This design comes from an exercise in tuning for small area on the open sky130 flow, not from production work.
Function was checked by simulation only, so behaviour that the tests miss may differ from the original.
Not every run is shown, and edits may drop behaviour that the tests do not exercise.

## flow/design.v

```verilog
`timescale 1ns / 1ps
module _latency #(
    parameter Latency = 7,
    parameter DATA_Width = 8,
    parameter RST_Enable = 1
)
(
    input clk,rst,clk_en,
    input [DATA_Width-1:0] din,
    output [DATA_Width-1:0] dout 
);
reg [DATA_Width-1:0] _delay [Latency-1:0];
integer i;
always @(posedge clk) begin
    if(clk_en) begin
        for(i=0; i<Latency-1; i=i+1)
            _delay[i+1] <= _delay[i];
        _delay[0] <= din;
    end
    if(RST_Enable) begin
        if(rst) begin
            for(i=0; i<Latency-1; i=i+1)
                _delay[i] <= 0;
        end
    end
end
assign dout = _delay[Latency-1];
endmodule
`timescale 1ns / 1ps
module  interpolator_raw #
(
    parameter D_width = 6
)
(
    input clk,rst,
    input clk_en,
    input din_valid,
    input din_last,
    input [D_width-1:0]dx,dy,
    input [7:0] lu,ru,ld,rd,
    output dout_valid,
    output dout_last,
    output [7:0] p
);
localparam AW = D_width + 8;
localparam SW = 2*D_width + 8;
function [AW-1:0] lerp8;
    input [D_width-1:0] f;
    input [7:0] l, r;
    integer j;
    begin
        lerp8 = 0;
        for (j = 0; j < D_width; j = j + 1)
            lerp8 = lerp8 + ((f[j] ? r : l) << j);
    end
endfunction
function [SW-1:0] lerp14;
    input [D_width-1:0] f;
    input [AW-1:0] l, r;
    integer j;
    begin
        lerp14 = 0;
        for (j = 0; j < D_width; j = j + 1)
            lerp14 = lerp14 + ((f[j] ? r : l) << j);
    end
endfunction
reg [AW-1:0] a_1, b_1;
reg [D_width-1:0] dy_1;
always @ (posedge clk)
    if (clk_en) begin
        a_1 <= lerp8(dx, lu, ru);
        b_1 <= lerp8(dx, ld, rd);
        dy_1 <= dy;
    end
wire [SW-1:0] s = lerp14(dy_1, a_1, b_1);
reg [7:0] p2, p3, p4;
always @ (posedge clk)
    if (clk_en) begin
        p2 <= s[SW-1 -: 8];
        p3 <= p2;
        p4 <= p3;
    end
assign p = p4;
_latency #(
    .Latency(4),
    .DATA_Width(1),
    .RST_Enable(1)
) u_valid_latecny
(
    .clk(clk),
    .clk_en(clk_en),
    .rst(rst),
    .din(din_valid),
    .dout(dout_valid)
);
_latency #(
    .Latency(4),
    .DATA_Width(1),
    .RST_Enable(0)
) u_last_latecny
(
    .clk(clk),
    .clk_en(clk_en),
    .rst(rst),
    .din(din_last),
    .dout(dout_last)
);
endmodule
```

## flow/run.sh

```bash
#!/bin/bash
# synth_recipe.tcl (not shown) runs the flow's synth.tcl, then flattens the netlist and writes it again
# the make line also repeats each setting of config.mk as NAME=value (left out here)
make -C /OpenROAD-flow-scripts/flow DESIGN_CONFIG=/design/flow/config.mk WORK_HOME=/design/flow/orfs CLKGATE_MAP_FILE= SYNTH_SCRIPT=/design/flow/synth_recipe.tcl finish
```

## flow/config.mk

```make
export PLATFORM = sky130hd
export DESIGN_NAME = interpolator_raw
export DESIGN_NICKNAME = interpolator_raw
export VERILOG_FILES = /design/flow/design.v
export SDC_FILE = /design/flow/constraint.sdc
export NUM_CORES = 4
export LEC_CHECK = 0
export CAP_MARGIN = 20
export CORE_MARGIN = 2
export CORE_UTILIZATION = 40
export SLEW_MARGIN = 20
```

## flow/constraint.sdc

```tcl
create_clock -name core_clock -period 5.0 [get_ports {clk}]
set_input_delay 1.0000 -clock core_clock [delete_from_list [all_inputs] [get_ports {clk}]]
set_output_delay 1.0000 -clock core_clock [all_outputs]
set_load 0.01 [all_outputs]
```

==> flow_summary.toml, run 1 <==
[sta]
setup_ws_ns = 0.2687
hold_violations = 0
slew_headroom = 0.4996

[route]
met3_length_um = 340
drt-pass1-iter-count = 4
routed_wl_um = 16360

[synthesis]
post-synth-top-area-fraction = 0.2493
syn_area_per_cell_um2 = 11.26
yosys.area_share.xor_xnor = 0.02268
synth_top_family_by_area = "adder cells"
yosys.cell_count.top_type = "inv_1"
synth_edf_count = 63
ys_warn_count = 5
synth_top_area_cell = "fa_1"
ys_seq_area_frac = 0.2407

[finish]
stdcell_area_um2 = 9585
multi_input_area_share = 0.5673
nFlopsAndLatches = 66
nNetsFinal = 1015
nClkBuffers = 9
largest_class = "multi-input combinational cells"
register_area_um2 = 1952
area_growth_pct = 18.21

[grt]
use_met3 = 0.02313
grt_max_degree = 35
grt_pass1_vias = 5868

[placement]
placed_cell_area_um2 = 9258
dp_cells = 1062
place_ws_ns = -0.09528

[critical_path]
path_max_fanout = 13
path_common_cell = "fa_1"
cp.required_ns = 5.07
crit_path_start_kind = "primary input"
cpLargestDelayFamily = "adder cells"

[worst_hold_path]
hold_end = "p4[3]$_DFFE_PP_"
hold_path_class = "flop to flop"

[floorplanning]
start_util = 0.4047
die_area_um2 = 21430

[clocking]
cts_resized = 0
cts-buffers-inserted = 9
cts_hold_buf = 0
cts_root_buf = "clkbuf_16"
path_clk_slew_ns = 0.06

[run_status]
status = "no timing/DRC/antenna violations"
run_1/chip.png
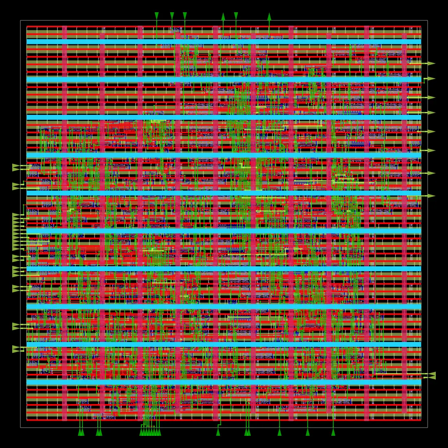
fin util: 0.4783
Final Non-Filler Cells: 1,078
Die Ht: 146.4 um
io pins: 59

run_1/sizes.png
Scale: 2 px per um.
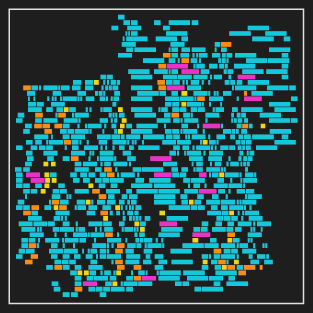
Magenta stands for _6 and larger, cells 16. Cyan stands for _0 and _1 cells, cells 708. Orange stands for _2 cells, cells 47. Yellow stands for _3 and _4 cells, cells 37.

run_1/cell_density.png
Scale: 2 px per um. 15 x 15 tiles, from black (low) to pale yellow (high), 0 to 100% covered.
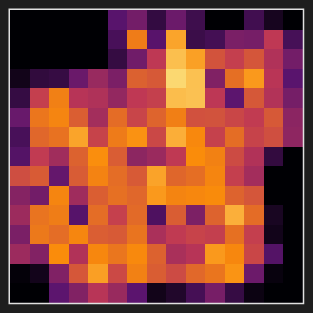
14% of the tiles are nearly empty. The fullest tile reaches 92%. The mean over all tiles is 43%. The emptiest ninth of the die: north-west. The densest ninth of the die: center. 8.4% of the tiles are over 75% full.

--- run 2 (changed files replaced; the others as in run 1) ---
==> flow/design.v <==
`timescale 1ns / 1ps
module _latency #(
    parameter Latency = 7,
    parameter DATA_Width = 8,
    parameter RST_Enable = 1
)
(
    input clk,rst,clk_en,
    input [DATA_Width-1:0] din,
    output [DATA_Width-1:0] dout 
);
reg [DATA_Width-1:0] _delay [Latency-1:0];
integer i;
always @(posedge clk) begin
    if(clk_en) begin
        for(i=0; i<Latency-1; i=i+1)
            _delay[i+1] <= _delay[i];
        _delay[0] <= din;
    end
    if(RST_Enable) begin
        if(rst) begin
            for(i=0; i<Latency-1; i=i+1)
                _delay[i] <= 0;
        end
    end
end
assign dout = _delay[Latency-1];
endmodule
`timescale 1ns / 1ps
module  interpolator_raw #
(
    parameter D_width = 6
)
(
    input clk,rst,
    input clk_en,
    input din_valid,
    input din_last,
    input [D_width-1:0]dx,dy,
    input [7:0] lu,ru,ld,rd,
    output dout_valid,
    output dout_last,
    output [7:0] p
);
wire xas1, xac2;
fa u_xas1 (.a((dx[0] ? ru[2] : lu[2])), .b((dx[1] ? ru[1] : lu[1])), .ci((dx[2] ? ru[0] : lu[0])), .s(xas1), .co(xac2));
wire xas3, xac4;
fa u_xas3 (.a((dx[0] ? ru[3] : lu[3])), .b((dx[1] ? ru[2] : lu[2])), .ci((dx[2] ? ru[1] : lu[1])), .s(xas3), .co(xac4));
wire xas5, xac6;
fa u_xas5 (.a((dx[3] ? ru[0] : lu[0])), .b(xac2), .ci(xas3), .s(xas5), .co(xac6));
wire xas7, xac8;
fa u_xas7 (.a((dx[0] ? ru[4] : lu[4])), .b((dx[1] ? ru[3] : lu[3])), .ci((dx[2] ? ru[2] : lu[2])), .s(xas7), .co(xac8));
wire xas9, xac10;
fa u_xas9 (.a((dx[3] ? ru[1] : lu[1])), .b((dx[4] ? ru[0] : lu[0])), .ci(xac4), .s(xas9), .co(xac10));
wire xas11, xac12;
fa u_xas11 (.a(xas7), .b(xac6), .ci(xas9), .s(xas11), .co(xac12));
wire xas13, xac14;
fa u_xas13 (.a((dx[0] ? ru[5] : lu[5])), .b((dx[1] ? ru[4] : lu[4])), .ci((dx[2] ? ru[3] : lu[3])), .s(xas13), .co(xac14));
wire xas15, xac16;
fa u_xas15 (.a((dx[3] ? ru[2] : lu[2])), .b((dx[4] ? ru[1] : lu[1])), .ci((dx[5] ? ru[0] : lu[0])), .s(xas15), .co(xac16));
wire xas17, xac18;
fa u_xas17 (.a(xac8), .b(xas13), .ci(xas15), .s(xas17), .co(xac18));
wire xas19, xac20;
fa u_xas19 (.a(xac10), .b(xas17), .ci(xac12), .s(xas19), .co(xac20));
wire xas21, xac22;
fa u_xas21 (.a((dx[0] ? ru[6] : lu[6])), .b((dx[1] ? ru[5] : lu[5])), .ci((dx[2] ? ru[4] : lu[4])), .s(xas21), .co(xac22));
wire xas23, xac24;
fa u_xas23 (.a((dx[3] ? ru[3] : lu[3])), .b((dx[4] ? ru[2] : lu[2])), .ci((dx[5] ? ru[1] : lu[1])), .s(xas23), .co(xac24));
wire xas25, xac26;
fa u_xas25 (.a(xac14), .b(xac16), .ci(xas21), .s(xas25), .co(xac26));
wire xas27, xac28;
fa u_xas27 (.a(xas23), .b(xac18), .ci(xas25), .s(xas27), .co(xac28));
wire xas29, xac30;
fa u_xas29 (.a((dx[0] ? ru[7] : lu[7])), .b((dx[1] ? ru[6] : lu[6])), .ci((dx[2] ? ru[5] : lu[5])), .s(xas29), .co(xac30));
wire xas31, xac32;
fa u_xas31 (.a((dx[3] ? ru[4] : lu[4])), .b((dx[4] ? ru[3] : lu[3])), .ci((dx[5] ? ru[2] : lu[2])), .s(xas31), .co(xac32));
wire xas33, xac34;
fa u_xas33 (.a(xac22), .b(xac24), .ci(xas29), .s(xas33), .co(xac34));
wire xas35, xac36;
fa u_xas35 (.a(xas31), .b(xac26), .ci(xas33), .s(xas35), .co(xac36));
wire xas37, xac38;
fa u_xas37 (.a((dx[1] ? ru[7] : lu[7])), .b((dx[2] ? ru[6] : lu[6])), .ci((dx[3] ? ru[5] : lu[5])), .s(xas37), .co(xac38));
wire xas39, xac40;
fa u_xas39 (.a((dx[4] ? ru[4] : lu[4])), .b((dx[5] ? ru[3] : lu[3])), .ci(xac30), .s(xas39), .co(xac40));
wire xas41, xac42;
fa u_xas41 (.a(xac32), .b(xas37), .ci(xac34), .s(xas41), .co(xac42));
wire xas43, xac44;
fa u_xas43 (.a(xas39), .b(xac36), .ci(xas41), .s(xas43), .co(xac44));
wire xas45, xac46;
fa u_xas45 (.a((dx[2] ? ru[7] : lu[7])), .b((dx[3] ? ru[6] : lu[6])), .ci((dx[4] ? ru[5] : lu[5])), .s(xas45), .co(xac46));
wire xas47, xac48;
fa u_xas47 (.a((dx[5] ? ru[4] : lu[4])), .b(xac38), .ci(xas45), .s(xas47), .co(xac48));
wire xas49, xac50;
fa u_xas49 (.a(xac40), .b(xas47), .ci(xac42), .s(xas49), .co(xac50));
wire xas51, xac52;
fa u_xas51 (.a((dx[3] ? ru[7] : lu[7])), .b((dx[4] ? ru[6] : lu[6])), .ci((dx[5] ? ru[5] : lu[5])), .s(xas51), .co(xac52));
wire xas53, xac54;
fa u_xas53 (.a(xac46), .b(xas51), .ci(xac48), .s(xas53), .co(xac54));
wire xas55, xac56;
fa u_xas55 (.a((dx[4] ? ru[7] : lu[7])), .b((dx[5] ? ru[6] : lu[6])), .ci(xac52), .s(xas55), .co(xac56));
wire xbs57, xbc58;
fa u_xbs57 (.a((dx[0] ? rd[2] : ld[2])), .b((dx[1] ? rd[1] : ld[1])), .ci((dx[2] ? rd[0] : ld[0])), .s(xbs57), .co(xbc58));
wire xbs59, xbc60;
fa u_xbs59 (.a((dx[0] ? rd[3] : ld[3])), .b((dx[1] ? rd[2] : ld[2])), .ci((dx[2] ? rd[1] : ld[1])), .s(xbs59), .co(xbc60));
wire xbs61, xbc62;
fa u_xbs61 (.a((dx[3] ? rd[0] : ld[0])), .b(xbc58), .ci(xbs59), .s(xbs61), .co(xbc62));
wire xbs63, xbc64;
fa u_xbs63 (.a((dx[0] ? rd[4] : ld[4])), .b((dx[1] ? rd[3] : ld[3])), .ci((dx[2] ? rd[2] : ld[2])), .s(xbs63), .co(xbc64));
wire xbs65, xbc66;
fa u_xbs65 (.a((dx[3] ? rd[1] : ld[1])), .b((dx[4] ? rd[0] : ld[0])), .ci(xbc60), .s(xbs65), .co(xbc66));
wire xbs67, xbc68;
fa u_xbs67 (.a(xbs63), .b(xbc62), .ci(xbs65), .s(xbs67), .co(xbc68));
wire xbs69, xbc70;
fa u_xbs69 (.a((dx[0] ? rd[5] : ld[5])), .b((dx[1] ? rd[4] : ld[4])), .ci((dx[2] ? rd[3] : ld[3])), .s(xbs69), .co(xbc70));
wire xbs71, xbc72;
fa u_xbs71 (.a((dx[3] ? rd[2] : ld[2])), .b((dx[4] ? rd[1] : ld[1])), .ci((dx[5] ? rd[0] : ld[0])), .s(xbs71), .co(xbc72));
wire xbs73, xbc74;
fa u_xbs73 (.a(xbc64), .b(xbs69), .ci(xbs71), .s(xbs73), .co(xbc74));
wire xbs75, xbc76;
fa u_xbs75 (.a(xbc66), .b(xbs73), .ci(xbc68), .s(xbs75), .co(xbc76));
wire xbs77, xbc78;
fa u_xbs77 (.a((dx[0] ? rd[6] : ld[6])), .b((dx[1] ? rd[5] : ld[5])), .ci((dx[2] ? rd[4] : ld[4])), .s(xbs77), .co(xbc78));
wire xbs79, xbc80;
fa u_xbs79 (.a((dx[3] ? rd[3] : ld[3])), .b((dx[4] ? rd[2] : ld[2])), .ci((dx[5] ? rd[1] : ld[1])), .s(xbs79), .co(xbc80));
wire xbs81, xbc82;
fa u_xbs81 (.a(xbc70), .b(xbc72), .ci(xbs77), .s(xbs81), .co(xbc82));
wire xbs83, xbc84;
fa u_xbs83 (.a(xbs79), .b(xbc74), .ci(xbs81), .s(xbs83), .co(xbc84));
wire xbs85, xbc86;
fa u_xbs85 (.a((dx[0] ? rd[7] : ld[7])), .b((dx[1] ? rd[6] : ld[6])), .ci((dx[2] ? rd[5] : ld[5])), .s(xbs85), .co(xbc86));
wire xbs87, xbc88;
fa u_xbs87 (.a((dx[3] ? rd[4] : ld[4])), .b((dx[4] ? rd[3] : ld[3])), .ci((dx[5] ? rd[2] : ld[2])), .s(xbs87), .co(xbc88));
wire xbs89, xbc90;
fa u_xbs89 (.a(xbc78), .b(xbc80), .ci(xbs85), .s(xbs89), .co(xbc90));
wire xbs91, xbc92;
fa u_xbs91 (.a(xbs87), .b(xbc82), .ci(xbs89), .s(xbs91), .co(xbc92));
wire xbs93, xbc94;
fa u_xbs93 (.a((dx[1] ? rd[7] : ld[7])), .b((dx[2] ? rd[6] : ld[6])), .ci((dx[3] ? rd[5] : ld[5])), .s(xbs93), .co(xbc94));
wire xbs95, xbc96;
fa u_xbs95 (.a((dx[4] ? rd[4] : ld[4])), .b((dx[5] ? rd[3] : ld[3])), .ci(xbc86), .s(xbs95), .co(xbc96));
wire xbs97, xbc98;
fa u_xbs97 (.a(xbc88), .b(xbs93), .ci(xbc90), .s(xbs97), .co(xbc98));
wire xbs99, xbc100;
fa u_xbs99 (.a(xbs95), .b(xbc92), .ci(xbs97), .s(xbs99), .co(xbc100));
wire xbs101, xbc102;
fa u_xbs101 (.a((dx[2] ? rd[7] : ld[7])), .b((dx[3] ? rd[6] : ld[6])), .ci((dx[4] ? rd[5] : ld[5])), .s(xbs101), .co(xbc102));
wire xbs103, xbc104;
fa u_xbs103 (.a((dx[5] ? rd[4] : ld[4])), .b(xbc94), .ci(xbs101), .s(xbs103), .co(xbc104));
wire xbs105, xbc106;
fa u_xbs105 (.a(xbc96), .b(xbs103), .ci(xbc98), .s(xbs105), .co(xbc106));
wire xbs107, xbc108;
fa u_xbs107 (.a((dx[3] ? rd[7] : ld[7])), .b((dx[4] ? rd[6] : ld[6])), .ci((dx[5] ? rd[5] : ld[5])), .s(xbs107), .co(xbc108));
wire xbs109, xbc110;
fa u_xbs109 (.a(xbc102), .b(xbs107), .ci(xbc104), .s(xbs109), .co(xbc110));
wire xbs111, xbc112;
fa u_xbs111 (.a((dx[4] ? rd[7] : ld[7])), .b((dx[5] ? rd[6] : ld[6])), .ci(xbc108), .s(xbs111), .co(xbc112));
wire [13:0] a = {1'b0, (dx[5] ? ru[7] : lu[7]), xas55, xas53, xac44, xas43, xac28, xas27, xas19, xas11, xas5, xas1, (dx[0] ? ru[1] : lu[1]), (dx[0] ? ru[0] : lu[0])} + {1'b0, xac56, xac54, xac50, xas49, 1'b0, xas35, xac20, 1'b0, 1'b0, 1'b0, 1'b0, (dx[1] ? ru[0] : lu[0]), 1'b0};
wire [13:0] b = {1'b0, (dx[5] ? rd[7] : ld[7]), xbs111, xbs109, xbc100, xbs99, xbc84, xbs83, xbs75, xbs67, xbs61, xbs57, (dx[0] ? rd[1] : ld[1]), (dx[0] ? rd[0] : ld[0])} + {1'b0, xbc112, xbc110, xbc106, xbs105, 1'b0, xbs91, xbc76, 1'b0, 1'b0, 1'b0, 1'b0, (dx[1] ? rd[0] : ld[0]), 1'b0};
reg [13:0] a_1, b_1;
reg [5:0] dy_1;
always @ (posedge clk)
    if (clk_en) begin
        a_1 <= a;
        b_1 <= b;
        dy_1 <= dy;
    end
wire ys113, yc114;
fa u_ys113 (.a((dy_1[0] ? b_1[2] : a_1[2])), .b((dy_1[1] ? b_1[1] : a_1[1])), .ci((dy_1[2] ? b_1[0] : a_1[0])), .s(ys113), .co(yc114));
wire ys115, yc116;
fa u_ys115 (.a((dy_1[0] ? b_1[3] : a_1[3])), .b((dy_1[1] ? b_1[2] : a_1[2])), .ci((dy_1[2] ? b_1[1] : a_1[1])), .s(ys115), .co(yc116));
wire ys117, yc118;
fa u_ys117 (.a((dy_1[3] ? b_1[0] : a_1[0])), .b(yc114), .ci(ys115), .s(ys117), .co(yc118));
wire ys119, yc120;
fa u_ys119 (.a((dy_1[0] ? b_1[4] : a_1[4])), .b((dy_1[1] ? b_1[3] : a_1[3])), .ci((dy_1[2] ? b_1[2] : a_1[2])), .s(ys119), .co(yc120));
wire ys121, yc122;
fa u_ys121 (.a((dy_1[3] ? b_1[1] : a_1[1])), .b((dy_1[4] ? b_1[0] : a_1[0])), .ci(yc116), .s(ys121), .co(yc122));
wire ys123, yc124;
fa u_ys123 (.a(ys119), .b(yc118), .ci(ys121), .s(ys123), .co(yc124));
wire ys125, yc126;
fa u_ys125 (.a((dy_1[0] ? b_1[5] : a_1[5])), .b((dy_1[1] ? b_1[4] : a_1[4])), .ci((dy_1[2] ? b_1[3] : a_1[3])), .s(ys125), .co(yc126));
wire ys127, yc128;
fa u_ys127 (.a((dy_1[3] ? b_1[2] : a_1[2])), .b((dy_1[4] ? b_1[1] : a_1[1])), .ci((dy_1[5] ? b_1[0] : a_1[0])), .s(ys127), .co(yc128));
wire ys129, yc130;
fa u_ys129 (.a(yc120), .b(ys125), .ci(ys127), .s(ys129), .co(yc130));
wire ys131, yc132;
fa u_ys131 (.a(yc122), .b(ys129), .ci(yc124), .s(ys131), .co(yc132));
wire ys133, yc134;
fa u_ys133 (.a((dy_1[0] ? b_1[6] : a_1[6])), .b((dy_1[1] ? b_1[5] : a_1[5])), .ci((dy_1[2] ? b_1[4] : a_1[4])), .s(ys133), .co(yc134));
wire ys135, yc136;
fa u_ys135 (.a((dy_1[3] ? b_1[3] : a_1[3])), .b((dy_1[4] ? b_1[2] : a_1[2])), .ci((dy_1[5] ? b_1[1] : a_1[1])), .s(ys135), .co(yc136));
wire ys137, yc138;
fa u_ys137 (.a(yc126), .b(yc128), .ci(ys133), .s(ys137), .co(yc138));
wire ys139, yc140;
fa u_ys139 (.a(ys135), .b(yc130), .ci(ys137), .s(ys139), .co(yc140));
wire ys141, yc142;
fa u_ys141 (.a((dy_1[0] ? b_1[7] : a_1[7])), .b((dy_1[1] ? b_1[6] : a_1[6])), .ci((dy_1[2] ? b_1[5] : a_1[5])), .s(ys141), .co(yc142));
wire ys143, yc144;
fa u_ys143 (.a((dy_1[3] ? b_1[4] : a_1[4])), .b((dy_1[4] ? b_1[3] : a_1[3])), .ci((dy_1[5] ? b_1[2] : a_1[2])), .s(ys143), .co(yc144));
wire ys145, yc146;
fa u_ys145 (.a(yc134), .b(yc136), .ci(ys141), .s(ys145), .co(yc146));
wire ys147, yc148;
fa u_ys147 (.a(ys143), .b(yc138), .ci(ys145), .s(ys147), .co(yc148));
wire ys149, yc150;
fa u_ys149 (.a((dy_1[0] ? b_1[8] : a_1[8])), .b((dy_1[1] ? b_1[7] : a_1[7])), .ci((dy_1[2] ? b_1[6] : a_1[6])), .s(ys149), .co(yc150));
wire ys151, yc152;
fa u_ys151 (.a((dy_1[3] ? b_1[5] : a_1[5])), .b((dy_1[4] ? b_1[4] : a_1[4])), .ci((dy_1[5] ? b_1[3] : a_1[3])), .s(ys151), .co(yc152));
wire ys153, yc154;
fa u_ys153 (.a(yc142), .b(yc144), .ci(ys149), .s(ys153), .co(yc154));
wire ys155, yc156;
fa u_ys155 (.a(ys151), .b(yc146), .ci(ys153), .s(ys155), .co(yc156));
wire ys157, yc158;
fa u_ys157 (.a((dy_1[0] ? b_1[9] : a_1[9])), .b((dy_1[1] ? b_1[8] : a_1[8])), .ci((dy_1[2] ? b_1[7] : a_1[7])), .s(ys157), .co(yc158));
wire ys159, yc160;
fa u_ys159 (.a((dy_1[3] ? b_1[6] : a_1[6])), .b((dy_1[4] ? b_1[5] : a_1[5])), .ci((dy_1[5] ? b_1[4] : a_1[4])), .s(ys159), .co(yc160));
wire ys161, yc162;
fa u_ys161 (.a(yc150), .b(yc152), .ci(ys157), .s(ys161), .co(yc162));
wire ys163, yc164;
fa u_ys163 (.a(ys159), .b(yc154), .ci(ys161), .s(ys163), .co(yc164));
wire ys165, yc166;
fa u_ys165 (.a((dy_1[0] ? b_1[10] : a_1[10])), .b((dy_1[1] ? b_1[9] : a_1[9])), .ci((dy_1[2] ? b_1[8] : a_1[8])), .s(ys165), .co(yc166));
wire ys167, yc168;
fa u_ys167 (.a((dy_1[3] ? b_1[7] : a_1[7])), .b((dy_1[4] ? b_1[6] : a_1[6])), .ci((dy_1[5] ? b_1[5] : a_1[5])), .s(ys167), .co(yc168));
wire ys169, yc170;
fa u_ys169 (.a(yc158), .b(yc160), .ci(ys165), .s(ys169), .co(yc170));
wire ys171, yc172;
fa u_ys171 (.a(ys167), .b(yc162), .ci(ys169), .s(ys171), .co(yc172));
wire ys173, yc174;
fa u_ys173 (.a((dy_1[0] ? b_1[11] : a_1[11])), .b((dy_1[1] ? b_1[10] : a_1[10])), .ci((dy_1[2] ? b_1[9] : a_1[9])), .s(ys173), .co(yc174));
wire ys175, yc176;
fa u_ys175 (.a((dy_1[3] ? b_1[8] : a_1[8])), .b((dy_1[4] ? b_1[7] : a_1[7])), .ci((dy_1[5] ? b_1[6] : a_1[6])), .s(ys175), .co(yc176));
wire ys177, yc178;
fa u_ys177 (.a(yc166), .b(yc168), .ci(ys173), .s(ys177), .co(yc178));
wire ys179, yc180;
fa u_ys179 (.a(ys175), .b(yc170), .ci(ys177), .s(ys179), .co(yc180));
wire ys181, yc182;
fa u_ys181 (.a((dy_1[0] ? b_1[12] : a_1[12])), .b((dy_1[1] ? b_1[11] : a_1[11])), .ci((dy_1[2] ? b_1[10] : a_1[10])), .s(ys181), .co(yc182));
wire ys183, yc184;
fa u_ys183 (.a((dy_1[3] ? b_1[9] : a_1[9])), .b((dy_1[4] ? b_1[8] : a_1[8])), .ci((dy_1[5] ? b_1[7] : a_1[7])), .s(ys183), .co(yc184));
wire ys185, yc186;
fa u_ys185 (.a(yc174), .b(yc176), .ci(ys181), .s(ys185), .co(yc186));
wire ys187, yc188;
fa u_ys187 (.a(ys183), .b(yc178), .ci(ys185), .s(ys187), .co(yc188));
wire ys189, yc190;
fa u_ys189 (.a((dy_1[0] ? b_1[13] : a_1[13])), .b((dy_1[1] ? b_1[12] : a_1[12])), .ci((dy_1[2] ? b_1[11] : a_1[11])), .s(ys189), .co(yc190));
wire ys191, yc192;
fa u_ys191 (.a((dy_1[3] ? b_1[10] : a_1[10])), .b((dy_1[4] ? b_1[9] : a_1[9])), .ci((dy_1[5] ? b_1[8] : a_1[8])), .s(ys191), .co(yc192));
wire ys193, yc194;
fa u_ys193 (.a(yc182), .b(yc184), .ci(ys189), .s(ys193), .co(yc194));
wire ys195, yc196;
fa u_ys195 (.a(ys191), .b(yc186), .ci(ys193), .s(ys195), .co(yc196));
wire ys197, yc198;
fa u_ys197 (.a((dy_1[1] ? b_1[13] : a_1[13])), .b((dy_1[2] ? b_1[12] : a_1[12])), .ci((dy_1[3] ? b_1[11] : a_1[11])), .s(ys197), .co(yc198));
wire ys199, yc200;
fa u_ys199 (.a((dy_1[4] ? b_1[10] : a_1[10])), .b((dy_1[5] ? b_1[9] : a_1[9])), .ci(yc190), .s(ys199), .co(yc200));
wire ys201, yc202;
fa u_ys201 (.a(yc192), .b(ys197), .ci(yc194), .s(ys201), .co(yc202));
wire ys203, yc204;
fa u_ys203 (.a(ys199), .b(yc196), .ci(ys201), .s(ys203), .co(yc204));
wire ys205, yc206;
fa u_ys205 (.a((dy_1[2] ? b_1[13] : a_1[13])), .b((dy_1[3] ? b_1[12] : a_1[12])), .ci((dy_1[4] ? b_1[11] : a_1[11])), .s(ys205), .co(yc206));
wire ys207, yc208;
fa u_ys207 (.a((dy_1[5] ? b_1[10] : a_1[10])), .b(yc198), .ci(ys205), .s(ys207), .co(yc208));
wire ys209, yc210;
fa u_ys209 (.a(yc200), .b(ys207), .ci(yc202), .s(ys209), .co(yc210));
wire ys211, yc212;
fa u_ys211 (.a((dy_1[3] ? b_1[13] : a_1[13])), .b((dy_1[4] ? b_1[12] : a_1[12])), .ci((dy_1[5] ? b_1[11] : a_1[11])), .s(ys211), .co(yc212));
wire ys213, yc214;
fa u_ys213 (.a(yc206), .b(ys211), .ci(yc208), .s(ys213), .co(yc214));
wire ys215, yc216;
fa u_ys215 (.a((dy_1[4] ? b_1[13] : a_1[13])), .b((dy_1[5] ? b_1[12] : a_1[12])), .ci(yc212), .s(ys215), .co(yc216));
wire [19:0] s = {1'b0, (dy_1[5] ? b_1[13] : a_1[13]), ys215, ys213, yc204, ys203, yc188, yc180, yc172, yc164, yc156, yc148, yc140, ys139, ys131, ys123, ys117, ys113, (dy_1[0] ? b_1[1] : a_1[1]), (dy_1[0] ? b_1[0] : a_1[0])} + {1'b0, yc216, yc214, yc210, ys209, 1'b0, ys195, ys187, ys179, ys171, ys163, ys155, ys147, yc132, 1'b0, 1'b0, 1'b0, 1'b0, (dy_1[1] ? b_1[0] : a_1[0]), 1'b0};
reg [7:0] p2, p3, p4;
always @ (posedge clk)
    if (clk_en) begin
        p2 <= s[19:12];
        p3 <= p2;
        p4 <= p3;
    end
assign p = p4;
_latency #(
    .Latency(4),
    .DATA_Width(1),
    .RST_Enable(1)
) u_valid_latecny
(
    .clk(clk),
    .clk_en(clk_en),
    .rst(rst),
    .din(din_valid),
    .dout(dout_valid)
);
_latency #(
    .Latency(4),
    .DATA_Width(1),
    .RST_Enable(0)
) u_last_latecny
(
    .clk(clk),
    .clk_en(clk_en),
    .rst(rst),
    .din(din_last),
    .dout(dout_last)
);
endmodule
module fa (
    input a, b, ci,
    output s, co
);
assign {co, s} = a + b + ci;
endmodule
==> flow/config.mk <==
export PLATFORM = sky130hd
export DESIGN_NAME = interpolator_raw
export DESIGN_NICKNAME = interpolator_raw
export VERILOG_FILES = /design/flow/design.v
export SDC_FILE = /design/flow/constraint.sdc
export NUM_CORES = 4
export LEC_CHECK = 0
export CAP_MARGIN = 20
export CORE_MARGIN = 2
export CORE_UTILIZATION = 40
export SLEW_MARGIN = 20
export SYNTH_HIERARCHICAL = 1
export SYNTH_MINIMUM_KEEP_SIZE = 0
run_2/logic_types.png
Scale: 4 px per um.
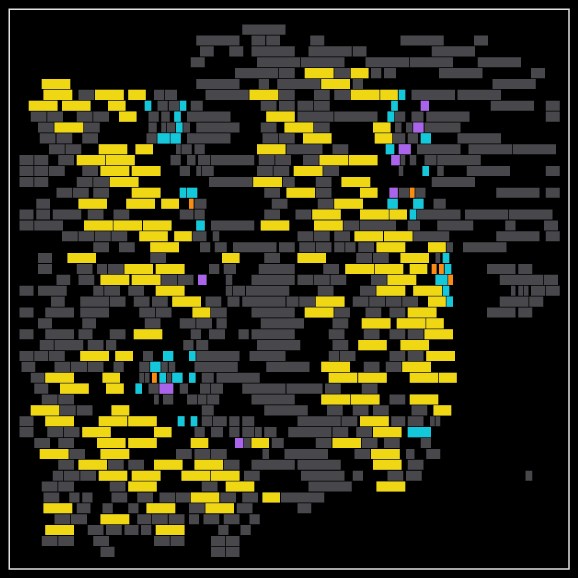
Purple stands for and/or cells, cells 8, most used and3_1. Yellow stands for fa/ha/maj cells, cells 136, most used fa_1. Cyan stands for aoi and oai cells, cells 33, most used a21oi_1. Orange stands for inv cells, cells 6, most used inv_1.

run_2/io_fan.png
Scale: 6 px per um.
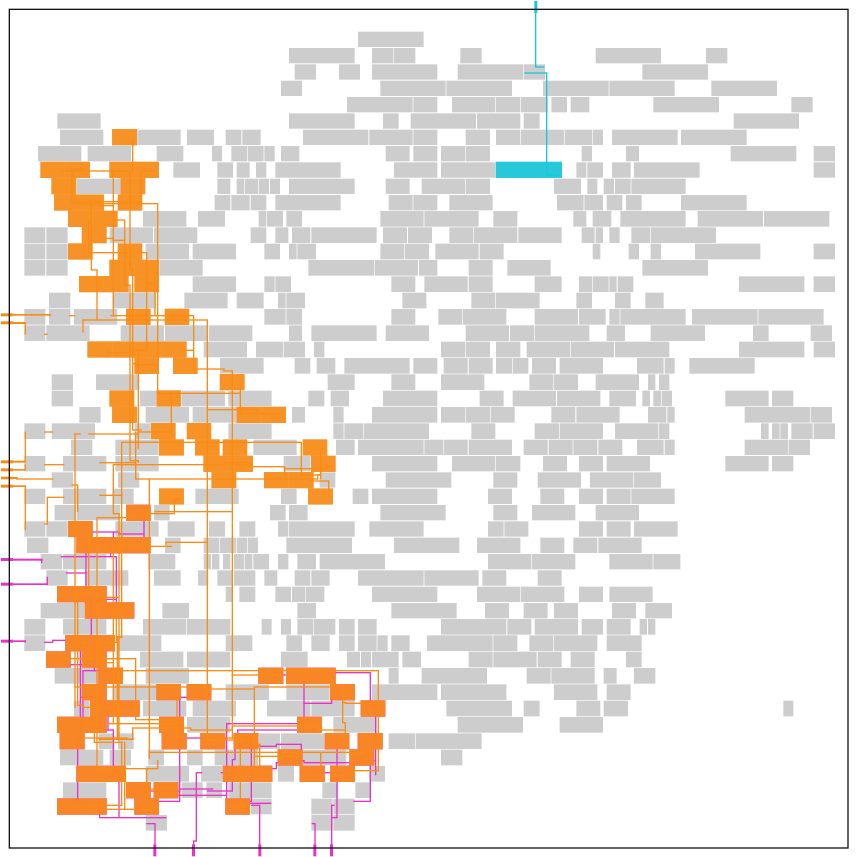
Cyan stands for dout_last, direction output, end cells 1, buffers 1, wire 33.1 um. Magenta stands for rd, direction input, end cells 48, buffers 10, wire 490 um. Orange stands for dx, direction input, end cells 96, buffers 22, wire 1,500 um.

run_2/sizes.png
Scale: 3 px per um.
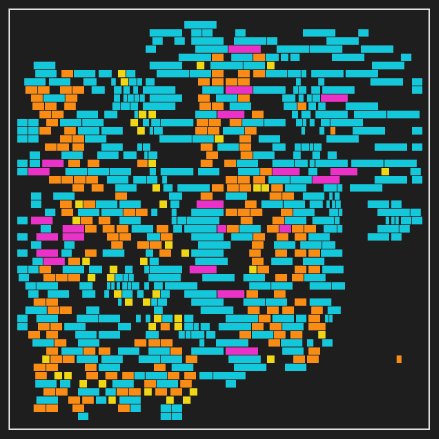
Magenta stands for _6 and larger, cells 21. Yellow stands for _3 and _4 cells, cells 45. Cyan stands for _0 and _1 cells, cells 379. Orange stands for _2 cells, cells 183.

run_2/chip.png
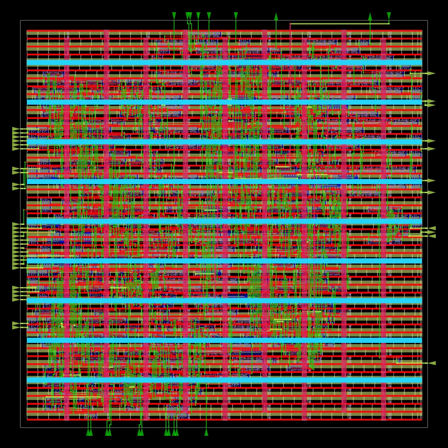
Final Non-Filler Cells: 857
fin util: 0.4964
WL final: 15,030 um
Die Width: 139.5 um

==> flow_summary.toml, run 2 <==
[critical_path]
r2r_cells = 10
r2r_start = "dy_1[0]$_DFFE_PP_"
path_common_cell = "fa_1"
critical_path.slowest_cell = "clkdlybuf4s50_1"
cp.required_ns = 5.08
worst-path-stages = 12
path_max_fanout = 10
crit_path_start_kind = "primary input"
end_kind = "flop"
cpLargestDelayFamily = "adder cells"

[synthesis]
syn_area_per_cell_um2 = 14.08
synth_compound_area_frac = 0.04172
yosys.cell_count.top_type = "mux2_2"
post-synth-top-area-fraction = 0.2942
yosys_register_bits = 66
synth_top_area_cell = "fa_1"
synth_edf_count = 63
yosys.area_share.xor_xnor = 0.02741
ys_seq_area_frac = 0.2656
synth_top_family_by_area = "adder cells"
ys_warn_count = 11

[clocking]
path_clk_slew_ns = 0.06
cts_root_buf = "clkbuf_16"
cts-buffers-inserted = 9
cts_hold_buf = 0
cts_buffer_depth = 2
htreeDepth = 3
cts_resized = 0

[finish]
nClkBuffers = 9
largest_class = "multi-input combinational cells"
nNetsFinal = 808
nFlopsAndLatches = 66
multi_input_cells = 431
area_growth_pct = 21.76
register_area_um2 = 1952
stdcell_area_um2 = 8947
multi_input_area_share = 0.5925
drive_gt1_frac = 0.3965

[grt]
grt_pass1_vias = 5212
grt_max_degree = 38
use_met3 = 0.01824

[floorplanning]
start_util = 0.4077
boundaryPins = 59
die_area_um2 = 19470

[route]
via_count = 4525
drt-pass1-iter-count = 4
met3_length_um = 321

[worst_hold_path]
hold_end = "p4[4]$_DFFE_PP_"
hold_path_class = "flop to flop"

[placement]
hpwl_um = 12100
dp_cells = 841
place_ws_ns = -0.1781
placed_cell_area_um2 = 8621

[sta]
slew_headroom = 0.5351
hold_violations = 0
max_slew.worst_pin.slew_ns = 0.6973
setup_viol = 0
setup_ws_ns = 0.1584

[run_status]
status = "no timing/DRC/antenna violations"
==> run 3: a larger rewrite; changed files in full <==
==> flow/design.v <==
`timescale 1ns / 1ps
module _latency #(
    parameter Latency = 7,
    parameter DATA_Width = 8,
    parameter RST_Enable = 1
)
(
    input clk,rst,clk_en,
    input [DATA_Width-1:0] din,
    output [DATA_Width-1:0] dout 
);
reg [DATA_Width-1:0] _delay [Latency-1:0];
integer i;
always @(posedge clk) begin
    if(clk_en) begin
        for(i=0; i<Latency-1; i=i+1)
            _delay[i+1] <= _delay[i];
        _delay[0] <= din;
    end
    if(RST_Enable) begin
        if(rst) begin
            for(i=0; i<Latency-1; i=i+1)
                _delay[i] <= 0;
        end
    end
end
assign dout = _delay[Latency-1];
endmodule
`timescale 1ns / 1ps
module  interpolator_raw #
(
    parameter D_width = 6
)
(
    input clk,rst,
    input clk_en,
    input din_valid,
    input din_last,
    input [D_width-1:0]dx,dy,
    input [7:0] lu,ru,ld,rd,
    output dout_valid,
    output dout_last,
    output [7:0] p
);
wire xap1;
mxn u_xap1 (.s(dx[0]), .l(lu[0]), .r(ru[0]), .y(xap1));
wire xap2;
mxn u_xap2 (.s(dx[0]), .l(lu[1]), .r(ru[1]), .y(xap2));
wire xap3;
mxn u_xap3 (.s(dx[0]), .l(lu[2]), .r(ru[2]), .y(xap3));
wire xap4;
mxn u_xap4 (.s(dx[0]), .l(lu[3]), .r(ru[3]), .y(xap4));
wire xap5;
mxn u_xap5 (.s(dx[0]), .l(lu[4]), .r(ru[4]), .y(xap5));
wire xap6;
mxn u_xap6 (.s(dx[0]), .l(lu[5]), .r(ru[5]), .y(xap6));
wire xap7;
mxn u_xap7 (.s(dx[0]), .l(lu[6]), .r(ru[6]), .y(xap7));
wire xap8;
mxn u_xap8 (.s(dx[0]), .l(lu[7]), .r(ru[7]), .y(xap8));
wire xap9;
mxn u_xap9 (.s(dx[1]), .l(lu[0]), .r(ru[0]), .y(xap9));
wire xap10;
mxn u_xap10 (.s(dx[1]), .l(lu[1]), .r(ru[1]), .y(xap10));
wire xap11;
mxn u_xap11 (.s(dx[1]), .l(lu[2]), .r(ru[2]), .y(xap11));
wire xap12;
mxn u_xap12 (.s(dx[1]), .l(lu[3]), .r(ru[3]), .y(xap12));
wire xap13;
mxn u_xap13 (.s(dx[1]), .l(lu[4]), .r(ru[4]), .y(xap13));
wire xap14;
mxn u_xap14 (.s(dx[1]), .l(lu[5]), .r(ru[5]), .y(xap14));
wire xap15;
mxn u_xap15 (.s(dx[1]), .l(lu[6]), .r(ru[6]), .y(xap15));
wire xap16;
mxn u_xap16 (.s(dx[1]), .l(lu[7]), .r(ru[7]), .y(xap16));
wire xap17;
mxn u_xap17 (.s(dx[2]), .l(lu[0]), .r(ru[0]), .y(xap17));
wire xap18;
mxn u_xap18 (.s(dx[2]), .l(lu[1]), .r(ru[1]), .y(xap18));
wire xap19;
mxn u_xap19 (.s(dx[2]), .l(lu[2]), .r(ru[2]), .y(xap19));
wire xap20;
mxn u_xap20 (.s(dx[2]), .l(lu[3]), .r(ru[3]), .y(xap20));
wire xap21;
mxn u_xap21 (.s(dx[2]), .l(lu[4]), .r(ru[4]), .y(xap21));
wire xap22;
mxn u_xap22 (.s(dx[2]), .l(lu[5]), .r(ru[5]), .y(xap22));
wire xap23;
mxn u_xap23 (.s(dx[2]), .l(lu[6]), .r(ru[6]), .y(xap23));
wire xap24;
mxn u_xap24 (.s(dx[2]), .l(lu[7]), .r(ru[7]), .y(xap24));
wire xap25;
mxn u_xap25 (.s(dx[3]), .l(lu[0]), .r(ru[0]), .y(xap25));
wire xap26;
mxn u_xap26 (.s(dx[3]), .l(lu[1]), .r(ru[1]), .y(xap26));
wire xap27;
mxn u_xap27 (.s(dx[3]), .l(lu[2]), .r(ru[2]), .y(xap27));
wire xap28;
mxn u_xap28 (.s(dx[3]), .l(lu[3]), .r(ru[3]), .y(xap28));
wire xap29;
mxn u_xap29 (.s(dx[3]), .l(lu[4]), .r(ru[4]), .y(xap29));
wire xap30;
mxn u_xap30 (.s(dx[3]), .l(lu[5]), .r(ru[5]), .y(xap30));
wire xap31;
mxn u_xap31 (.s(dx[3]), .l(lu[6]), .r(ru[6]), .y(xap31));
wire xap32;
mxn u_xap32 (.s(dx[3]), .l(lu[7]), .r(ru[7]), .y(xap32));
wire xap33;
mxn u_xap33 (.s(dx[4]), .l(lu[0]), .r(ru[0]), .y(xap33));
wire xap34;
mxn u_xap34 (.s(dx[4]), .l(lu[1]), .r(ru[1]), .y(xap34));
wire xap35;
mxn u_xap35 (.s(dx[4]), .l(lu[2]), .r(ru[2]), .y(xap35));
wire xap36;
mxn u_xap36 (.s(dx[4]), .l(lu[3]), .r(ru[3]), .y(xap36));
wire xap37;
mxn u_xap37 (.s(dx[4]), .l(lu[4]), .r(ru[4]), .y(xap37));
wire xap38;
mxn u_xap38 (.s(dx[4]), .l(lu[5]), .r(ru[5]), .y(xap38));
wire xap39;
mxn u_xap39 (.s(dx[4]), .l(lu[6]), .r(ru[6]), .y(xap39));
wire xap40;
mxn u_xap40 (.s(dx[4]), .l(lu[7]), .r(ru[7]), .y(xap40));
wire xap41;
mxn u_xap41 (.s(dx[5]), .l(lu[0]), .r(ru[0]), .y(xap41));
wire xap42;
mxn u_xap42 (.s(dx[5]), .l(lu[1]), .r(ru[1]), .y(xap42));
wire xap43;
mxn u_xap43 (.s(dx[5]), .l(lu[2]), .r(ru[2]), .y(xap43));
wire xap44;
mxn u_xap44 (.s(dx[5]), .l(lu[3]), .r(ru[3]), .y(xap44));
wire xap45;
mxn u_xap45 (.s(dx[5]), .l(lu[4]), .r(ru[4]), .y(xap45));
wire xap46;
mxn u_xap46 (.s(dx[5]), .l(lu[5]), .r(ru[5]), .y(xap46));
wire xap47;
mxn u_xap47 (.s(dx[5]), .l(lu[6]), .r(ru[6]), .y(xap47));
wire xap48;
mxn u_xap48 (.s(dx[5]), .l(lu[7]), .r(ru[7]), .y(xap48));
wire xas50, xac49;
fa u_xas50 (.a(xap10), .b(xap17), .ci(xap3), .s(xas50), .co(xac49));
wire xas52, xac51;
fa u_xas52 (.a(xap11), .b(xap18), .ci(xap25), .s(xas52), .co(xac51));
wire xas54, xac53;
fa u_xas54 (.a(xap4), .b(xac49), .ci(xas52), .s(xas54), .co(xac53));
wire xas56, xac55;
fa u_xas56 (.a(xap12), .b(xap19), .ci(xap26), .s(xas56), .co(xac55));
wire xas58, xac57;
fa u_xas58 (.a(xap33), .b(xap5), .ci(xac51), .s(xas58), .co(xac57));
wire xas60, xac59;
fa u_xas60 (.a(xas56), .b(xac53), .ci(xas58), .s(xas60), .co(xac59));
wire xas62, xac61;
fa u_xas62 (.a(xap13), .b(xap20), .ci(xap27), .s(xas62), .co(xac61));
wire xas64, xac63;
fa u_xas64 (.a(xap34), .b(xap41), .ci(xap6), .s(xas64), .co(xac63));
wire xas66, xac65;
fa u_xas66 (.a(xac55), .b(xas62), .ci(xas64), .s(xas66), .co(xac65));
wire xas68, xac67;
fa u_xas68 (.a(xac57), .b(xas66), .ci(xac59), .s(xas68), .co(xac67));
wire xas70, xac69;
fa u_xas70 (.a(xap14), .b(xap21), .ci(xap28), .s(xas70), .co(xac69));
wire xas72, xac71;
fa u_xas72 (.a(xap35), .b(xap42), .ci(xap7), .s(xas72), .co(xac71));
wire xas74, xac73;
fa u_xas74 (.a(xac61), .b(xac63), .ci(xas70), .s(xas74), .co(xac73));
wire xas76, xac75;
fa u_xas76 (.a(xas72), .b(xac65), .ci(xas74), .s(xas76), .co(xac75));
wire xas78, xac77;
fa u_xas78 (.a(xap15), .b(xap22), .ci(xap29), .s(xas78), .co(xac77));
wire xas80, xac79;
fa u_xas80 (.a(xap36), .b(xap43), .ci(xap8), .s(xas80), .co(xac79));
wire xas82, xac81;
fa u_xas82 (.a(xac69), .b(xac71), .ci(xas78), .s(xas82), .co(xac81));
wire xas84, xac83;
fa u_xas84 (.a(xas80), .b(xac73), .ci(xas82), .s(xas84), .co(xac83));
wire xas86, xac85;
fa u_xas86 (.a(xap16), .b(xap23), .ci(xap30), .s(xas86), .co(xac85));
wire xas88, xac87;
fa u_xas88 (.a(xap37), .b(xap44), .ci(xac77), .s(xas88), .co(xac87));
wire xas90, xac89;
fa u_xas90 (.a(xac79), .b(xas86), .ci(xac81), .s(xas90), .co(xac89));
wire xas92, xac91;
fa u_xas92 (.a(xas88), .b(xac83), .ci(xas90), .s(xas92), .co(xac91));
wire xas94, xac93;
fa u_xas94 (.a(xap24), .b(xap31), .ci(xap38), .s(xas94), .co(xac93));
wire xas96, xac95;
fa u_xas96 (.a(xap45), .b(xac85), .ci(xas94), .s(xas96), .co(xac95));
wire xas98, xac97;
fa u_xas98 (.a(xac87), .b(xas96), .ci(xac89), .s(xas98), .co(xac97));
wire xas100, xac99;
fa u_xas100 (.a(xap32), .b(xap39), .ci(xap46), .s(xas100), .co(xac99));
wire xas102, xac101;
fa u_xas102 (.a(xac93), .b(xas100), .ci(xac95), .s(xas102), .co(xac101));
wire xas104, xac103;
fa u_xas104 (.a(xap40), .b(xap47), .ci(xac99), .s(xas104), .co(xac103));
wire [13:0] xasum105 = {1'b1, xap48, xas104, xas102, xac91, xas92, xac75, xas76, xas68, xas60, xas54, xas50, xap2, xap1} + {1'b1, xac103, xac101, xac97, xas98, 1'b1, xas84, xac67, 1'b1, 1'b1, 1'b1, 1'b1, xap9, 1'b1} + 1'b1;
wire xbp106;
mxn u_xbp106 (.s(dx[0]), .l(ld[0]), .r(rd[0]), .y(xbp106));
wire xbp107;
mxn u_xbp107 (.s(dx[0]), .l(ld[1]), .r(rd[1]), .y(xbp107));
wire xbp108;
mxn u_xbp108 (.s(dx[0]), .l(ld[2]), .r(rd[2]), .y(xbp108));
wire xbp109;
mxn u_xbp109 (.s(dx[0]), .l(ld[3]), .r(rd[3]), .y(xbp109));
wire xbp110;
mxn u_xbp110 (.s(dx[0]), .l(ld[4]), .r(rd[4]), .y(xbp110));
wire xbp111;
mxn u_xbp111 (.s(dx[0]), .l(ld[5]), .r(rd[5]), .y(xbp111));
wire xbp112;
mxn u_xbp112 (.s(dx[0]), .l(ld[6]), .r(rd[6]), .y(xbp112));
wire xbp113;
mxn u_xbp113 (.s(dx[0]), .l(ld[7]), .r(rd[7]), .y(xbp113));
wire xbp114;
mxn u_xbp114 (.s(dx[1]), .l(ld[0]), .r(rd[0]), .y(xbp114));
wire xbp115;
mxn u_xbp115 (.s(dx[1]), .l(ld[1]), .r(rd[1]), .y(xbp115));
wire xbp116;
mxn u_xbp116 (.s(dx[1]), .l(ld[2]), .r(rd[2]), .y(xbp116));
wire xbp117;
mxn u_xbp117 (.s(dx[1]), .l(ld[3]), .r(rd[3]), .y(xbp117));
wire xbp118;
mxn u_xbp118 (.s(dx[1]), .l(ld[4]), .r(rd[4]), .y(xbp118));
wire xbp119;
mxn u_xbp119 (.s(dx[1]), .l(ld[5]), .r(rd[5]), .y(xbp119));
wire xbp120;
mxn u_xbp120 (.s(dx[1]), .l(ld[6]), .r(rd[6]), .y(xbp120));
wire xbp121;
mxn u_xbp121 (.s(dx[1]), .l(ld[7]), .r(rd[7]), .y(xbp121));
wire xbp122;
mxn u_xbp122 (.s(dx[2]), .l(ld[0]), .r(rd[0]), .y(xbp122));
wire xbp123;
mxn u_xbp123 (.s(dx[2]), .l(ld[1]), .r(rd[1]), .y(xbp123));
wire xbp124;
mxn u_xbp124 (.s(dx[2]), .l(ld[2]), .r(rd[2]), .y(xbp124));
wire xbp125;
mxn u_xbp125 (.s(dx[2]), .l(ld[3]), .r(rd[3]), .y(xbp125));
wire xbp126;
mxn u_xbp126 (.s(dx[2]), .l(ld[4]), .r(rd[4]), .y(xbp126));
wire xbp127;
mxn u_xbp127 (.s(dx[2]), .l(ld[5]), .r(rd[5]), .y(xbp127));
wire xbp128;
mxn u_xbp128 (.s(dx[2]), .l(ld[6]), .r(rd[6]), .y(xbp128));
wire xbp129;
mxn u_xbp129 (.s(dx[2]), .l(ld[7]), .r(rd[7]), .y(xbp129));
wire xbp130;
mxn u_xbp130 (.s(dx[3]), .l(ld[0]), .r(rd[0]), .y(xbp130));
wire xbp131;
mxn u_xbp131 (.s(dx[3]), .l(ld[1]), .r(rd[1]), .y(xbp131));
wire xbp132;
mxn u_xbp132 (.s(dx[3]), .l(ld[2]), .r(rd[2]), .y(xbp132));
wire xbp133;
mxn u_xbp133 (.s(dx[3]), .l(ld[3]), .r(rd[3]), .y(xbp133));
wire xbp134;
mxn u_xbp134 (.s(dx[3]), .l(ld[4]), .r(rd[4]), .y(xbp134));
wire xbp135;
mxn u_xbp135 (.s(dx[3]), .l(ld[5]), .r(rd[5]), .y(xbp135));
wire xbp136;
mxn u_xbp136 (.s(dx[3]), .l(ld[6]), .r(rd[6]), .y(xbp136));
wire xbp137;
mxn u_xbp137 (.s(dx[3]), .l(ld[7]), .r(rd[7]), .y(xbp137));
wire xbp138;
mxn u_xbp138 (.s(dx[4]), .l(ld[0]), .r(rd[0]), .y(xbp138));
wire xbp139;
mxn u_xbp139 (.s(dx[4]), .l(ld[1]), .r(rd[1]), .y(xbp139));
wire xbp140;
mxn u_xbp140 (.s(dx[4]), .l(ld[2]), .r(rd[2]), .y(xbp140));
wire xbp141;
mxn u_xbp141 (.s(dx[4]), .l(ld[3]), .r(rd[3]), .y(xbp141));
wire xbp142;
mxn u_xbp142 (.s(dx[4]), .l(ld[4]), .r(rd[4]), .y(xbp142));
wire xbp143;
mxn u_xbp143 (.s(dx[4]), .l(ld[5]), .r(rd[5]), .y(xbp143));
wire xbp144;
mxn u_xbp144 (.s(dx[4]), .l(ld[6]), .r(rd[6]), .y(xbp144));
wire xbp145;
mxn u_xbp145 (.s(dx[4]), .l(ld[7]), .r(rd[7]), .y(xbp145));
wire xbp146;
mxn u_xbp146 (.s(dx[5]), .l(ld[0]), .r(rd[0]), .y(xbp146));
wire xbp147;
mxn u_xbp147 (.s(dx[5]), .l(ld[1]), .r(rd[1]), .y(xbp147));
wire xbp148;
mxn u_xbp148 (.s(dx[5]), .l(ld[2]), .r(rd[2]), .y(xbp148));
wire xbp149;
mxn u_xbp149 (.s(dx[5]), .l(ld[3]), .r(rd[3]), .y(xbp149));
wire xbp150;
mxn u_xbp150 (.s(dx[5]), .l(ld[4]), .r(rd[4]), .y(xbp150));
wire xbp151;
mxn u_xbp151 (.s(dx[5]), .l(ld[5]), .r(rd[5]), .y(xbp151));
wire xbp152;
mxn u_xbp152 (.s(dx[5]), .l(ld[6]), .r(rd[6]), .y(xbp152));
wire xbp153;
mxn u_xbp153 (.s(dx[5]), .l(ld[7]), .r(rd[7]), .y(xbp153));
wire xbs155, xbc154;
fa u_xbs155 (.a(xbp108), .b(xbp115), .ci(xbp122), .s(xbs155), .co(xbc154));
wire xbs157, xbc156;
fa u_xbs157 (.a(xbp109), .b(xbp116), .ci(xbp123), .s(xbs157), .co(xbc156));
wire xbs159, xbc158;
fa u_xbs159 (.a(xbp130), .b(xbc154), .ci(xbs157), .s(xbs159), .co(xbc158));
wire xbs161, xbc160;
fa u_xbs161 (.a(xbp110), .b(xbp117), .ci(xbp124), .s(xbs161), .co(xbc160));
wire xbs163, xbc162;
fa u_xbs163 (.a(xbp131), .b(xbp138), .ci(xbc156), .s(xbs163), .co(xbc162));
wire xbs165, xbc164;
fa u_xbs165 (.a(xbs161), .b(xbc158), .ci(xbs163), .s(xbs165), .co(xbc164));
wire xbs167, xbc166;
fa u_xbs167 (.a(xbp111), .b(xbp118), .ci(xbp125), .s(xbs167), .co(xbc166));
wire xbs169, xbc168;
fa u_xbs169 (.a(xbp132), .b(xbp139), .ci(xbp146), .s(xbs169), .co(xbc168));
wire xbs171, xbc170;
fa u_xbs171 (.a(xbc160), .b(xbs167), .ci(xbs169), .s(xbs171), .co(xbc170));
wire xbs173, xbc172;
fa u_xbs173 (.a(xbc162), .b(xbs171), .ci(xbc164), .s(xbs173), .co(xbc172));
wire xbs175, xbc174;
fa u_xbs175 (.a(xbp112), .b(xbp119), .ci(xbp126), .s(xbs175), .co(xbc174));
wire xbs177, xbc176;
fa u_xbs177 (.a(xbp133), .b(xbp140), .ci(xbp147), .s(xbs177), .co(xbc176));
wire xbs179, xbc178;
fa u_xbs179 (.a(xbc166), .b(xbc168), .ci(xbs175), .s(xbs179), .co(xbc178));
wire xbs181, xbc180;
fa u_xbs181 (.a(xbs177), .b(xbc170), .ci(xbs179), .s(xbs181), .co(xbc180));
wire xbs183, xbc182;
fa u_xbs183 (.a(xbp113), .b(xbp120), .ci(xbp127), .s(xbs183), .co(xbc182));
wire xbs185, xbc184;
fa u_xbs185 (.a(xbp134), .b(xbp141), .ci(xbp148), .s(xbs185), .co(xbc184));
wire xbs187, xbc186;
fa u_xbs187 (.a(xbc174), .b(xbc176), .ci(xbs183), .s(xbs187), .co(xbc186));
wire xbs189, xbc188;
fa u_xbs189 (.a(xbs185), .b(xbc178), .ci(xbs187), .s(xbs189), .co(xbc188));
wire xbs191, xbc190;
fa u_xbs191 (.a(xbp121), .b(xbp128), .ci(xbp135), .s(xbs191), .co(xbc190));
wire xbs193, xbc192;
fa u_xbs193 (.a(xbp142), .b(xbp149), .ci(xbc182), .s(xbs193), .co(xbc192));
wire xbs195, xbc194;
fa u_xbs195 (.a(xbc184), .b(xbs191), .ci(xbc186), .s(xbs195), .co(xbc194));
wire xbs197, xbc196;
fa u_xbs197 (.a(xbs193), .b(xbc188), .ci(xbs195), .s(xbs197), .co(xbc196));
wire xbs199, xbc198;
fa u_xbs199 (.a(xbp129), .b(xbp136), .ci(xbp143), .s(xbs199), .co(xbc198));
wire xbs201, xbc200;
fa u_xbs201 (.a(xbp150), .b(xbc190), .ci(xbs199), .s(xbs201), .co(xbc200));
wire xbs203, xbc202;
fa u_xbs203 (.a(xbc192), .b(xbs201), .ci(xbc194), .s(xbs203), .co(xbc202));
wire xbs205, xbc204;
fa u_xbs205 (.a(xbp137), .b(xbp144), .ci(xbp151), .s(xbs205), .co(xbc204));
wire xbs207, xbc206;
fa u_xbs207 (.a(xbc198), .b(xbs205), .ci(xbc200), .s(xbs207), .co(xbc206));
wire xbs209, xbc208;
fa u_xbs209 (.a(xbp145), .b(xbp152), .ci(xbc204), .s(xbs209), .co(xbc208));
wire [13:0] xbsum210 = {1'b1, xbp153, xbs209, xbs207, xbc196, xbs197, xbc180, xbs181, xbs173, xbs165, xbs159, xbs155, xbp107, xbp106} + {1'b1, xbc208, xbc206, xbc202, xbs203, 1'b1, xbs189, xbc172, 1'b1, 1'b1, 1'b1, 1'b1, xbp114, 1'b1} + 1'b1;
wire [13:0] a_n = {xasum105[13], xasum105[12], xasum105[11], xasum105[10], xasum105[9], xasum105[8], xasum105[7], xasum105[6], xasum105[5], xasum105[4], xasum105[3], xasum105[2], xasum105[1], xasum105[0]};
wire [13:0] b_n = {xbsum210[13], xbsum210[12], xbsum210[11], xbsum210[10], xbsum210[9], xbsum210[8], xbsum210[7], xbsum210[6], xbsum210[5], xbsum210[4], xbsum210[3], xbsum210[2], xbsum210[1], xbsum210[0]};
reg [13:0] a_n1, b_n1;
reg [5:0] dy_1;
always @ (posedge clk)
    if (clk_en) begin
        a_n1 <= a_n;
        b_n1 <= b_n;
        dy_1 <= dy;
    end
wire yp211;
mxn u_yp211 (.s(dy_1[0]), .l(a_n1[0]), .r(b_n1[0]), .y(yp211));
wire yp212;
mxn u_yp212 (.s(dy_1[0]), .l(a_n1[1]), .r(b_n1[1]), .y(yp212));
wire yp213;
mxn u_yp213 (.s(dy_1[0]), .l(a_n1[2]), .r(b_n1[2]), .y(yp213));
wire yp214;
mxn u_yp214 (.s(dy_1[0]), .l(a_n1[3]), .r(b_n1[3]), .y(yp214));
wire yp215;
mxn u_yp215 (.s(dy_1[0]), .l(a_n1[4]), .r(b_n1[4]), .y(yp215));
wire yp216;
mxn u_yp216 (.s(dy_1[0]), .l(a_n1[5]), .r(b_n1[5]), .y(yp216));
wire yp217;
mxn u_yp217 (.s(dy_1[0]), .l(a_n1[6]), .r(b_n1[6]), .y(yp217));
wire yp218;
mxn u_yp218 (.s(dy_1[0]), .l(a_n1[7]), .r(b_n1[7]), .y(yp218));
wire yp219;
mxn u_yp219 (.s(dy_1[0]), .l(a_n1[8]), .r(b_n1[8]), .y(yp219));
wire yp220;
mxn u_yp220 (.s(dy_1[0]), .l(a_n1[9]), .r(b_n1[9]), .y(yp220));
wire yp221;
mxn u_yp221 (.s(dy_1[0]), .l(a_n1[10]), .r(b_n1[10]), .y(yp221));
wire yp222;
mxn u_yp222 (.s(dy_1[0]), .l(a_n1[11]), .r(b_n1[11]), .y(yp222));
wire yp223;
mxn u_yp223 (.s(dy_1[0]), .l(a_n1[12]), .r(b_n1[12]), .y(yp223));
wire yp224;
mxn u_yp224 (.s(dy_1[0]), .l(a_n1[13]), .r(b_n1[13]), .y(yp224));
wire yp225;
mxn u_yp225 (.s(dy_1[1]), .l(a_n1[0]), .r(b_n1[0]), .y(yp225));
wire yp226;
mxn u_yp226 (.s(dy_1[1]), .l(a_n1[1]), .r(b_n1[1]), .y(yp226));
wire yp227;
mxn u_yp227 (.s(dy_1[1]), .l(a_n1[2]), .r(b_n1[2]), .y(yp227));
wire yp228;
mxn u_yp228 (.s(dy_1[1]), .l(a_n1[3]), .r(b_n1[3]), .y(yp228));
wire yp229;
mxn u_yp229 (.s(dy_1[1]), .l(a_n1[4]), .r(b_n1[4]), .y(yp229));
wire yp230;
mxn u_yp230 (.s(dy_1[1]), .l(a_n1[5]), .r(b_n1[5]), .y(yp230));
wire yp231;
mxn u_yp231 (.s(dy_1[1]), .l(a_n1[6]), .r(b_n1[6]), .y(yp231));
wire yp232;
mxn u_yp232 (.s(dy_1[1]), .l(a_n1[7]), .r(b_n1[7]), .y(yp232));
wire yp233;
mxn u_yp233 (.s(dy_1[1]), .l(a_n1[8]), .r(b_n1[8]), .y(yp233));
wire yp234;
mxn u_yp234 (.s(dy_1[1]), .l(a_n1[9]), .r(b_n1[9]), .y(yp234));
wire yp235;
mxn u_yp235 (.s(dy_1[1]), .l(a_n1[10]), .r(b_n1[10]), .y(yp235));
wire yp236;
mxn u_yp236 (.s(dy_1[1]), .l(a_n1[11]), .r(b_n1[11]), .y(yp236));
wire yp237;
mxn u_yp237 (.s(dy_1[1]), .l(a_n1[12]), .r(b_n1[12]), .y(yp237));
wire yp238;
mxn u_yp238 (.s(dy_1[1]), .l(a_n1[13]), .r(b_n1[13]), .y(yp238));
wire yp239;
mxn u_yp239 (.s(dy_1[2]), .l(a_n1[0]), .r(b_n1[0]), .y(yp239));
wire yp240;
mxn u_yp240 (.s(dy_1[2]), .l(a_n1[1]), .r(b_n1[1]), .y(yp240));
wire yp241;
mxn u_yp241 (.s(dy_1[2]), .l(a_n1[2]), .r(b_n1[2]), .y(yp241));
wire yp242;
mxn u_yp242 (.s(dy_1[2]), .l(a_n1[3]), .r(b_n1[3]), .y(yp242));
wire yp243;
mxn u_yp243 (.s(dy_1[2]), .l(a_n1[4]), .r(b_n1[4]), .y(yp243));
wire yp244;
mxn u_yp244 (.s(dy_1[2]), .l(a_n1[5]), .r(b_n1[5]), .y(yp244));
wire yp245;
mxn u_yp245 (.s(dy_1[2]), .l(a_n1[6]), .r(b_n1[6]), .y(yp245));
wire yp246;
mxn u_yp246 (.s(dy_1[2]), .l(a_n1[7]), .r(b_n1[7]), .y(yp246));
wire yp247;
mxn u_yp247 (.s(dy_1[2]), .l(a_n1[8]), .r(b_n1[8]), .y(yp247));
wire yp248;
mxn u_yp248 (.s(dy_1[2]), .l(a_n1[9]), .r(b_n1[9]), .y(yp248));
wire yp249;
mxn u_yp249 (.s(dy_1[2]), .l(a_n1[10]), .r(b_n1[10]), .y(yp249));
wire yp250;
mxn u_yp250 (.s(dy_1[2]), .l(a_n1[11]), .r(b_n1[11]), .y(yp250));
wire yp251;
mxn u_yp251 (.s(dy_1[2]), .l(a_n1[12]), .r(b_n1[12]), .y(yp251));
wire yp252;
mxn u_yp252 (.s(dy_1[2]), .l(a_n1[13]), .r(b_n1[13]), .y(yp252));
wire yp253;
mxn u_yp253 (.s(dy_1[3]), .l(a_n1[0]), .r(b_n1[0]), .y(yp253));
wire yp254;
mxn u_yp254 (.s(dy_1[3]), .l(a_n1[1]), .r(b_n1[1]), .y(yp254));
wire yp255;
mxn u_yp255 (.s(dy_1[3]), .l(a_n1[2]), .r(b_n1[2]), .y(yp255));
wire yp256;
mxn u_yp256 (.s(dy_1[3]), .l(a_n1[3]), .r(b_n1[3]), .y(yp256));
wire yp257;
mxn u_yp257 (.s(dy_1[3]), .l(a_n1[4]), .r(b_n1[4]), .y(yp257));
wire yp258;
mxn u_yp258 (.s(dy_1[3]), .l(a_n1[5]), .r(b_n1[5]), .y(yp258));
wire yp259;
mxn u_yp259 (.s(dy_1[3]), .l(a_n1[6]), .r(b_n1[6]), .y(yp259));
wire yp260;
mxn u_yp260 (.s(dy_1[3]), .l(a_n1[7]), .r(b_n1[7]), .y(yp260));
wire yp261;
mxn u_yp261 (.s(dy_1[3]), .l(a_n1[8]), .r(b_n1[8]), .y(yp261));
wire yp262;
mxn u_yp262 (.s(dy_1[3]), .l(a_n1[9]), .r(b_n1[9]), .y(yp262));
wire yp263;
mxn u_yp263 (.s(dy_1[3]), .l(a_n1[10]), .r(b_n1[10]), .y(yp263));
wire yp264;
mxn u_yp264 (.s(dy_1[3]), .l(a_n1[11]), .r(b_n1[11]), .y(yp264));
wire yp265;
mxn u_yp265 (.s(dy_1[3]), .l(a_n1[12]), .r(b_n1[12]), .y(yp265));
wire yp266;
mxn u_yp266 (.s(dy_1[3]), .l(a_n1[13]), .r(b_n1[13]), .y(yp266));
wire yp267;
mxn u_yp267 (.s(dy_1[4]), .l(a_n1[0]), .r(b_n1[0]), .y(yp267));
wire yp268;
mxn u_yp268 (.s(dy_1[4]), .l(a_n1[1]), .r(b_n1[1]), .y(yp268));
wire yp269;
mxn u_yp269 (.s(dy_1[4]), .l(a_n1[2]), .r(b_n1[2]), .y(yp269));
wire yp270;
mxn u_yp270 (.s(dy_1[4]), .l(a_n1[3]), .r(b_n1[3]), .y(yp270));
wire yp271;
mxn u_yp271 (.s(dy_1[4]), .l(a_n1[4]), .r(b_n1[4]), .y(yp271));
wire yp272;
mxn u_yp272 (.s(dy_1[4]), .l(a_n1[5]), .r(b_n1[5]), .y(yp272));
wire yp273;
mxn u_yp273 (.s(dy_1[4]), .l(a_n1[6]), .r(b_n1[6]), .y(yp273));
wire yp274;
mxn u_yp274 (.s(dy_1[4]), .l(a_n1[7]), .r(b_n1[7]), .y(yp274));
wire yp275;
mxn u_yp275 (.s(dy_1[4]), .l(a_n1[8]), .r(b_n1[8]), .y(yp275));
wire yp276;
mxn u_yp276 (.s(dy_1[4]), .l(a_n1[9]), .r(b_n1[9]), .y(yp276));
wire yp277;
mxn u_yp277 (.s(dy_1[4]), .l(a_n1[10]), .r(b_n1[10]), .y(yp277));
wire yp278;
mxn u_yp278 (.s(dy_1[4]), .l(a_n1[11]), .r(b_n1[11]), .y(yp278));
wire yp279;
mxn u_yp279 (.s(dy_1[4]), .l(a_n1[12]), .r(b_n1[12]), .y(yp279));
wire yp280;
mxn u_yp280 (.s(dy_1[4]), .l(a_n1[13]), .r(b_n1[13]), .y(yp280));
wire yp281;
mxn u_yp281 (.s(dy_1[5]), .l(a_n1[0]), .r(b_n1[0]), .y(yp281));
wire yp282;
mxn u_yp282 (.s(dy_1[5]), .l(a_n1[1]), .r(b_n1[1]), .y(yp282));
wire yp283;
mxn u_yp283 (.s(dy_1[5]), .l(a_n1[2]), .r(b_n1[2]), .y(yp283));
wire yp284;
mxn u_yp284 (.s(dy_1[5]), .l(a_n1[3]), .r(b_n1[3]), .y(yp284));
wire yp285;
mxn u_yp285 (.s(dy_1[5]), .l(a_n1[4]), .r(b_n1[4]), .y(yp285));
wire yp286;
mxn u_yp286 (.s(dy_1[5]), .l(a_n1[5]), .r(b_n1[5]), .y(yp286));
wire yp287;
mxn u_yp287 (.s(dy_1[5]), .l(a_n1[6]), .r(b_n1[6]), .y(yp287));
wire yp288;
mxn u_yp288 (.s(dy_1[5]), .l(a_n1[7]), .r(b_n1[7]), .y(yp288));
wire yp289;
mxn u_yp289 (.s(dy_1[5]), .l(a_n1[8]), .r(b_n1[8]), .y(yp289));
wire yp290;
mxn u_yp290 (.s(dy_1[5]), .l(a_n1[9]), .r(b_n1[9]), .y(yp290));
wire yp291;
mxn u_yp291 (.s(dy_1[5]), .l(a_n1[10]), .r(b_n1[10]), .y(yp291));
wire yp292;
mxn u_yp292 (.s(dy_1[5]), .l(a_n1[11]), .r(b_n1[11]), .y(yp292));
wire yp293;
mxn u_yp293 (.s(dy_1[5]), .l(a_n1[12]), .r(b_n1[12]), .y(yp293));
wire yp294;
mxn u_yp294 (.s(dy_1[5]), .l(a_n1[13]), .r(b_n1[13]), .y(yp294));
wire ys296, yc295;
fa u_ys296 (.a(yp213), .b(yp226), .ci(yp239), .s(ys296), .co(yc295));
wire ys298, yc297;
fa u_ys298 (.a(yp214), .b(yp227), .ci(yp240), .s(ys298), .co(yc297));
wire ys300, yc299;
fa u_ys300 (.a(yp253), .b(yc295), .ci(ys298), .s(ys300), .co(yc299));
wire ys302, yc301;
fa u_ys302 (.a(yp215), .b(yp228), .ci(yp241), .s(ys302), .co(yc301));
wire ys304, yc303;
fa u_ys304 (.a(yp254), .b(yp267), .ci(yc297), .s(ys304), .co(yc303));
wire ys306, yc305;
fa u_ys306 (.a(ys302), .b(yc299), .ci(ys304), .s(ys306), .co(yc305));
wire ys308, yc307;
fa u_ys308 (.a(yp216), .b(yp229), .ci(yp242), .s(ys308), .co(yc307));
wire ys310, yc309;
fa u_ys310 (.a(yp255), .b(yp268), .ci(yp281), .s(ys310), .co(yc309));
wire ys312, yc311;
fa u_ys312 (.a(yc301), .b(ys308), .ci(ys310), .s(ys312), .co(yc311));
wire ys314, yc313;
fa u_ys314 (.a(yc303), .b(ys312), .ci(yc305), .s(ys314), .co(yc313));
wire ys316, yc315;
fa u_ys316 (.a(yp217), .b(yp230), .ci(yp243), .s(ys316), .co(yc315));
wire ys318, yc317;
fa u_ys318 (.a(yp256), .b(yp269), .ci(yp282), .s(ys318), .co(yc317));
wire ys320, yc319;
fa u_ys320 (.a(yc307), .b(yc309), .ci(ys316), .s(ys320), .co(yc319));
wire ys322, yc321;
fa u_ys322 (.a(ys318), .b(yc311), .ci(ys320), .s(ys322), .co(yc321));
wire ys324, yc323;
fa u_ys324 (.a(yp218), .b(yp231), .ci(yp244), .s(ys324), .co(yc323));
wire ys326, yc325;
fa u_ys326 (.a(yp257), .b(yp270), .ci(yp283), .s(ys326), .co(yc325));
wire ys328, yc327;
fa u_ys328 (.a(yc315), .b(yc317), .ci(ys324), .s(ys328), .co(yc327));
wire ys330, yc329;
fa u_ys330 (.a(ys326), .b(yc319), .ci(ys328), .s(ys330), .co(yc329));
wire ys332, yc331;
fa u_ys332 (.a(yp219), .b(yp232), .ci(yp245), .s(ys332), .co(yc331));
wire ys334, yc333;
fa u_ys334 (.a(yp258), .b(yp271), .ci(yp284), .s(ys334), .co(yc333));
wire ys336, yc335;
fa u_ys336 (.a(yc323), .b(yc325), .ci(ys332), .s(ys336), .co(yc335));
wire ys338, yc337;
fa u_ys338 (.a(ys334), .b(yc327), .ci(ys336), .s(ys338), .co(yc337));
wire ys340, yc339;
fa u_ys340 (.a(yp220), .b(yp233), .ci(yp246), .s(ys340), .co(yc339));
wire ys342, yc341;
fa u_ys342 (.a(yp259), .b(yp272), .ci(yp285), .s(ys342), .co(yc341));
wire ys344, yc343;
fa u_ys344 (.a(yc331), .b(yc333), .ci(ys340), .s(ys344), .co(yc343));
wire ys346, yc345;
fa u_ys346 (.a(ys342), .b(yc335), .ci(ys344), .s(ys346), .co(yc345));
wire ys348, yc347;
fa u_ys348 (.a(yp221), .b(yp234), .ci(yp247), .s(ys348), .co(yc347));
wire ys350, yc349;
fa u_ys350 (.a(yp260), .b(yp273), .ci(yp286), .s(ys350), .co(yc349));
wire ys352, yc351;
fa u_ys352 (.a(yc339), .b(yc341), .ci(ys348), .s(ys352), .co(yc351));
wire ys354, yc353;
fa u_ys354 (.a(ys350), .b(yc343), .ci(ys352), .s(ys354), .co(yc353));
wire ys356, yc355;
fa u_ys356 (.a(yp222), .b(yp235), .ci(yp248), .s(ys356), .co(yc355));
wire ys358, yc357;
fa u_ys358 (.a(yp261), .b(yp274), .ci(yp287), .s(ys358), .co(yc357));
wire ys360, yc359;
fa u_ys360 (.a(yc347), .b(yc349), .ci(ys356), .s(ys360), .co(yc359));
wire ys362, yc361;
fa u_ys362 (.a(ys358), .b(yc351), .ci(ys360), .s(ys362), .co(yc361));
wire ys364, yc363;
fa u_ys364 (.a(yp223), .b(yp236), .ci(yp249), .s(ys364), .co(yc363));
wire ys366, yc365;
fa u_ys366 (.a(yp262), .b(yp275), .ci(yp288), .s(ys366), .co(yc365));
wire ys368, yc367;
fa u_ys368 (.a(yc355), .b(yc357), .ci(ys364), .s(ys368), .co(yc367));
wire ys370, yc369;
fa u_ys370 (.a(ys366), .b(yc359), .ci(ys368), .s(ys370), .co(yc369));
wire ys372, yc371;
fa u_ys372 (.a(yp224), .b(yp237), .ci(yp250), .s(ys372), .co(yc371));
wire ys374, yc373;
fa u_ys374 (.a(yp263), .b(yp276), .ci(yp289), .s(ys374), .co(yc373));
wire ys376, yc375;
fa u_ys376 (.a(yc363), .b(yc365), .ci(ys372), .s(ys376), .co(yc375));
wire ys378, yc377;
fa u_ys378 (.a(ys374), .b(yc367), .ci(ys376), .s(ys378), .co(yc377));
wire ys380, yc379;
fa u_ys380 (.a(yp238), .b(yp251), .ci(yp264), .s(ys380), .co(yc379));
wire ys382, yc381;
fa u_ys382 (.a(yp277), .b(yp290), .ci(yc371), .s(ys382), .co(yc381));
wire ys384, yc383;
fa u_ys384 (.a(yc373), .b(ys380), .ci(yc375), .s(ys384), .co(yc383));
wire ys386, yc385;
fa u_ys386 (.a(ys382), .b(yc377), .ci(ys384), .s(ys386), .co(yc385));
wire ys388, yc387;
fa u_ys388 (.a(yp252), .b(yp265), .ci(yp278), .s(ys388), .co(yc387));
wire ys390, yc389;
fa u_ys390 (.a(yp291), .b(yc379), .ci(ys388), .s(ys390), .co(yc389));
wire ys392, yc391;
fa u_ys392 (.a(yc381), .b(ys390), .ci(yc383), .s(ys392), .co(yc391));
wire ys394, yc393;
fa u_ys394 (.a(yp266), .b(yp279), .ci(yp292), .s(ys394), .co(yc393));
wire ys396, yc395;
fa u_ys396 (.a(yc387), .b(ys394), .ci(yc389), .s(ys396), .co(yc395));
wire ys398, yc397;
fa u_ys398 (.a(yp280), .b(yp293), .ci(yc393), .s(ys398), .co(yc397));
wire [19:0] ysum399 = {1'b0, yp294, ys398, ys396, yc385, ys386, yc369, yc361, yc353, yc345, yc337, yc329, yc321, ys322, ys314, ys306, ys300, ys296, yp212, yp211} + {1'b0, yc397, yc395, yc391, ys392, 1'b0, ys378, ys370, ys362, ys354, ys346, ys338, ys330, yc313, 1'b0, 1'b0, 1'b0, 1'b0, yp225, 1'b0};
wire [7:0] s_hi = {ysum399[19], ysum399[18], ysum399[17], ysum399[16], ysum399[15], ysum399[14], ysum399[13], ysum399[12]};
reg [7:0] p2, p3, p4;
always @ (posedge clk)
    if (clk_en) begin
        p2 <= s_hi;
        p3 <= p2;
        p4 <= p3;
    end
assign p = p4;
reg [3:0] v, l;
always @ (posedge clk) begin
    if (clk_en) begin
        v <= {v[2:0], din_valid};
        l <= {l[2:0], din_last};
    end
    if (rst)
        v[2:0] <= 3'b0;
end
assign dout_valid = v[3];
assign dout_last = l[3];
endmodule
module mxn (
    input s, l, r,
    output y
);
assign y = ~(s ? r : l);
endmodule
module fa (
    input a, b, ci,
    output s, co
);
assign {co, s} = a + b + ci;
endmodule
module mj (
    input a, b, c,
    output y
);
assign y = (a & b) | (a & c) | (b & c);
endmodule
module ha (
    input a, b,
    output s, co
);
assign {co, s} = a + b;
endmodule
module han (
    input a, b,
    output s, co
);
assign s = ~(a ^ b);
assign co = a | b;
endmodule
run_3/logic_types.png
Scale: 4 px per um.
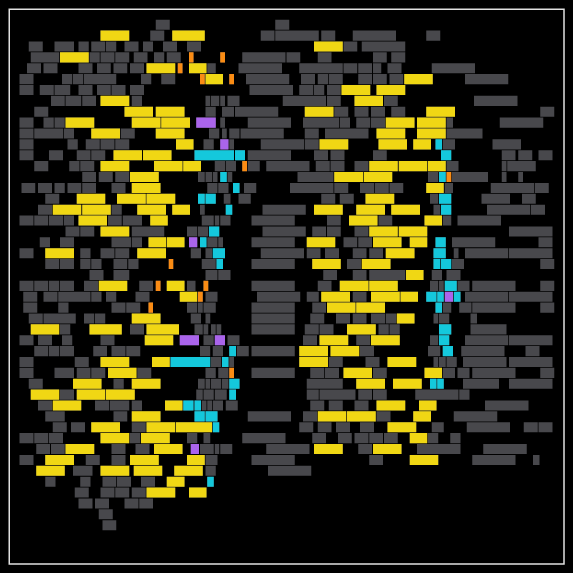
Yellow stands for fa/ha/maj cells, cells 136, most used fa_1. Orange stands for inv cells, cells 13, most used inv_1. Purple stands for and/or cells, cells 7, most used or3_1. Cyan stands for aoi and oai cells, cells 41, most used a21oi_1.

run_3/cell_density.png
Scale: 3 px per um. 14 x 14 tiles, from black (low) to pale yellow (high), 0 to 100% covered.
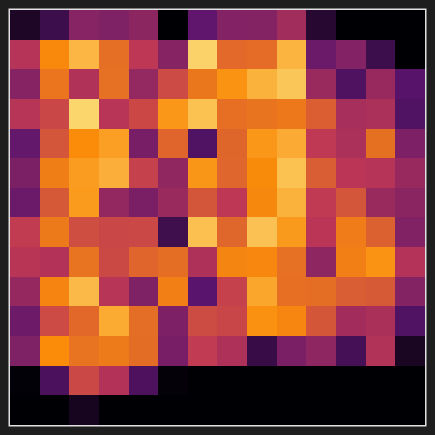
14% of the tiles are over 75% full. 14% of the tiles are nearly empty. The mean over all tiles is 46%. The emptiest ninth of the die: south-east.

run_3/chip.png
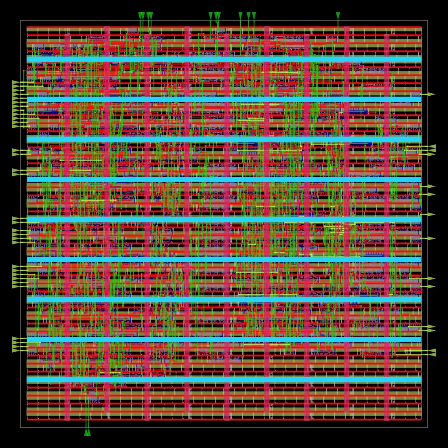
Die Ht: 138.3 um
WL final: 15,370 um
Site Rows: 49
full die area: 19,130 um2

run_3/sizes.png
Scale: 3 px per um.
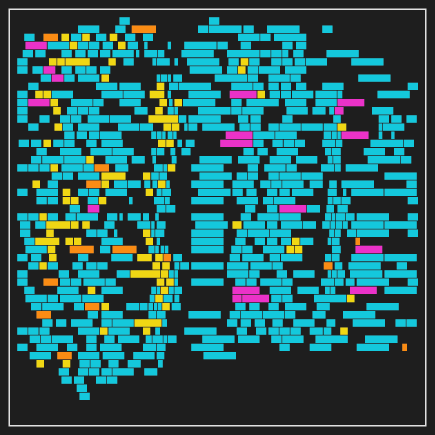
Orange stands for _2 cells, cells 14. Magenta stands for _6 and larger, cells 17. Cyan stands for _0 and _1 cells, cells 563. Yellow stands for _3 and _4 cells, cells 80.

==> flow_summary.toml, run 3 <==
[finish]
nClkBuffers = 9
final_util = 0.5075
reg.largest.list = "a_n1 (14), b_n1 (14)"
drive_gt1_frac = 0.1647
area_growth_pct = 25.47
seq-cell-share = 0.2156
nFlopsAndLatches = 66
nNetsFinal = 854
antenna_cells = 0
instances_no_fill = 903
largest_class = "multi-input combinational cells"
stdcell_area_um2 = 9055
multi_input_cells = 448
register_area_um2 = 1952
multi_input_area_share = 0.5859
fill_cells = 1512

[clocking]
clk_latency_ns = 0.33
htreeDepth = 3
cts-buffers-inserted = 9
cts_resized = 0
cts_tree = "built"
path_clk_slew_ns = 0.05
cts_hold_buf = 0
cts_root_buf = "clkbuf_16"
cts_buffer_depth = 2

[synthesis]
synth_compound_area_frac = 0.05496
yosys_register_bits = 66
post-synth-top-area-fraction = 0.2996
async_flop_share = 0
ys_warn_count = 7
yosys.cell_count.top_type = "mux2i_1"
synthMuxAreaShare = 0.2524
syn_area_um2 = 7217
syn_area_per_cell_um2 = 13.64
ys_seq_area_frac = 0.2705
synth_top_area_cell = "fa_1"
synth_edf_count = 63
yosys.area_share.xor_xnor = 0.02670
synth_top_family_by_area = "adder cells"

[grt]
grt_max_degree = 38
overflow = 0
use_met3 = 0.02148
grt_busiest_layer = "met2"
grt_pass1_vias = 5223
grt.met1_usage = 0.2109

[route]
met3_length_um = 435
drt-pass1-iter-count = 4
ant_nets = 0
via_count = 4819
top_layer = "met4"

[worst_hold_path]
hold_path_class = "flop to flop"
hold_end = "p3[3]$_DFFE_PP_"
hold_depth = 0

[sta]
setup_ws_ns = 0.1103
clock.fmax_mhz = 204.5
layout_worst_path_cycle_share = 0.9779
max_slew.worst_pin.slew_ns = 0.6716
setup_viol = 0
skew_ns = 0.008745
hold_violations = 0
rsz0062_at_grt = "false"
slew_headroom = 0.5523

[placement]
placed_cell_area_um2 = 8630
port-buffer-count = 58
place_ws_ns = -0.3587
dp_cells = 885
hpwl_um = 12710
gp_congestion = 0.8730

[critical_path]
cp.required_ns = 5.07
critical_path.slowest_cell = "or4b_4"
crit_start = "dx[2]"
crit_path_start_kind = "primary input"
cpLargestDelayFamily = "adder cells"
r2r_cells = 12
worst-path-stages = 12
end_kind = "flop"
worstPathCellList = "clkdlybuf4s50_1 > buf_12 > mux2i_4 > fa_1 > fa_2 > fa_1 > fa_1 > or4b_4 > a2111oi_4 > o21bai_1 > a21oi_1 > xnor2_1"
r2r_start = "dy_1[2]$_DFFE_PP_"
path_common_cell = "fa_1"
path_max_fanout = 7

[floorplanning]
boundaryPins = 59
start_util = 0.4045
num_tap_cells = 229
die_width_um = 138.3

[run_status]
status = "no timing/DRC/antenna violations"

[flow_run]
drv_cap = 0
==> run 4: too many edits to list; what changed since run 3 <==
flow/design.v: 685 -> 936 lines; modules unchanged: 5
  interpolator_raw: edited, 625 -> 876 lines
  mxn: edited, 6 -> 6 lines
==> module mxn as of run 4 <==
module mxn (
    input s, sn, l, r,
    output y
);
assign y = ~((s | l) & (sn | r));
endmodule
==> flow/flow/run.sh (new file) <==
#!/bin/bash
# The standard layout (standard.sh: ORFS synthesis to final layout),
# with two changes:
#  - each port gets a sky130_fd_sc_hd__buf_1 buffer instead of the larger
#    delay cell buffer_ports picks by default;
#  - clock tree synthesis adds no dummy loads.
# All of make's output goes to standard.log in this folder; ORFS writes each
# tool's own log under orfs/logs/.
set -euo pipefail
bash standard.sh \
  "BUFFER_PORTS_ARGS=-buffer_cell sky130_fd_sc_hd__buf_1" \
  "CTS_ARGS=-sink_clustering_enable -repair_clock_nets -dont_use_dummy_load" \
  finish > standard.log 2>&1
==> flow/standard.sh (new file) <==
#!/bin/bash
# synth_recipe.tcl (not shown) runs the flow's synth.tcl, then flattens the netlist and writes it again
# the make line also repeats each setting of config.mk as NAME=value (left out here)
make -C /OpenROAD-flow-scripts/flow DESIGN_CONFIG=/design/flow/config.mk WORK_HOME=/design/flow/orfs CLKGATE_MAP_FILE= SYNTH_SCRIPT=/design/flow/synth_recipe.tcl "${@:-finish}"
--- a/flow/config.mk
+++ b/flow/config.mk
@@ -8,5 +8,6 @@
 export CAP_MARGIN = 20
 export CORE_MARGIN = 2
-export CORE_UTILIZATION = 40
+export CORE_UTILIZATION = 65
+export GPL_TIMING_DRIVEN = 0
 export SLEW_MARGIN = 20
 export SYNTH_HIERARCHICAL = 1
removed: flow/run.sh
run_4/logic_types.png
Scale: 6 px per um.
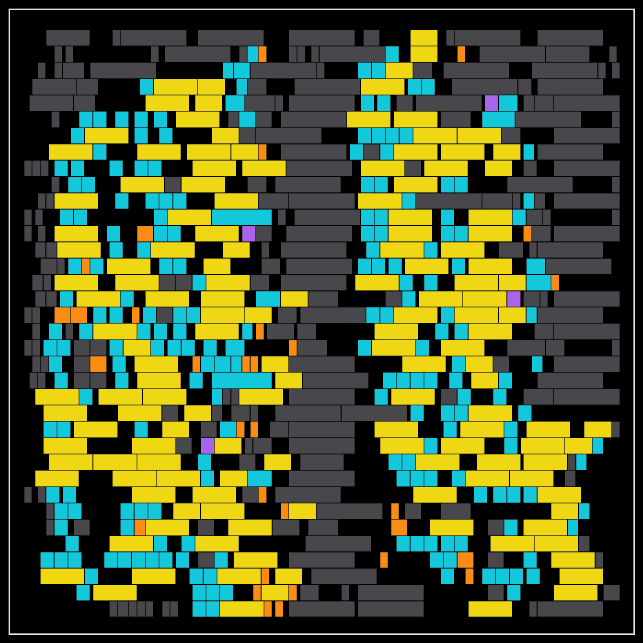
Cyan stands for aoi and oai cells, cells 209, most used o22ai_1, where all over the die. Orange stands for inv cells, cells 31, most used inv_1. Yellow stands for fa/ha/maj cells, cells 143, most used fa_1, where all over the die. Purple stands for and/or cells, cells 4.

run_4/cell_density.png
Scale: 4 px per um. 10 x 10 tiles, from black (low) to pale yellow (high), 0 to 100% covered.
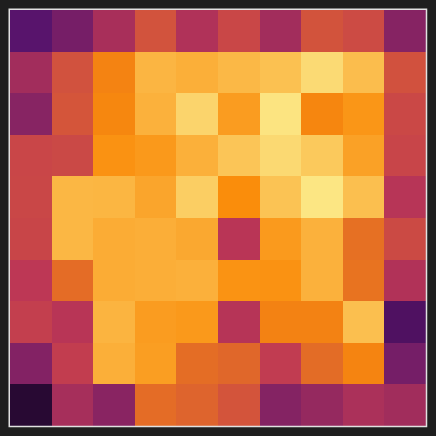
The mean over all tiles is 66%. 44% of the tiles are over 75% full. The fullest tile reaches 95%.

run_4/io_fan.png
Scale: 8 px per um.
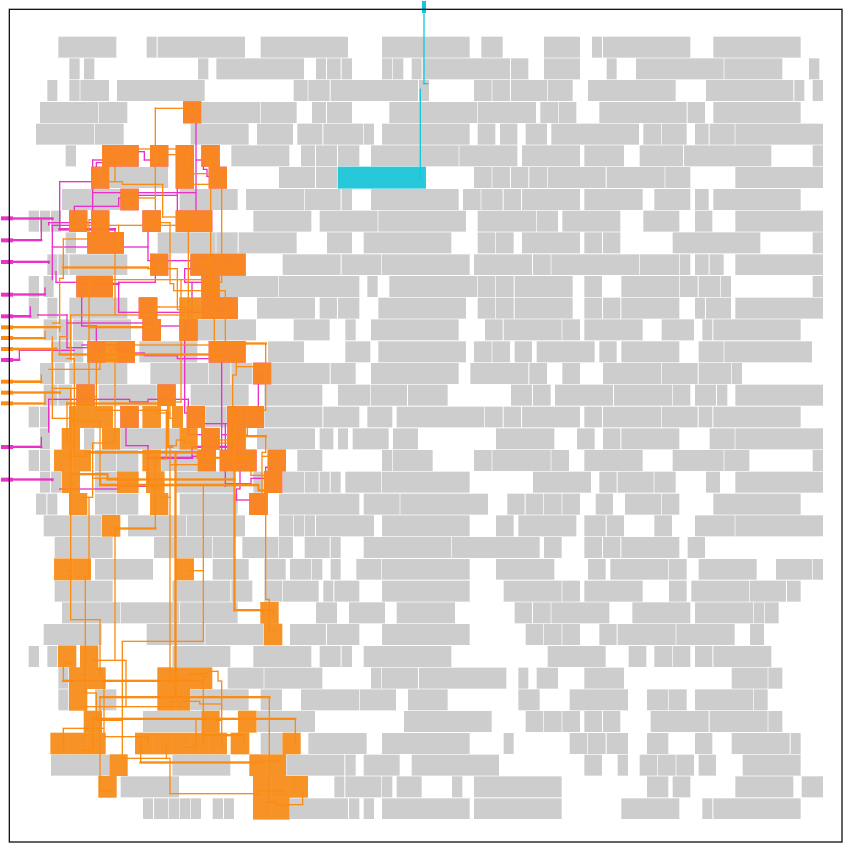
Magenta stands for rd, direction input, end cells 48, buffers 8, wire 419 um. Orange stands for dx, direction input, end cells 103, buffers 6, wire 1,150 um. Cyan stands for dout_last, direction output, end cells 1, buffers 1, wire 20.9 um.

run_4/sizes.png
Scale: 4 px per um.
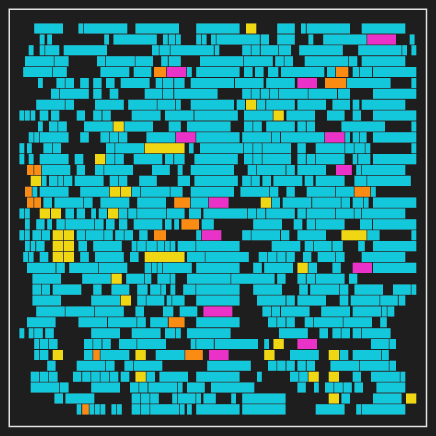
Yellow stands for _3 and _4 cells, cells 34. Magenta stands for _6 and larger, cells 12. Cyan stands for _0 and _1 cells, cells 542. Orange stands for _2 cells, cells 16.

==> flow_summary.toml, run 4 <==
[run_status]
status = "finished with violations"
violations = "negative setup slack"

[clocking]
cts_tree = "built"
cts-buffers-inserted = 9
htreeDepth = 3
clk_latency_ns = 0.36
cts_root_buf = "clkbuf_8"
cts_hold_buf = 0
cts_resized = 6
path_clk_slew_ns = 0.08
cts_buffer_depth = 2

[sta]
hold_violations = 0
setup_viol = 1
clock.fmax_mhz = 199.8
layout_worst_path_cycle_share = 1.001
setup_ws_ns = -0.005371
slew_headroom = 0.5405

[finish]
register_area_um2 = 1952
drive_gt1_frac = 0.1026
fill_cells = 672
largest_class = "multi-input combinational cells"
multi_input_cells = 413
antenna_cells = 0
final_util = 0.7458
nClkBuffers = 9
instances_no_fill = 737
seq-cell-share = 0.2690
area_growth_pct = 11.82
multi_input_area_share = 0.6082
reg.largest.list = "a_1 (14), b_1 (14)"

[critical_path]
path_common_cell = "fa_1"
worstPathCellList = "clkinvlp_4 > o22ai_1 > fa_1 > fa_1 > fa_1 > fa_1 > ha_1 > o21ai_0 > nand2b_1 > a221oi_2 > o21ai_2 > fa_1 > xnor2_1"
critical_path.slowest_cell = "edfxtp_1"
worst-path-stages = 13
r2r_cells = 13
end_kind = "flop"
r2r_start = "dy_1[4]$_DFFE_PP_"
cpLargestDelayFamily = "adder cells"

[placement]
place_ws_ns = -0.8532
port-buffer-count = 58
gp_congestion = 0.8894
dp_cells = 702
placed_cell_area_um2 = 6894

[synthesis]
ys_seq_area_frac = 0.3008
synthMuxAreaShare = 0.004628
yosys.cell_count.top_type = "o22ai_1"
synth_top_area_cell = "fa_1"
ys_warn_count = 7
syn_area_um2 = 6489
yosys_register_bits = 66
post-synth-top-area-fraction = 0.3425
synth_top_family_by_area = "adder cells"
yosys.area_share.xor_xnor = 0.02160
synth_edf_count = 63
syn_area_per_cell_um2 = 12.72

[grt]
overflow = 0
use_met3 = 0.05764
grt.met1_usage = 0.3811
grt_max_degree = 38

[worst_hold_path]
hold_end = "p4[6]$_DFFE_PP_"
hold_path_class = "flop to flop"
hold_depth = 0

[floorplanning]
num_tap_cells = 133
die_area_um2 = 10800
die_width_um = 103.9
num_rows = 36
die_height_um = 103.9
boundaryPins = 59

[route]
ant_nets = 0
top_layer = "met4"
routed_wl_um = 15980
met3_length_um = 1726
drt-pass1-iter-count = 7
==> run 4 -> run 5 <==
--- a/flow/design.v
+++ b/flow/design.v
@@ -195,8 +195,9 @@
 fa u_xas102 (.a(xac93), .b(xas100), .ci(xac95), .s(xas102), .co(xac101));
 wire xas104, xac103;
 fa u_xas104 (.a(xap40), .b(xap47), .ci(xac99), .s(xas104), .co(xac103));
-wire xak105 = xap2 | xap9;
-wire xap106 = xap2 ^ xap9;
+wire xak105, xap106;
+or2 u_xak105 (.a(xap2), .b(xap9), .y(xak105));
+xor2 u_xap106 (.a(xap2), .b(xap9), .y(xap106));
 wire xak107 = xas50;
 wire xap108 = 1'b1;
 wire xak109 = xas54;
@@ -205,20 +206,20 @@
 wire xap112 = 1'b1;
 wire xak113 = xas68;
 wire xap114 = 1'b1;
-wire xak115 = xas76 & xac67;
-wire xap116 = xas76 ^ xac67;
-wire xak117 = xac75 & xas84;
-wire xap118 = xac75 ^ xas84;
+wire xak115, xap116;
+kp u_xak115 (.a(xas76), .b(xac67), .k(xak115), .p(xap116));
+wire xak117, xap118;
+kp u_xak117 (.a(xac75), .b(xas84), .k(xak117), .p(xap118));
 wire xak119 = xas92;
 wire xap120 = 1'b1;
-wire xak121 = xac91 & xas98;
-wire xap122 = xac91 ^ xas98;
-wire xak123 = xas102 & xac97;
-wire xap124 = xas102 ^ xac97;
-wire xak125 = xas104 & xac101;
-wire xap126 = xas104 ^ xac101;
-wire xak127 = xap48 & xac103;
-wire xap128 = xap48 ^ xac103;
+wire xak121, xap122;
+kp u_xak121 (.a(xac91), .b(xas98), .k(xak121), .p(xap122));
+wire xak123, xap124;
+kp u_xak123 (.a(xas102), .b(xac97), .k(xak123), .p(xap124));
+wire xak125, xap126;
+kp u_xak125 (.a(xas104), .b(xac101), .k(xak125), .p(xap126));
+wire xak127, xap128;
+kp u_xak127 (.a(xap48), .b(xac103), .k(xak127), .p(xap128));
 wire xak129 = 1'b1;
 wire xap130 = 1'b0;
 wire xaK131 = xak107 | (xap108 & xak105);
@@ -417,8 +418,9 @@
 fa u_xbs276 (.a(xbc267), .b(xbs274), .ci(xbc269), .s(xbs276), .co(xbc275));
 wire xbs278, xbc277;
 fa u_xbs278 (.a(xbp214), .b(xbp221), .ci(xbc273), .s(xbs278), .co(xbc277));
-wire xbk279 = xbp176 | xbp183;
-wire xbp280 = xbp176 ^ xbp183;
+wire xbk279, xbp280;
+or2 u_xbk279 (.a(xbp176), .b(xbp183), .y(xbk279));
+xor2 u_xbp280 (.a(xbp176), .b(xbp183), .y(xbp280));
 wire xbk281 = xbs224;
 wire xbp282 = 1'b1;
 wire xbk283 = xbs228;
@@ -427,20 +429,20 @@
 wire xbp286 = 1'b1;
 wire xbk287 = xbs242;
 wire xbp288 = 1'b1;
-wire xbk289 = xbs250 & xbc241;
-wire xbp290 = xbs250 ^ xbc241;
-wire xbk291 = xbc249 & xbs258;
-wire xbp292 = xbc249 ^ xbs258;
+wire xbk289, xbp290;
+kp u_xbk289 (.a(xbs250), .b(xbc241), .k(xbk289), .p(xbp290));
+wire xbk291, xbp292;
+kp u_xbk291 (.a(xbc249), .b(xbs258), .k(xbk291), .p(xbp292));
 wire xbk293 = xbs266;
 wire xbp294 = 1'b1;
-wire xbk295 = xbc265 & xbs272;
-wire xbp296 = xbc265 ^ xbs272;
-wire xbk297 = xbs276 & xbc271;
-wire xbp298 = xbs276 ^ xbc271;
-wire xbk299 = xbs278 & xbc275;
-wire xbp300 = xbs278 ^ xbc275;
-wire xbk301 = xbp222 & xbc277;
-wire xbp302 = xbp222 ^ xbc277;
+wire xbk295, xbp296;
+kp u_xbk295 (.a(xbc265), .b(xbs272), .k(xbk295), .p(xbp296));
+wire xbk297, xbp298;
+kp u_xbk297 (.a(xbs276), .b(xbc271), .k(xbk297), .p(xbp298));
+wire xbk299, xbp300;
+kp u_xbk299 (.a(xbs278), .b(xbc275), .k(xbk299), .p(xbp300));
+wire xbk301, xbp302;
+kp u_xbk301 (.a(xbp222), .b(xbc277), .k(xbk301), .p(xbp302));
 wire xbk303 = 1'b1;
 wire xbp304 = 1'b0;
 wire xbK305 = xbk281 | (xbp282 & xbk279);
@@ -770,8 +772,9 @@
 fa u_ys534 (.a(yc525), .b(ys532), .ci(yc527), .s(ys534), .co(yc533));
 wire ys536, yc535;
 fa u_ys536 (.a(yp418), .b(yp431), .ci(yc531), .s(ys536), .co(yc535));
-wire yk537 = yp350 | yp363;
-wire yp538 = yp350 ^ yp363;
+wire yk537, yp538;
+or2 u_yk537 (.a(yp350), .b(yp363), .y(yk537));
+xor2 u_yp538 (.a(yp350), .b(yp363), .y(yp538));
 wire yk539 = ys434;
 wire yp540 = 1'b1;
 wire yk541 = ys438;
@@ -780,32 +783,32 @@
 wire yp544 = 1'b1;
 wire yk545 = ys452;
 wire yp546 = 1'b1;
-wire yk547 = ys460 & yc451;
-wire yp548 = ys460 ^ yc451;
-wire yk549 = yc459 & ys468;
-wire yp550 = yc459 ^ ys468;
-wire yk551 = yc467 & ys476;
-wire yp552 = yc467 ^ ys476;
-wire yk553 = yc475 & ys484;
-wire yp554 = yc475 ^ ys484;
-wire yk555 = yc483 & ys492;
-wire yp556 = yc483 ^ ys492;
-wire yk557 = yc491 & ys500;
-wire yp558 = yc491 ^ ys500;
-wire yk559 = yc499 & ys508;
-wire yp560 = yc499 ^ ys508;
-wire yk561 = yc507 & ys516;
-wire yp562 = yc507 ^ ys516;
+wire yk547, yp548;
+kp u_yk547 (.a(ys460), .b(yc451), .k(yk547), .p(yp548));
+wire yk549, yp550;
+kp u_yk549 (.a(yc459), .b(ys468), .k(yk549), .p(yp550));
+wire yk551, yp552;
+kp u_yk551 (.a(yc467), .b(ys476), .k(yk551), .p(yp552));
+wire yk553, yp554;
+kp u_yk553 (.a(yc475), .b(ys484), .k(yk553), .p(yp554));
+wire yk555, yp556;
+kp u_yk555 (.a(yc483), .b(ys492), .k(yk555), .p(yp556));
+wire yk557, yp558;
+kp u_yk557 (.a(yc491), .b(ys500), .k(yk557), .p(yp558));
+wire yk559, yp560;
+kp u_yk559 (.a(yc499), .b(ys508), .k(yk559), .p(yp560));
+wire yk561, yp562;
+kp u_yk561 (.a(yc507), .b(ys516), .k(yk561), .p(yp562));
 wire yk563 = ys524;
 wire yp564 = 1'b1;
-wire yk565 = yc523 & ys530;
-wire yp566 = yc523 ^ ys530;
-wire yk567 = ys534 & yc529;
-wire yp568 = ys534 ^ yc529;
-wire yk569 = ys536 & yc533;
-wire yp570 = ys536 ^ yc533;
-wire yk571 = yp432 & yc535;
-wire yp572 = yp432 ^ yc535;
+wire yk565, yp566;
+kp u_yk565 (.a(yc523), .b(ys530), .k(yk565), .p(yp566));
+wire yk567, yp568;
+kp u_yk567 (.a(ys534), .b(yc529), .k(yk567), .p(yp568));
+wire yk569, yp570;
+kp u_yk569 (.a(ys536), .b(yc533), .k(yk569), .p(yp570));
+wire yk571, yp572;
+kp u_yk571 (.a(yp432), .b(yc535), .k(yk571), .p(yp572));
 wire yk573 = 1'b1;
 wire yp574 = 1'b0;
 wire yK575 = yk539 | (yp540 & yk537);
@@ -934,3 +937,22 @@
 assign s = ~(a ^ b);
 assign co = a | b;
 endmodule
+module kp (
+    input a, b,
+    output k, p
+);
+assign k = a & b;
+assign p = a ^ b;
+endmodule
+module or2 (
+    input a, b,
+    output y
+);
+assign y = a | b;
+endmodule
+module xor2 (
+    input a, b,
+    output y
+);
+assign y = a ^ b;
+endmodule
run_5/io_fan.png
Scale: 8 px per um.
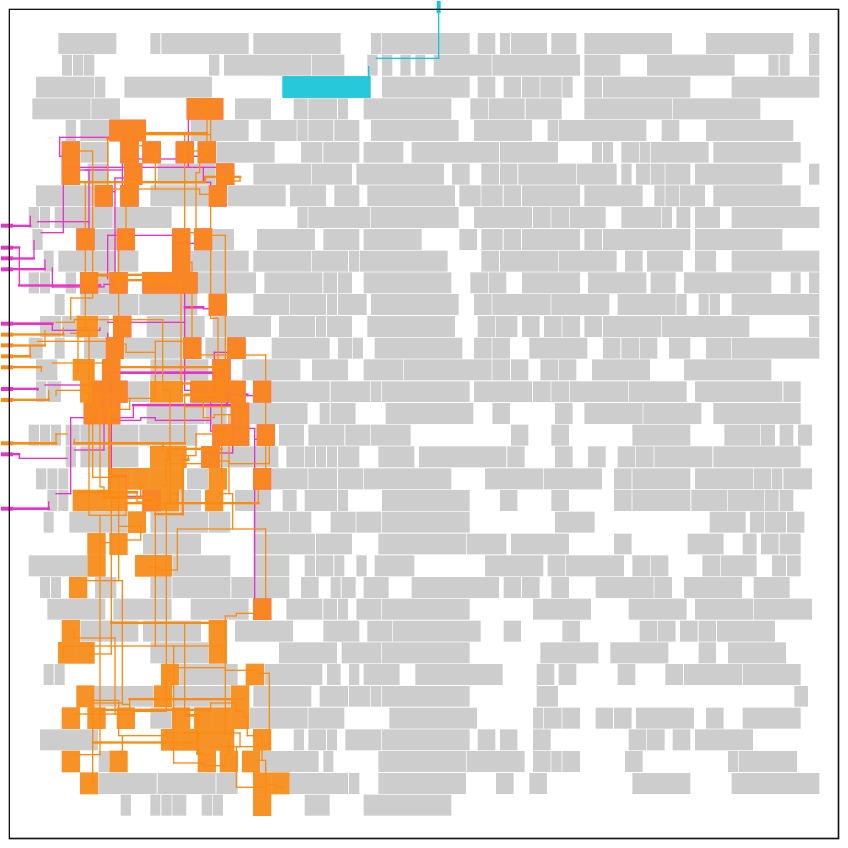
Magenta stands for rd, direction input, end cells 48, buffers 8, wire 395 um. Orange stands for dx, direction input, end cells 103, buffers 6, wire 1,160 um. Cyan stands for dout_last, direction output, end cells 1, buffers 1, wire 15.4 um.

run_5/chip.png
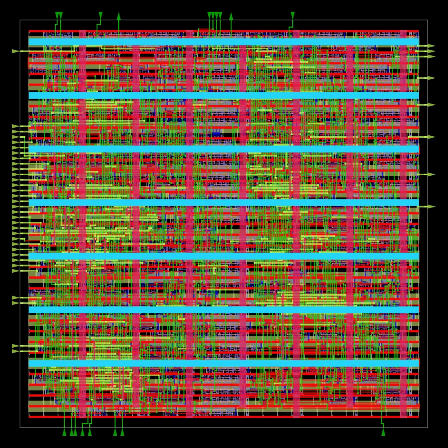
cell area after layout: 7161 um2
WL final: 16,130 um

run_5/logic_types.png
Scale: 6 px per um.
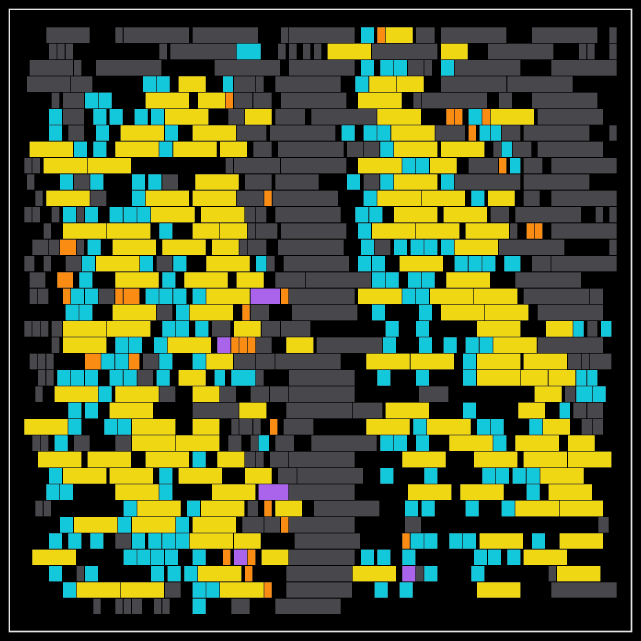
Cyan stands for aoi and oai cells, cells 199, most used o22ai_1, where all over the die. Orange stands for inv cells, cells 30, most used inv_1, where all over the die. Yellow stands for fa/ha/maj cells, cells 141, most used fa_1, where all over the die. Purple stands for and/or cells, cells 5, most used or2_1.

run_5/cell_density.png
Scale: 4 px per um. 10 x 10 tiles, from black (low) to pale yellow (high), 0 to 100% covered.
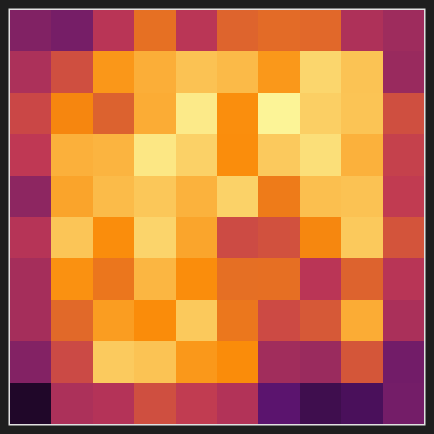
The mean over all tiles is 65%. The fullest tile reaches 98%. The emptiest ninth of the die: south-east. 43% of the tiles are over 75% full.

==> flow_summary.toml, run 5 <==
[run_status]
status = "no timing/DRC/antenna violations"

[worst_hold_path]
hold_depth = 0
hold_end = "p4[4]$_DFFE_PP_"
hold_path_class = "flop to flop"

[clocking]
clk_latency_ns = 0.34
cts-buffers-inserted = 9
cts_resized = 9
cts_tree = "built"
cts_hold_buf = 0
cts_root_buf = "clkbuf_8"
path_clk_slew_ns = 0.08
htreeDepth = 3
cts_buffer_depth = 2

[finish]
final_util = 0.7394
largest_class = "multi-input combinational cells"
inverters = 30
instances_no_fill = 734
drive_gt1_frac = 0.08819
area_growth_pct = 11.34
antenna_cells = 0
multi_input_area_share = 0.6128
nClkBuffers = 9
nFlopsAndLatches = 66
multi_input_cells = 417
fill_cells = 662
register_area_um2 = 1952
seq-cell-share = 0.2726
reg.largest.list = "a_1 (14), b_1 (14)"

[floorplanning]
die_height_um = 103.5
num_tap_cells = 133
core_area_um2 = 9684
start_util = 0.6641
die_width_um = 103.5
boundaryPins = 59
num_rows = 36
die_area_um2 = 10710

[grt]
grt.met1_usage = 0.4044
grt_max_degree = 38
overflow = 0
grt_first_pass_wirelength_um = 25320
use_met3 = 0.06048

[synthesis]
ys_warn_count = 7
yosys.area_share.adder = 0.4004
syn_area_per_cell_um2 = 12.56
synth_top_area_cell = "fa_1"
synthMuxAreaShare = 0.004669
yosys.cell_count.top_type = "o22ai_1"
synthTopCellsByCount = "o22ai_1 (179), fa_1 (108), edfxtp_1 (63)"
async_flop_share = 0
ys_seq_area_frac = 0.3035
synth_top_family_by_area = "adder cells"
post-synth-top-area-fraction = 0.3362
synth_edf_count = 63
yosys_register_bits = 66
syn_area_um2 = 6431
yosys.area_share.xor_xnor = 0.02724

[sta]
finalCriticalPeriod_ns = 4.876
setup_viol = 0
tns_ns = 0
layout_worst_path_cycle_share = 0.9753
setup_ws_ns = 0.1236
max_slew.worst_pin.slew_ns = 0.6972
clock.fmax_mhz = 205.1
hold_violations = 0
slew_headroom = 0.5352
slew_viol_final = 0
skew_ns = 0.02587

[critical_path]
critical_path.slowest_cell = "or4b_4"
end_kind = "flop"
arrival_ns = 4.94
path_common_cell = "fa_1"
worstPathCellList = "buf_2 > clkinvlp_4 > o22ai_1 > fa_1 > fa_1 > fa_1 > fa_1 > or4b_4 > nor4_4 > nor3_1 > ha_1 > nor2_1 > xor2_1"
crit_path_start_kind = "primary input"
critical_path_class = "primary input to flop"
cpLargestDelayFamily = "adder cells"
path_max_fanout = 17
crit_start = "dx[0]"
r2r-end = "p2[6]$_DFFE_PP_"
r2r_start = "dy_1[3]$_DFFE_PP_"
r2r_cells = 13
worst-path-stages = 13

[route]
met3_length_um = 1477
drt-pass1-iter-count = 5
top_layer = "met4"
first_iter_violations = 464
ant_nets = 0

[placement]
dp_cells = 704
placed_cell_area_um2 = 6837
gp_congestion = 0.9293
place_ws_ns = -0.8009
port-buffer-count = 58

[flow_run]
drv_cap = 0
==> run 5 -> run 6 <==
--- a/flow/config.mk
+++ b/flow/config.mk
@@ -9,6 +9,7 @@
 export CORE_MARGIN = 2
 export CORE_UTILIZATION = 65
 export GPL_TIMING_DRIVEN = 0
+export PLACE_DENSITY = 0.75
 export SLEW_MARGIN = 20
 export SYNTH_HIERARCHICAL = 1
 export SYNTH_MINIMUM_KEEP_SIZE = 0
run_6/chip.png
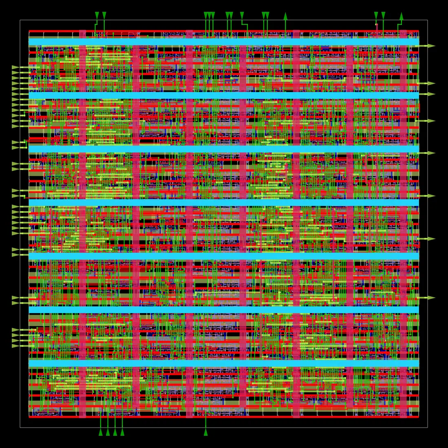
WL final: 14,940 um
Final Non-Filler Cells: 725
cell area after layout: 7107 um2
Site Rows: 36
full die area: 10,710 um2

run_6/cell_density.png
Scale: 4 px per um. 10 x 10 tiles, from black (low) to pale yellow (high), 0 to 100% covered.
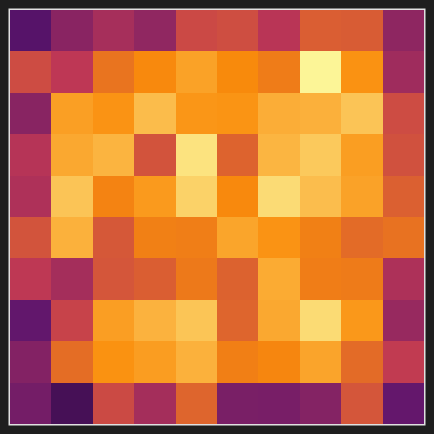
37% of the tiles are over 75% full. The fullest tile reaches 98%. The mean over all tiles is 65%.

run_6/logic_types.png
Scale: 6 px per um.
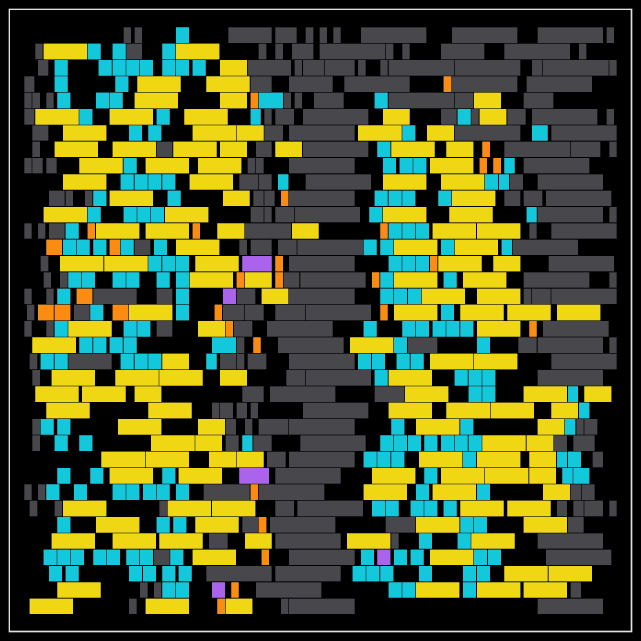
Purple stands for and/or cells, cells 5, most used or2_1. Yellow stands for fa/ha/maj cells, cells 141, most used fa_1, where all over the die. Orange stands for inv cells, cells 30, most used inv_1. Cyan stands for aoi and oai cells, cells 199, most used o22ai_1, where all over the die.

run_6/io_fan.png
Scale: 8 px per um.
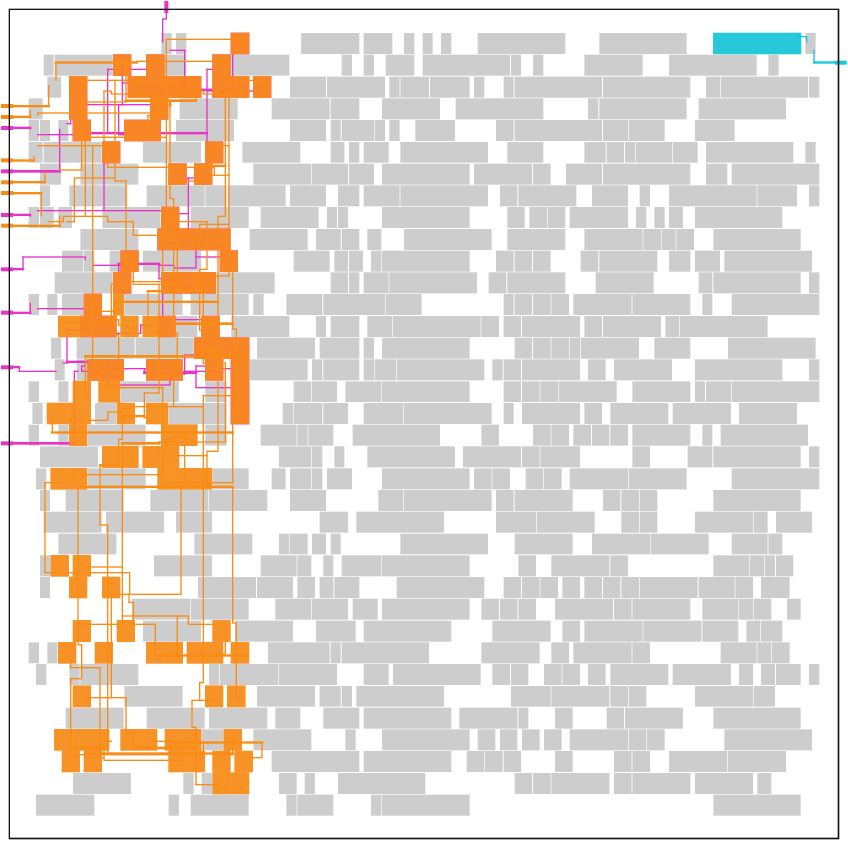
Magenta stands for rd, direction input, end cells 48, buffers 8, wire 335 um. Orange stands for dx, direction input, end cells 103, buffers 6, wire 1,240 um. Cyan stands for dout_last, direction output, end cells 1, buffers 1, wire 5.90 um.

==> flow_summary.toml, run 6 <==
[sta]
tns_ns = 0
max_slew.worst_pin.slew_ns = 0.6394
setup_ws_ns = 0.07818
slew_headroom = 0.5738
clock.fmax_mhz = 203.2
setup_viol = 0
finalCriticalPeriod_ns = 4.922
skew_ns = 0.01922
hold_violations = 0
layout_worst_path_cycle_share = 0.9844
slew_viol_final = 0

[critical_path]
critical_path_class = "primary input to flop"
end_kind = "flop"
crit_start = "dx[2]"
cpLargestDelayFamily = "adder cells"
critical_path.slowest_cell = "or4b_4"
path_max_fanout = 17
crit_path_start_kind = "primary input"
arrival_ns = 5.00
worst-path-stages = 14
r2r_start = "dy_1[1]$_DFFE_PP_"
r2r-end = "p2[6]$_DFFE_PP_"
path_common_cell = "fa_1"
r2r_cells = 13
slowest_delay_ns = 0.52

[finish]
multi_input_cells = 417
final_util = 0.7339
fill_cells = 692
antenna_cells = 0
multi_input_area_share = 0.6157
drive_gt1_frac = 0.07264
inverters = 30
reg.largest.list = "a_1 (14), b_1 (14)"
area_growth_pct = 10.51
seq-cell-share = 0.2746
nClkBuffers = 9
nFlopsAndLatches = 66
layout_common_cells = "o22ai_1 (179), fa_1 (108), edfxtp_1 (63)"
multi_input_area_um2 = 4375
register_area_um2 = 1952

[floorplanning]
core_area_um2 = 9684
start_util = 0.6641
die_width_um = 103.5
boundaryPins = 59
num_tap_cells = 133
die_height_um = 103.5

[grt]
use_met3 = 0.04435
grt.met1_usage = 0.3813
grt_max_degree = 39
grt_first_pass_wirelength_um = 23280
overflow = 0

[synthesis]
ys_seq_area_frac = 0.3035
yosys_register_bits = 66
synthTopCellsByCount = "o22ai_1 (179), fa_1 (108), edfxtp_1 (63)"
yosys.area_share.xor_xnor = 0.02724
synth_edf_count = 63
syn_area_um2 = 6431
synth_ff_type = "edfxtp_1"
async_flop_share = 0
synth_top_area_cell = "fa_1"
yosys.cell_count.top_type = "o22ai_1"
syn_area_per_cell_um2 = 12.56
yosys.area_share.adder = 0.4004
ys_warn_count = 7
post-synth-top-area-fraction = 0.3362
synthMuxAreaShare = 0.004669

[worst_hold_path]
hold_end = "p4[6]$_DFFE_PP_"
hold_path_class = "flop to flop"
hold_depth = 0

[clocking]
cts_resized = 7
cts_hold_buf = 0
clk_latency_ns = 0.34
cts-buffers-inserted = 9
cts_tree = "built"
cts_root_buf = "clkbuf_8"
path_clk_slew_ns = 0.07
htreeDepth = 3
cts_buffer_depth = 2

[flow_run]
drv_cap = 0

[route]
drt-pass1-iter-count = 5
top_layer = "met4"
route.detailed.drc = 0
met3_length_um = 1357
via_per_inst = 7.092
ant_nets = 0
first_iter_violations = 455

[placement]
place_ws_ns = -0.7483
gp_congestion = 0.9048
port-buffer-count = 58
dp_cells = 704
placed_cell_area_um2 = 6837

[run_status]
status = "no timing/DRC/antenna violations"
==> run 6 -> run 7 <==
--- a/flow/config.mk
+++ b/flow/config.mk
@@ -8,6 +8,7 @@
 export CAP_MARGIN = 20
 export CORE_MARGIN = 2
 export CORE_UTILIZATION = 65
+export GPL_ROUTABILITY_DRIVEN = 0
 export GPL_TIMING_DRIVEN = 0
 export PLACE_DENSITY = 0.75
 export SLEW_MARGIN = 20
run_7/chip.png
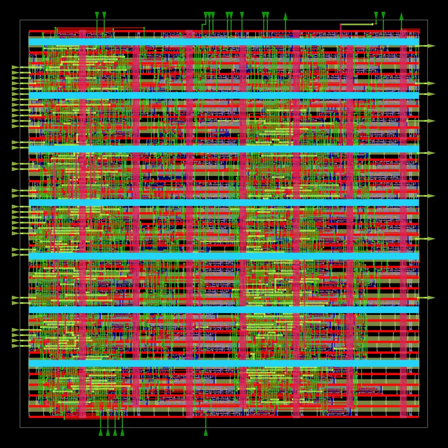
Die Width: 103.5 um
cell area after layout: 7086 um2
WL final: 14,670 um
fin util: 0.7317

run_7/logic_types.png
Scale: 6 px per um.
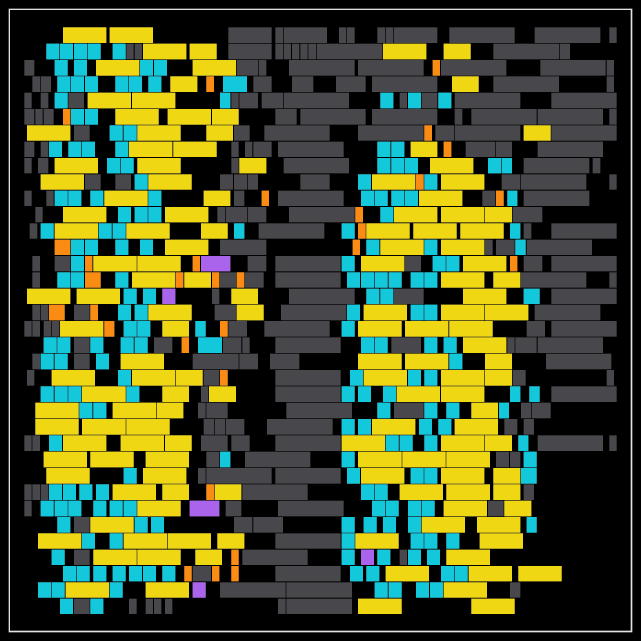
Cyan stands for aoi and oai cells, cells 199, most used o22ai_1, where all over the die. Purple stands for and/or cells, cells 5, most used or2_1. Orange stands for inv cells, cells 30, most used inv_1. Yellow stands for fa/ha/maj cells, cells 141, most used fa_1, where all over the die.

run_7/sizes.png
Scale: 4 px per um.
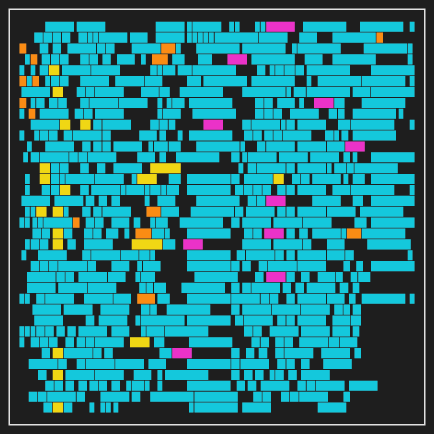
Orange stands for _2 cells, cells 14. Cyan stands for _0 and _1 cells, cells 550. Yellow stands for _3 and _4 cells, cells 19. Magenta stands for _6 and larger, cells 10.

run_7/cell_density.png
Scale: 4 px per um. 10 x 10 tiles, from black (low) to pale yellow (high), 0 to 100% covered.
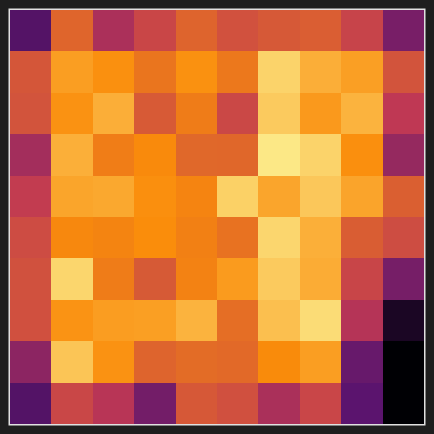
38% of the tiles are over 75% full. The mean over all tiles is 65%. The fullest tile reaches 95%. 2.0% of the tiles are nearly empty. The emptiest ninth of the die: south-east. The densest ninth of the die: center.

==> flow_summary.toml, run 7 <==
[critical_path]
path_common_cell = "fa_1"
r2r_cells = 14
r2r_start = "dy_1[2]$_DFFE_PP_"
arrival_ns = 4.94
r2r-end = "p2[6]$_DFFE_PP_"
path_max_fanout = 18
cpLargestDelayFamily = "adder cells"
end_kind = "flop"
crit_path_start_kind = "primary input"
crit_start = "dx[1]"
worst-path-stages = 13

[sta]
max_slew.worst_pin.slew_ns = 0.6239
finalCriticalPeriod_ns = 4.868
hold_violations = 0
skew_ns = 0.02613
slew_viol_final = 0
clock.fmax_mhz = 205.4
setup_ws_ns = 0.1322
setup_viol = 0
slew_headroom = 0.5840
layout_worst_path_cycle_share = 0.9736

[synthesis]
syn_area_per_cell_um2 = 12.56
async_flop_share = 0
synth_edf_count = 63
synth_ff_type = "edfxtp_1"
yosys.area_share.adder = 0.4004
synthTopCellsByCount = "o22ai_1 (179), fa_1 (108), edfxtp_1 (63)"
syn_area_um2 = 6431
synth_top_area_cell = "fa_1"
yosys_register_bits = 66
ys_warn_count = 7
yosys.area_share.xor_xnor = 0.02724
synthMuxAreaShare = 0.004669

[finish]
inverters = 30
reg.largest.list = "a_1 (14), b_1 (14)"
instances_no_fill = 726
nFlopsAndLatches = 66
register_area_um2 = 1952
antenna_cells = 0
nClkBuffers = 9
multi_input_area_um2 = 4382
drive_gt1_frac = 0.07251
seq-cell-share = 0.2755
layout_common_cells = "o22ai_1 (179), fa_1 (108), edfxtp_1 (63)"

[clocking]
cts_buffer_depth = 2
cts_root_buf = "clkbuf_8"
cts_tree = "built"
cts_resized = 6
cts_hold_buf = 0
htreeDepth = 3
cts-buffers-inserted = 9
path_clk_slew_ns = 0.06
clk_latency_ns = 0.34

[grt]
overflow = 0
grt.met1_usage = 0.3629
grt_first_pass_wirelength_um = 23000
use_met3 = 0.04772

[worst_hold_path]
hold_depth = 0
hold_path_class = "flop to flop"
hold_end = "p3[2]$_DFFE_PP_"

[placement]
place_ws_ns = -0.6531
dp_cells = 704
port-buffer-count = 58

[route]
route.detailed.drc = 0
via_per_inst = 7.047
top_layer = "met4"
met3_length_um = 1334
ant_nets = 0
drt-pass1-iter-count = 7
first_iter_violations = 474

[floorplanning]
num_tap_cells = 133
boundaryPins = 59
core_area_um2 = 9684

[flow_run]
drv_cap = 0

[run_status]
status = "no timing/DRC/antenna violations"
==> run 7 -> run 8 <==
==> flow/flow/run.sh (replaced) <==
#!/bin/bash
# The standard layout (standard.sh: ORFS synthesis to final layout),
# with two changes:
#  - each port gets a sky130_fd_sc_hd__buf_1 buffer instead of the larger
#    delay cell buffer_ports picks by default;
#  - clock tree synthesis builds its tree from clkbuf_4 and adds no dummy
#    loads.
# All of make's output goes to standard.log in this folder; ORFS writes each
# tool's own log under orfs/logs/.
set -euo pipefail
bash standard.sh \
  "BUFFER_PORTS_ARGS=-buffer_cell sky130_fd_sc_hd__buf_1" \
  "CTS_ARGS=-sink_clustering_enable -repair_clock_nets -dont_use_dummy_load -root_buf sky130_fd_sc_hd__clkbuf_4 -buf_list sky130_fd_sc_hd__clkbuf_4" \
  finish > standard.log 2>&1
run_8/chip.png
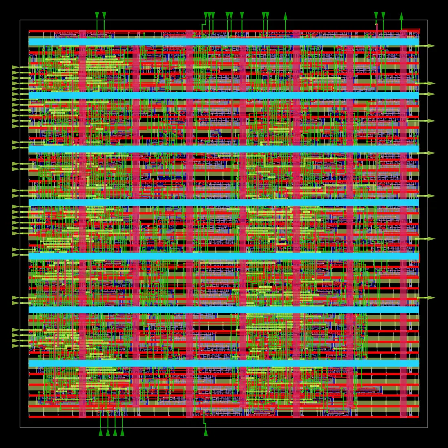
WL final: 14,180 um
fin util: 0.7156
cell area after layout: 6930 um2

run_8/cell_density.png
Scale: 4 px per um. 10 x 10 tiles, from black (low) to pale yellow (high), 0 to 100% covered.
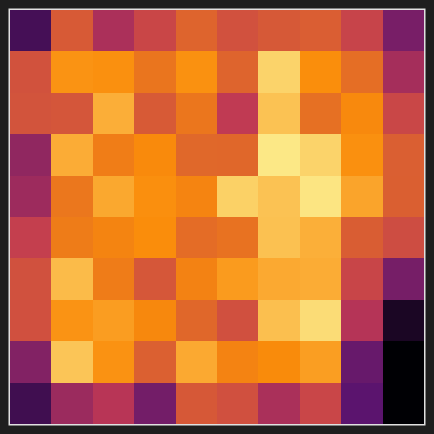
The emptiest ninth of the die: south-east. The mean over all tiles is 63%. 32% of the tiles are over 75% full. 2.0% of the tiles are nearly empty. The fullest tile reaches 95%.

run_8/io_fan.png
Scale: 8 px per um.
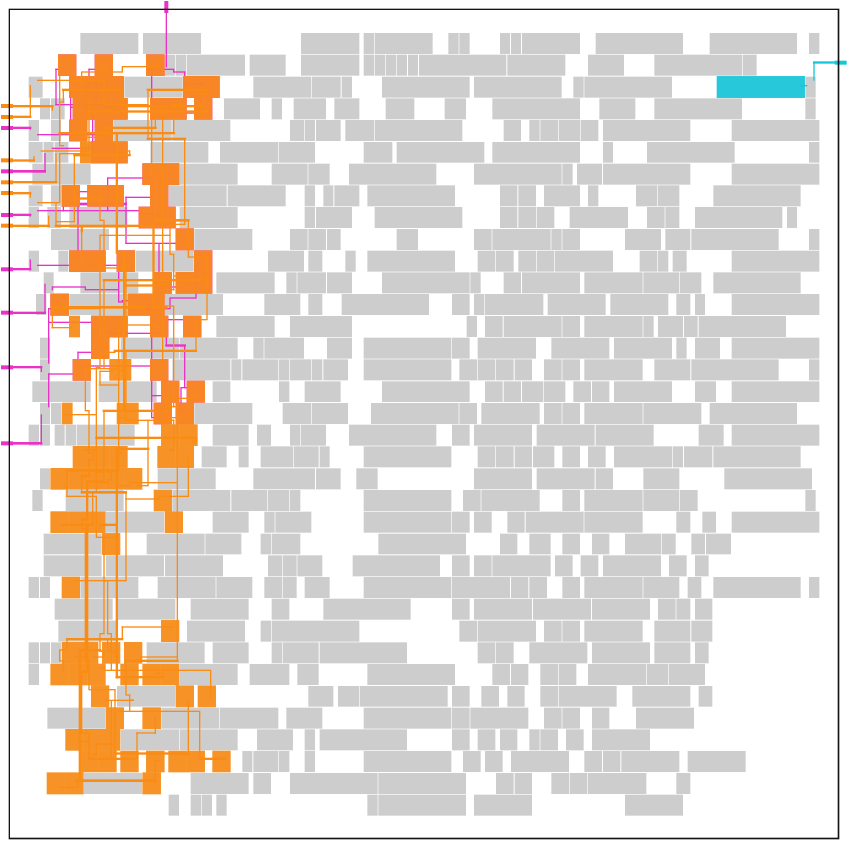
Orange stands for dx, direction input, end cells 102, buffers 6, wire 1,080 um. Magenta stands for rd, direction input, end cells 48, buffers 8, wire 287 um. Cyan stands for dout_last, direction output, end cells 1, buffers 1, wire 5.50 um.

run_8/sizes.png
Scale: 4 px per um.
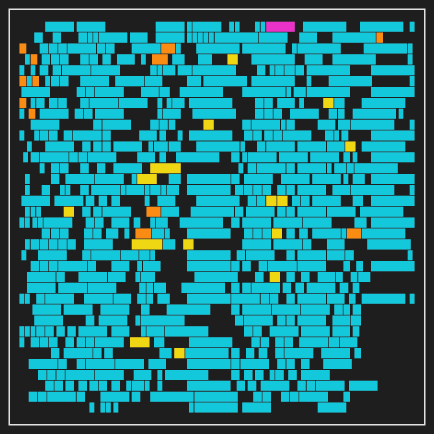
Yellow stands for _3 and _4 cells, cells 15. Cyan stands for _0 and _1 cells, cells 553. Orange stands for _2 cells, cells 12. Magenta stands for _6 and larger, cells 1.

==> flow_summary.toml, run 8 <==
[finish]
inverters = 29
drive_gt1_frac = 0.04819
antenna_cells = 1
nClkBuffers = 9
register_area_um2 = 1952
layout_common_cells = "o22ai_1 (179), fa_1 (108), edfxtp_1 (63)"
multi_input_area_um2 = 4375
instances_no_fill = 715
seq-cell-share = 0.2816
nFlopsAndLatches = 66

[critical_path]
arrival_ns = 4.99
r2r_cells = 14
worst-path-stages = 13
cpLargestDelayFamily = "adder cells"
r2r_start = "dy_1[2]$_DFFE_PP_"
crit_path_start_kind = "primary input"
r2r-end = "p2[6]$_DFFE_PP_"
path_common_cell = "fa_1"
path_max_fanout = 17

[clocking]
cts_buffer_depth = 2
cts_tree = "built"
clk_latency_ns = 0.41
path_clk_slew_ns = 0.11
cts_root_buf = "clkbuf_4"
cts_resized = 5

[sta]
finalCriticalPeriod_ns = 4.845
setup_ws_ns = 0.1553
max_slew.worst_pin.slew_ns = 0.6250
skew_ns = 0.03697
slew_viol_final = 0
setup_viol = 0
hold_violations = 0
slew_headroom = 0.5833

[grt]
overflow = 0
use_met3 = 0.04704
grt_first_pass_wirelength_um = 22980

[floorplanning]
die_width_um = 103.5
core_area_um2 = 9684
boundaryPins = 59

[route]
route.detailed.drc = 0
drt-pass1-iter-count = 7
met3_length_um = 1391
first_iter_violations = 462
top_layer = "met4"
ant_nets = 0

[run_status]
status = "no timing/DRC/antenna violations"

[synthesis]
async_flop_share = 0
syn_area_um2 = 6431
yosys.area_share.adder = 0.4004
synth_top_area_cell = "fa_1"
ys_warn_count = 7
synth_edf_count = 63
synth_ff_type = "edfxtp_1"
yosys.area_share.xor_xnor = 0.02724
syn_area_per_cell_um2 = 12.56
synthTopCellsByCount = "o22ai_1 (179), fa_1 (108), edfxtp_1 (63)"

[worst_hold_path]
hold_path_class = "flop to flop"
hold_end = "p4[4]$_DFFE_PP_"
hold_depth = 0

[flow_run]
drv_cap = 0

[placement]
place_ws_ns = -0.6531
dp_cells = 704
port-buffer-count = 58

separate check: timing with driven ports:
The flow's constraints put no driver on any port. The routed layouts listed below were extracted and timed again, unchanged, in two steps. Step 1 (the two cells are an assumption about what drives the block):
set clk [get_ports {clk}]
set_driving_cell -lib_cell sky130_fd_sc_hd__clkbuf_16 $clk
set_driving_cell -lib_cell sky130_fd_sc_hd__buf_2 [delete_from_list [all_inputs] $clk]
Step 2 moves the port delays by t, midway between the first and last clock arrival at a register: inputs arrive t later, outputs are due t later. That takes back most of the time a late clock gives input paths. Three values: ideal ports, drivers, drivers and shift; two values: the first two.
| run | shift t [ns] | setup slack, ns | slew at the worst register clock pin (ns) |
|---|---|---|---|
| run 1 | 0.372 | 0.269 / 0.285 / -0.087 | 0.06 / 0.06 |
| run 2 | 0.359 | 0.158 / 0.167 / -0.193 | 0.06 / 0.06 |
| run 3 | 0.367 | 0.110 / 0.126 / -0.241 | 0.06 / 0.06 |
| run 4 | 0.381 | -0.005 / -0.005 / -0.290 | 0.08 / 0.08 |
| run 5 | 0.355 | 0.124 / 0.132 / -0.223 | 0.08 / 0.08 |
| run 6 | 0.367 | 0.078 / 0.088 / -0.279 | 0.07 / 0.07 |
| run 7 | 0.360 | 0.132 / 0.136 / -0.225 | 0.08 / 0.08 |
| run 8 | 0.426 | 0.155 / 0.161 / -0.266 | 0.11 / 0.11 |
Met with ideal ports but missed after step 2: setup timing in 7 of these runs. The setup slack of run 8, which loses most, moves by +0.006 ns with the drivers and by -0.421 ns with both steps.
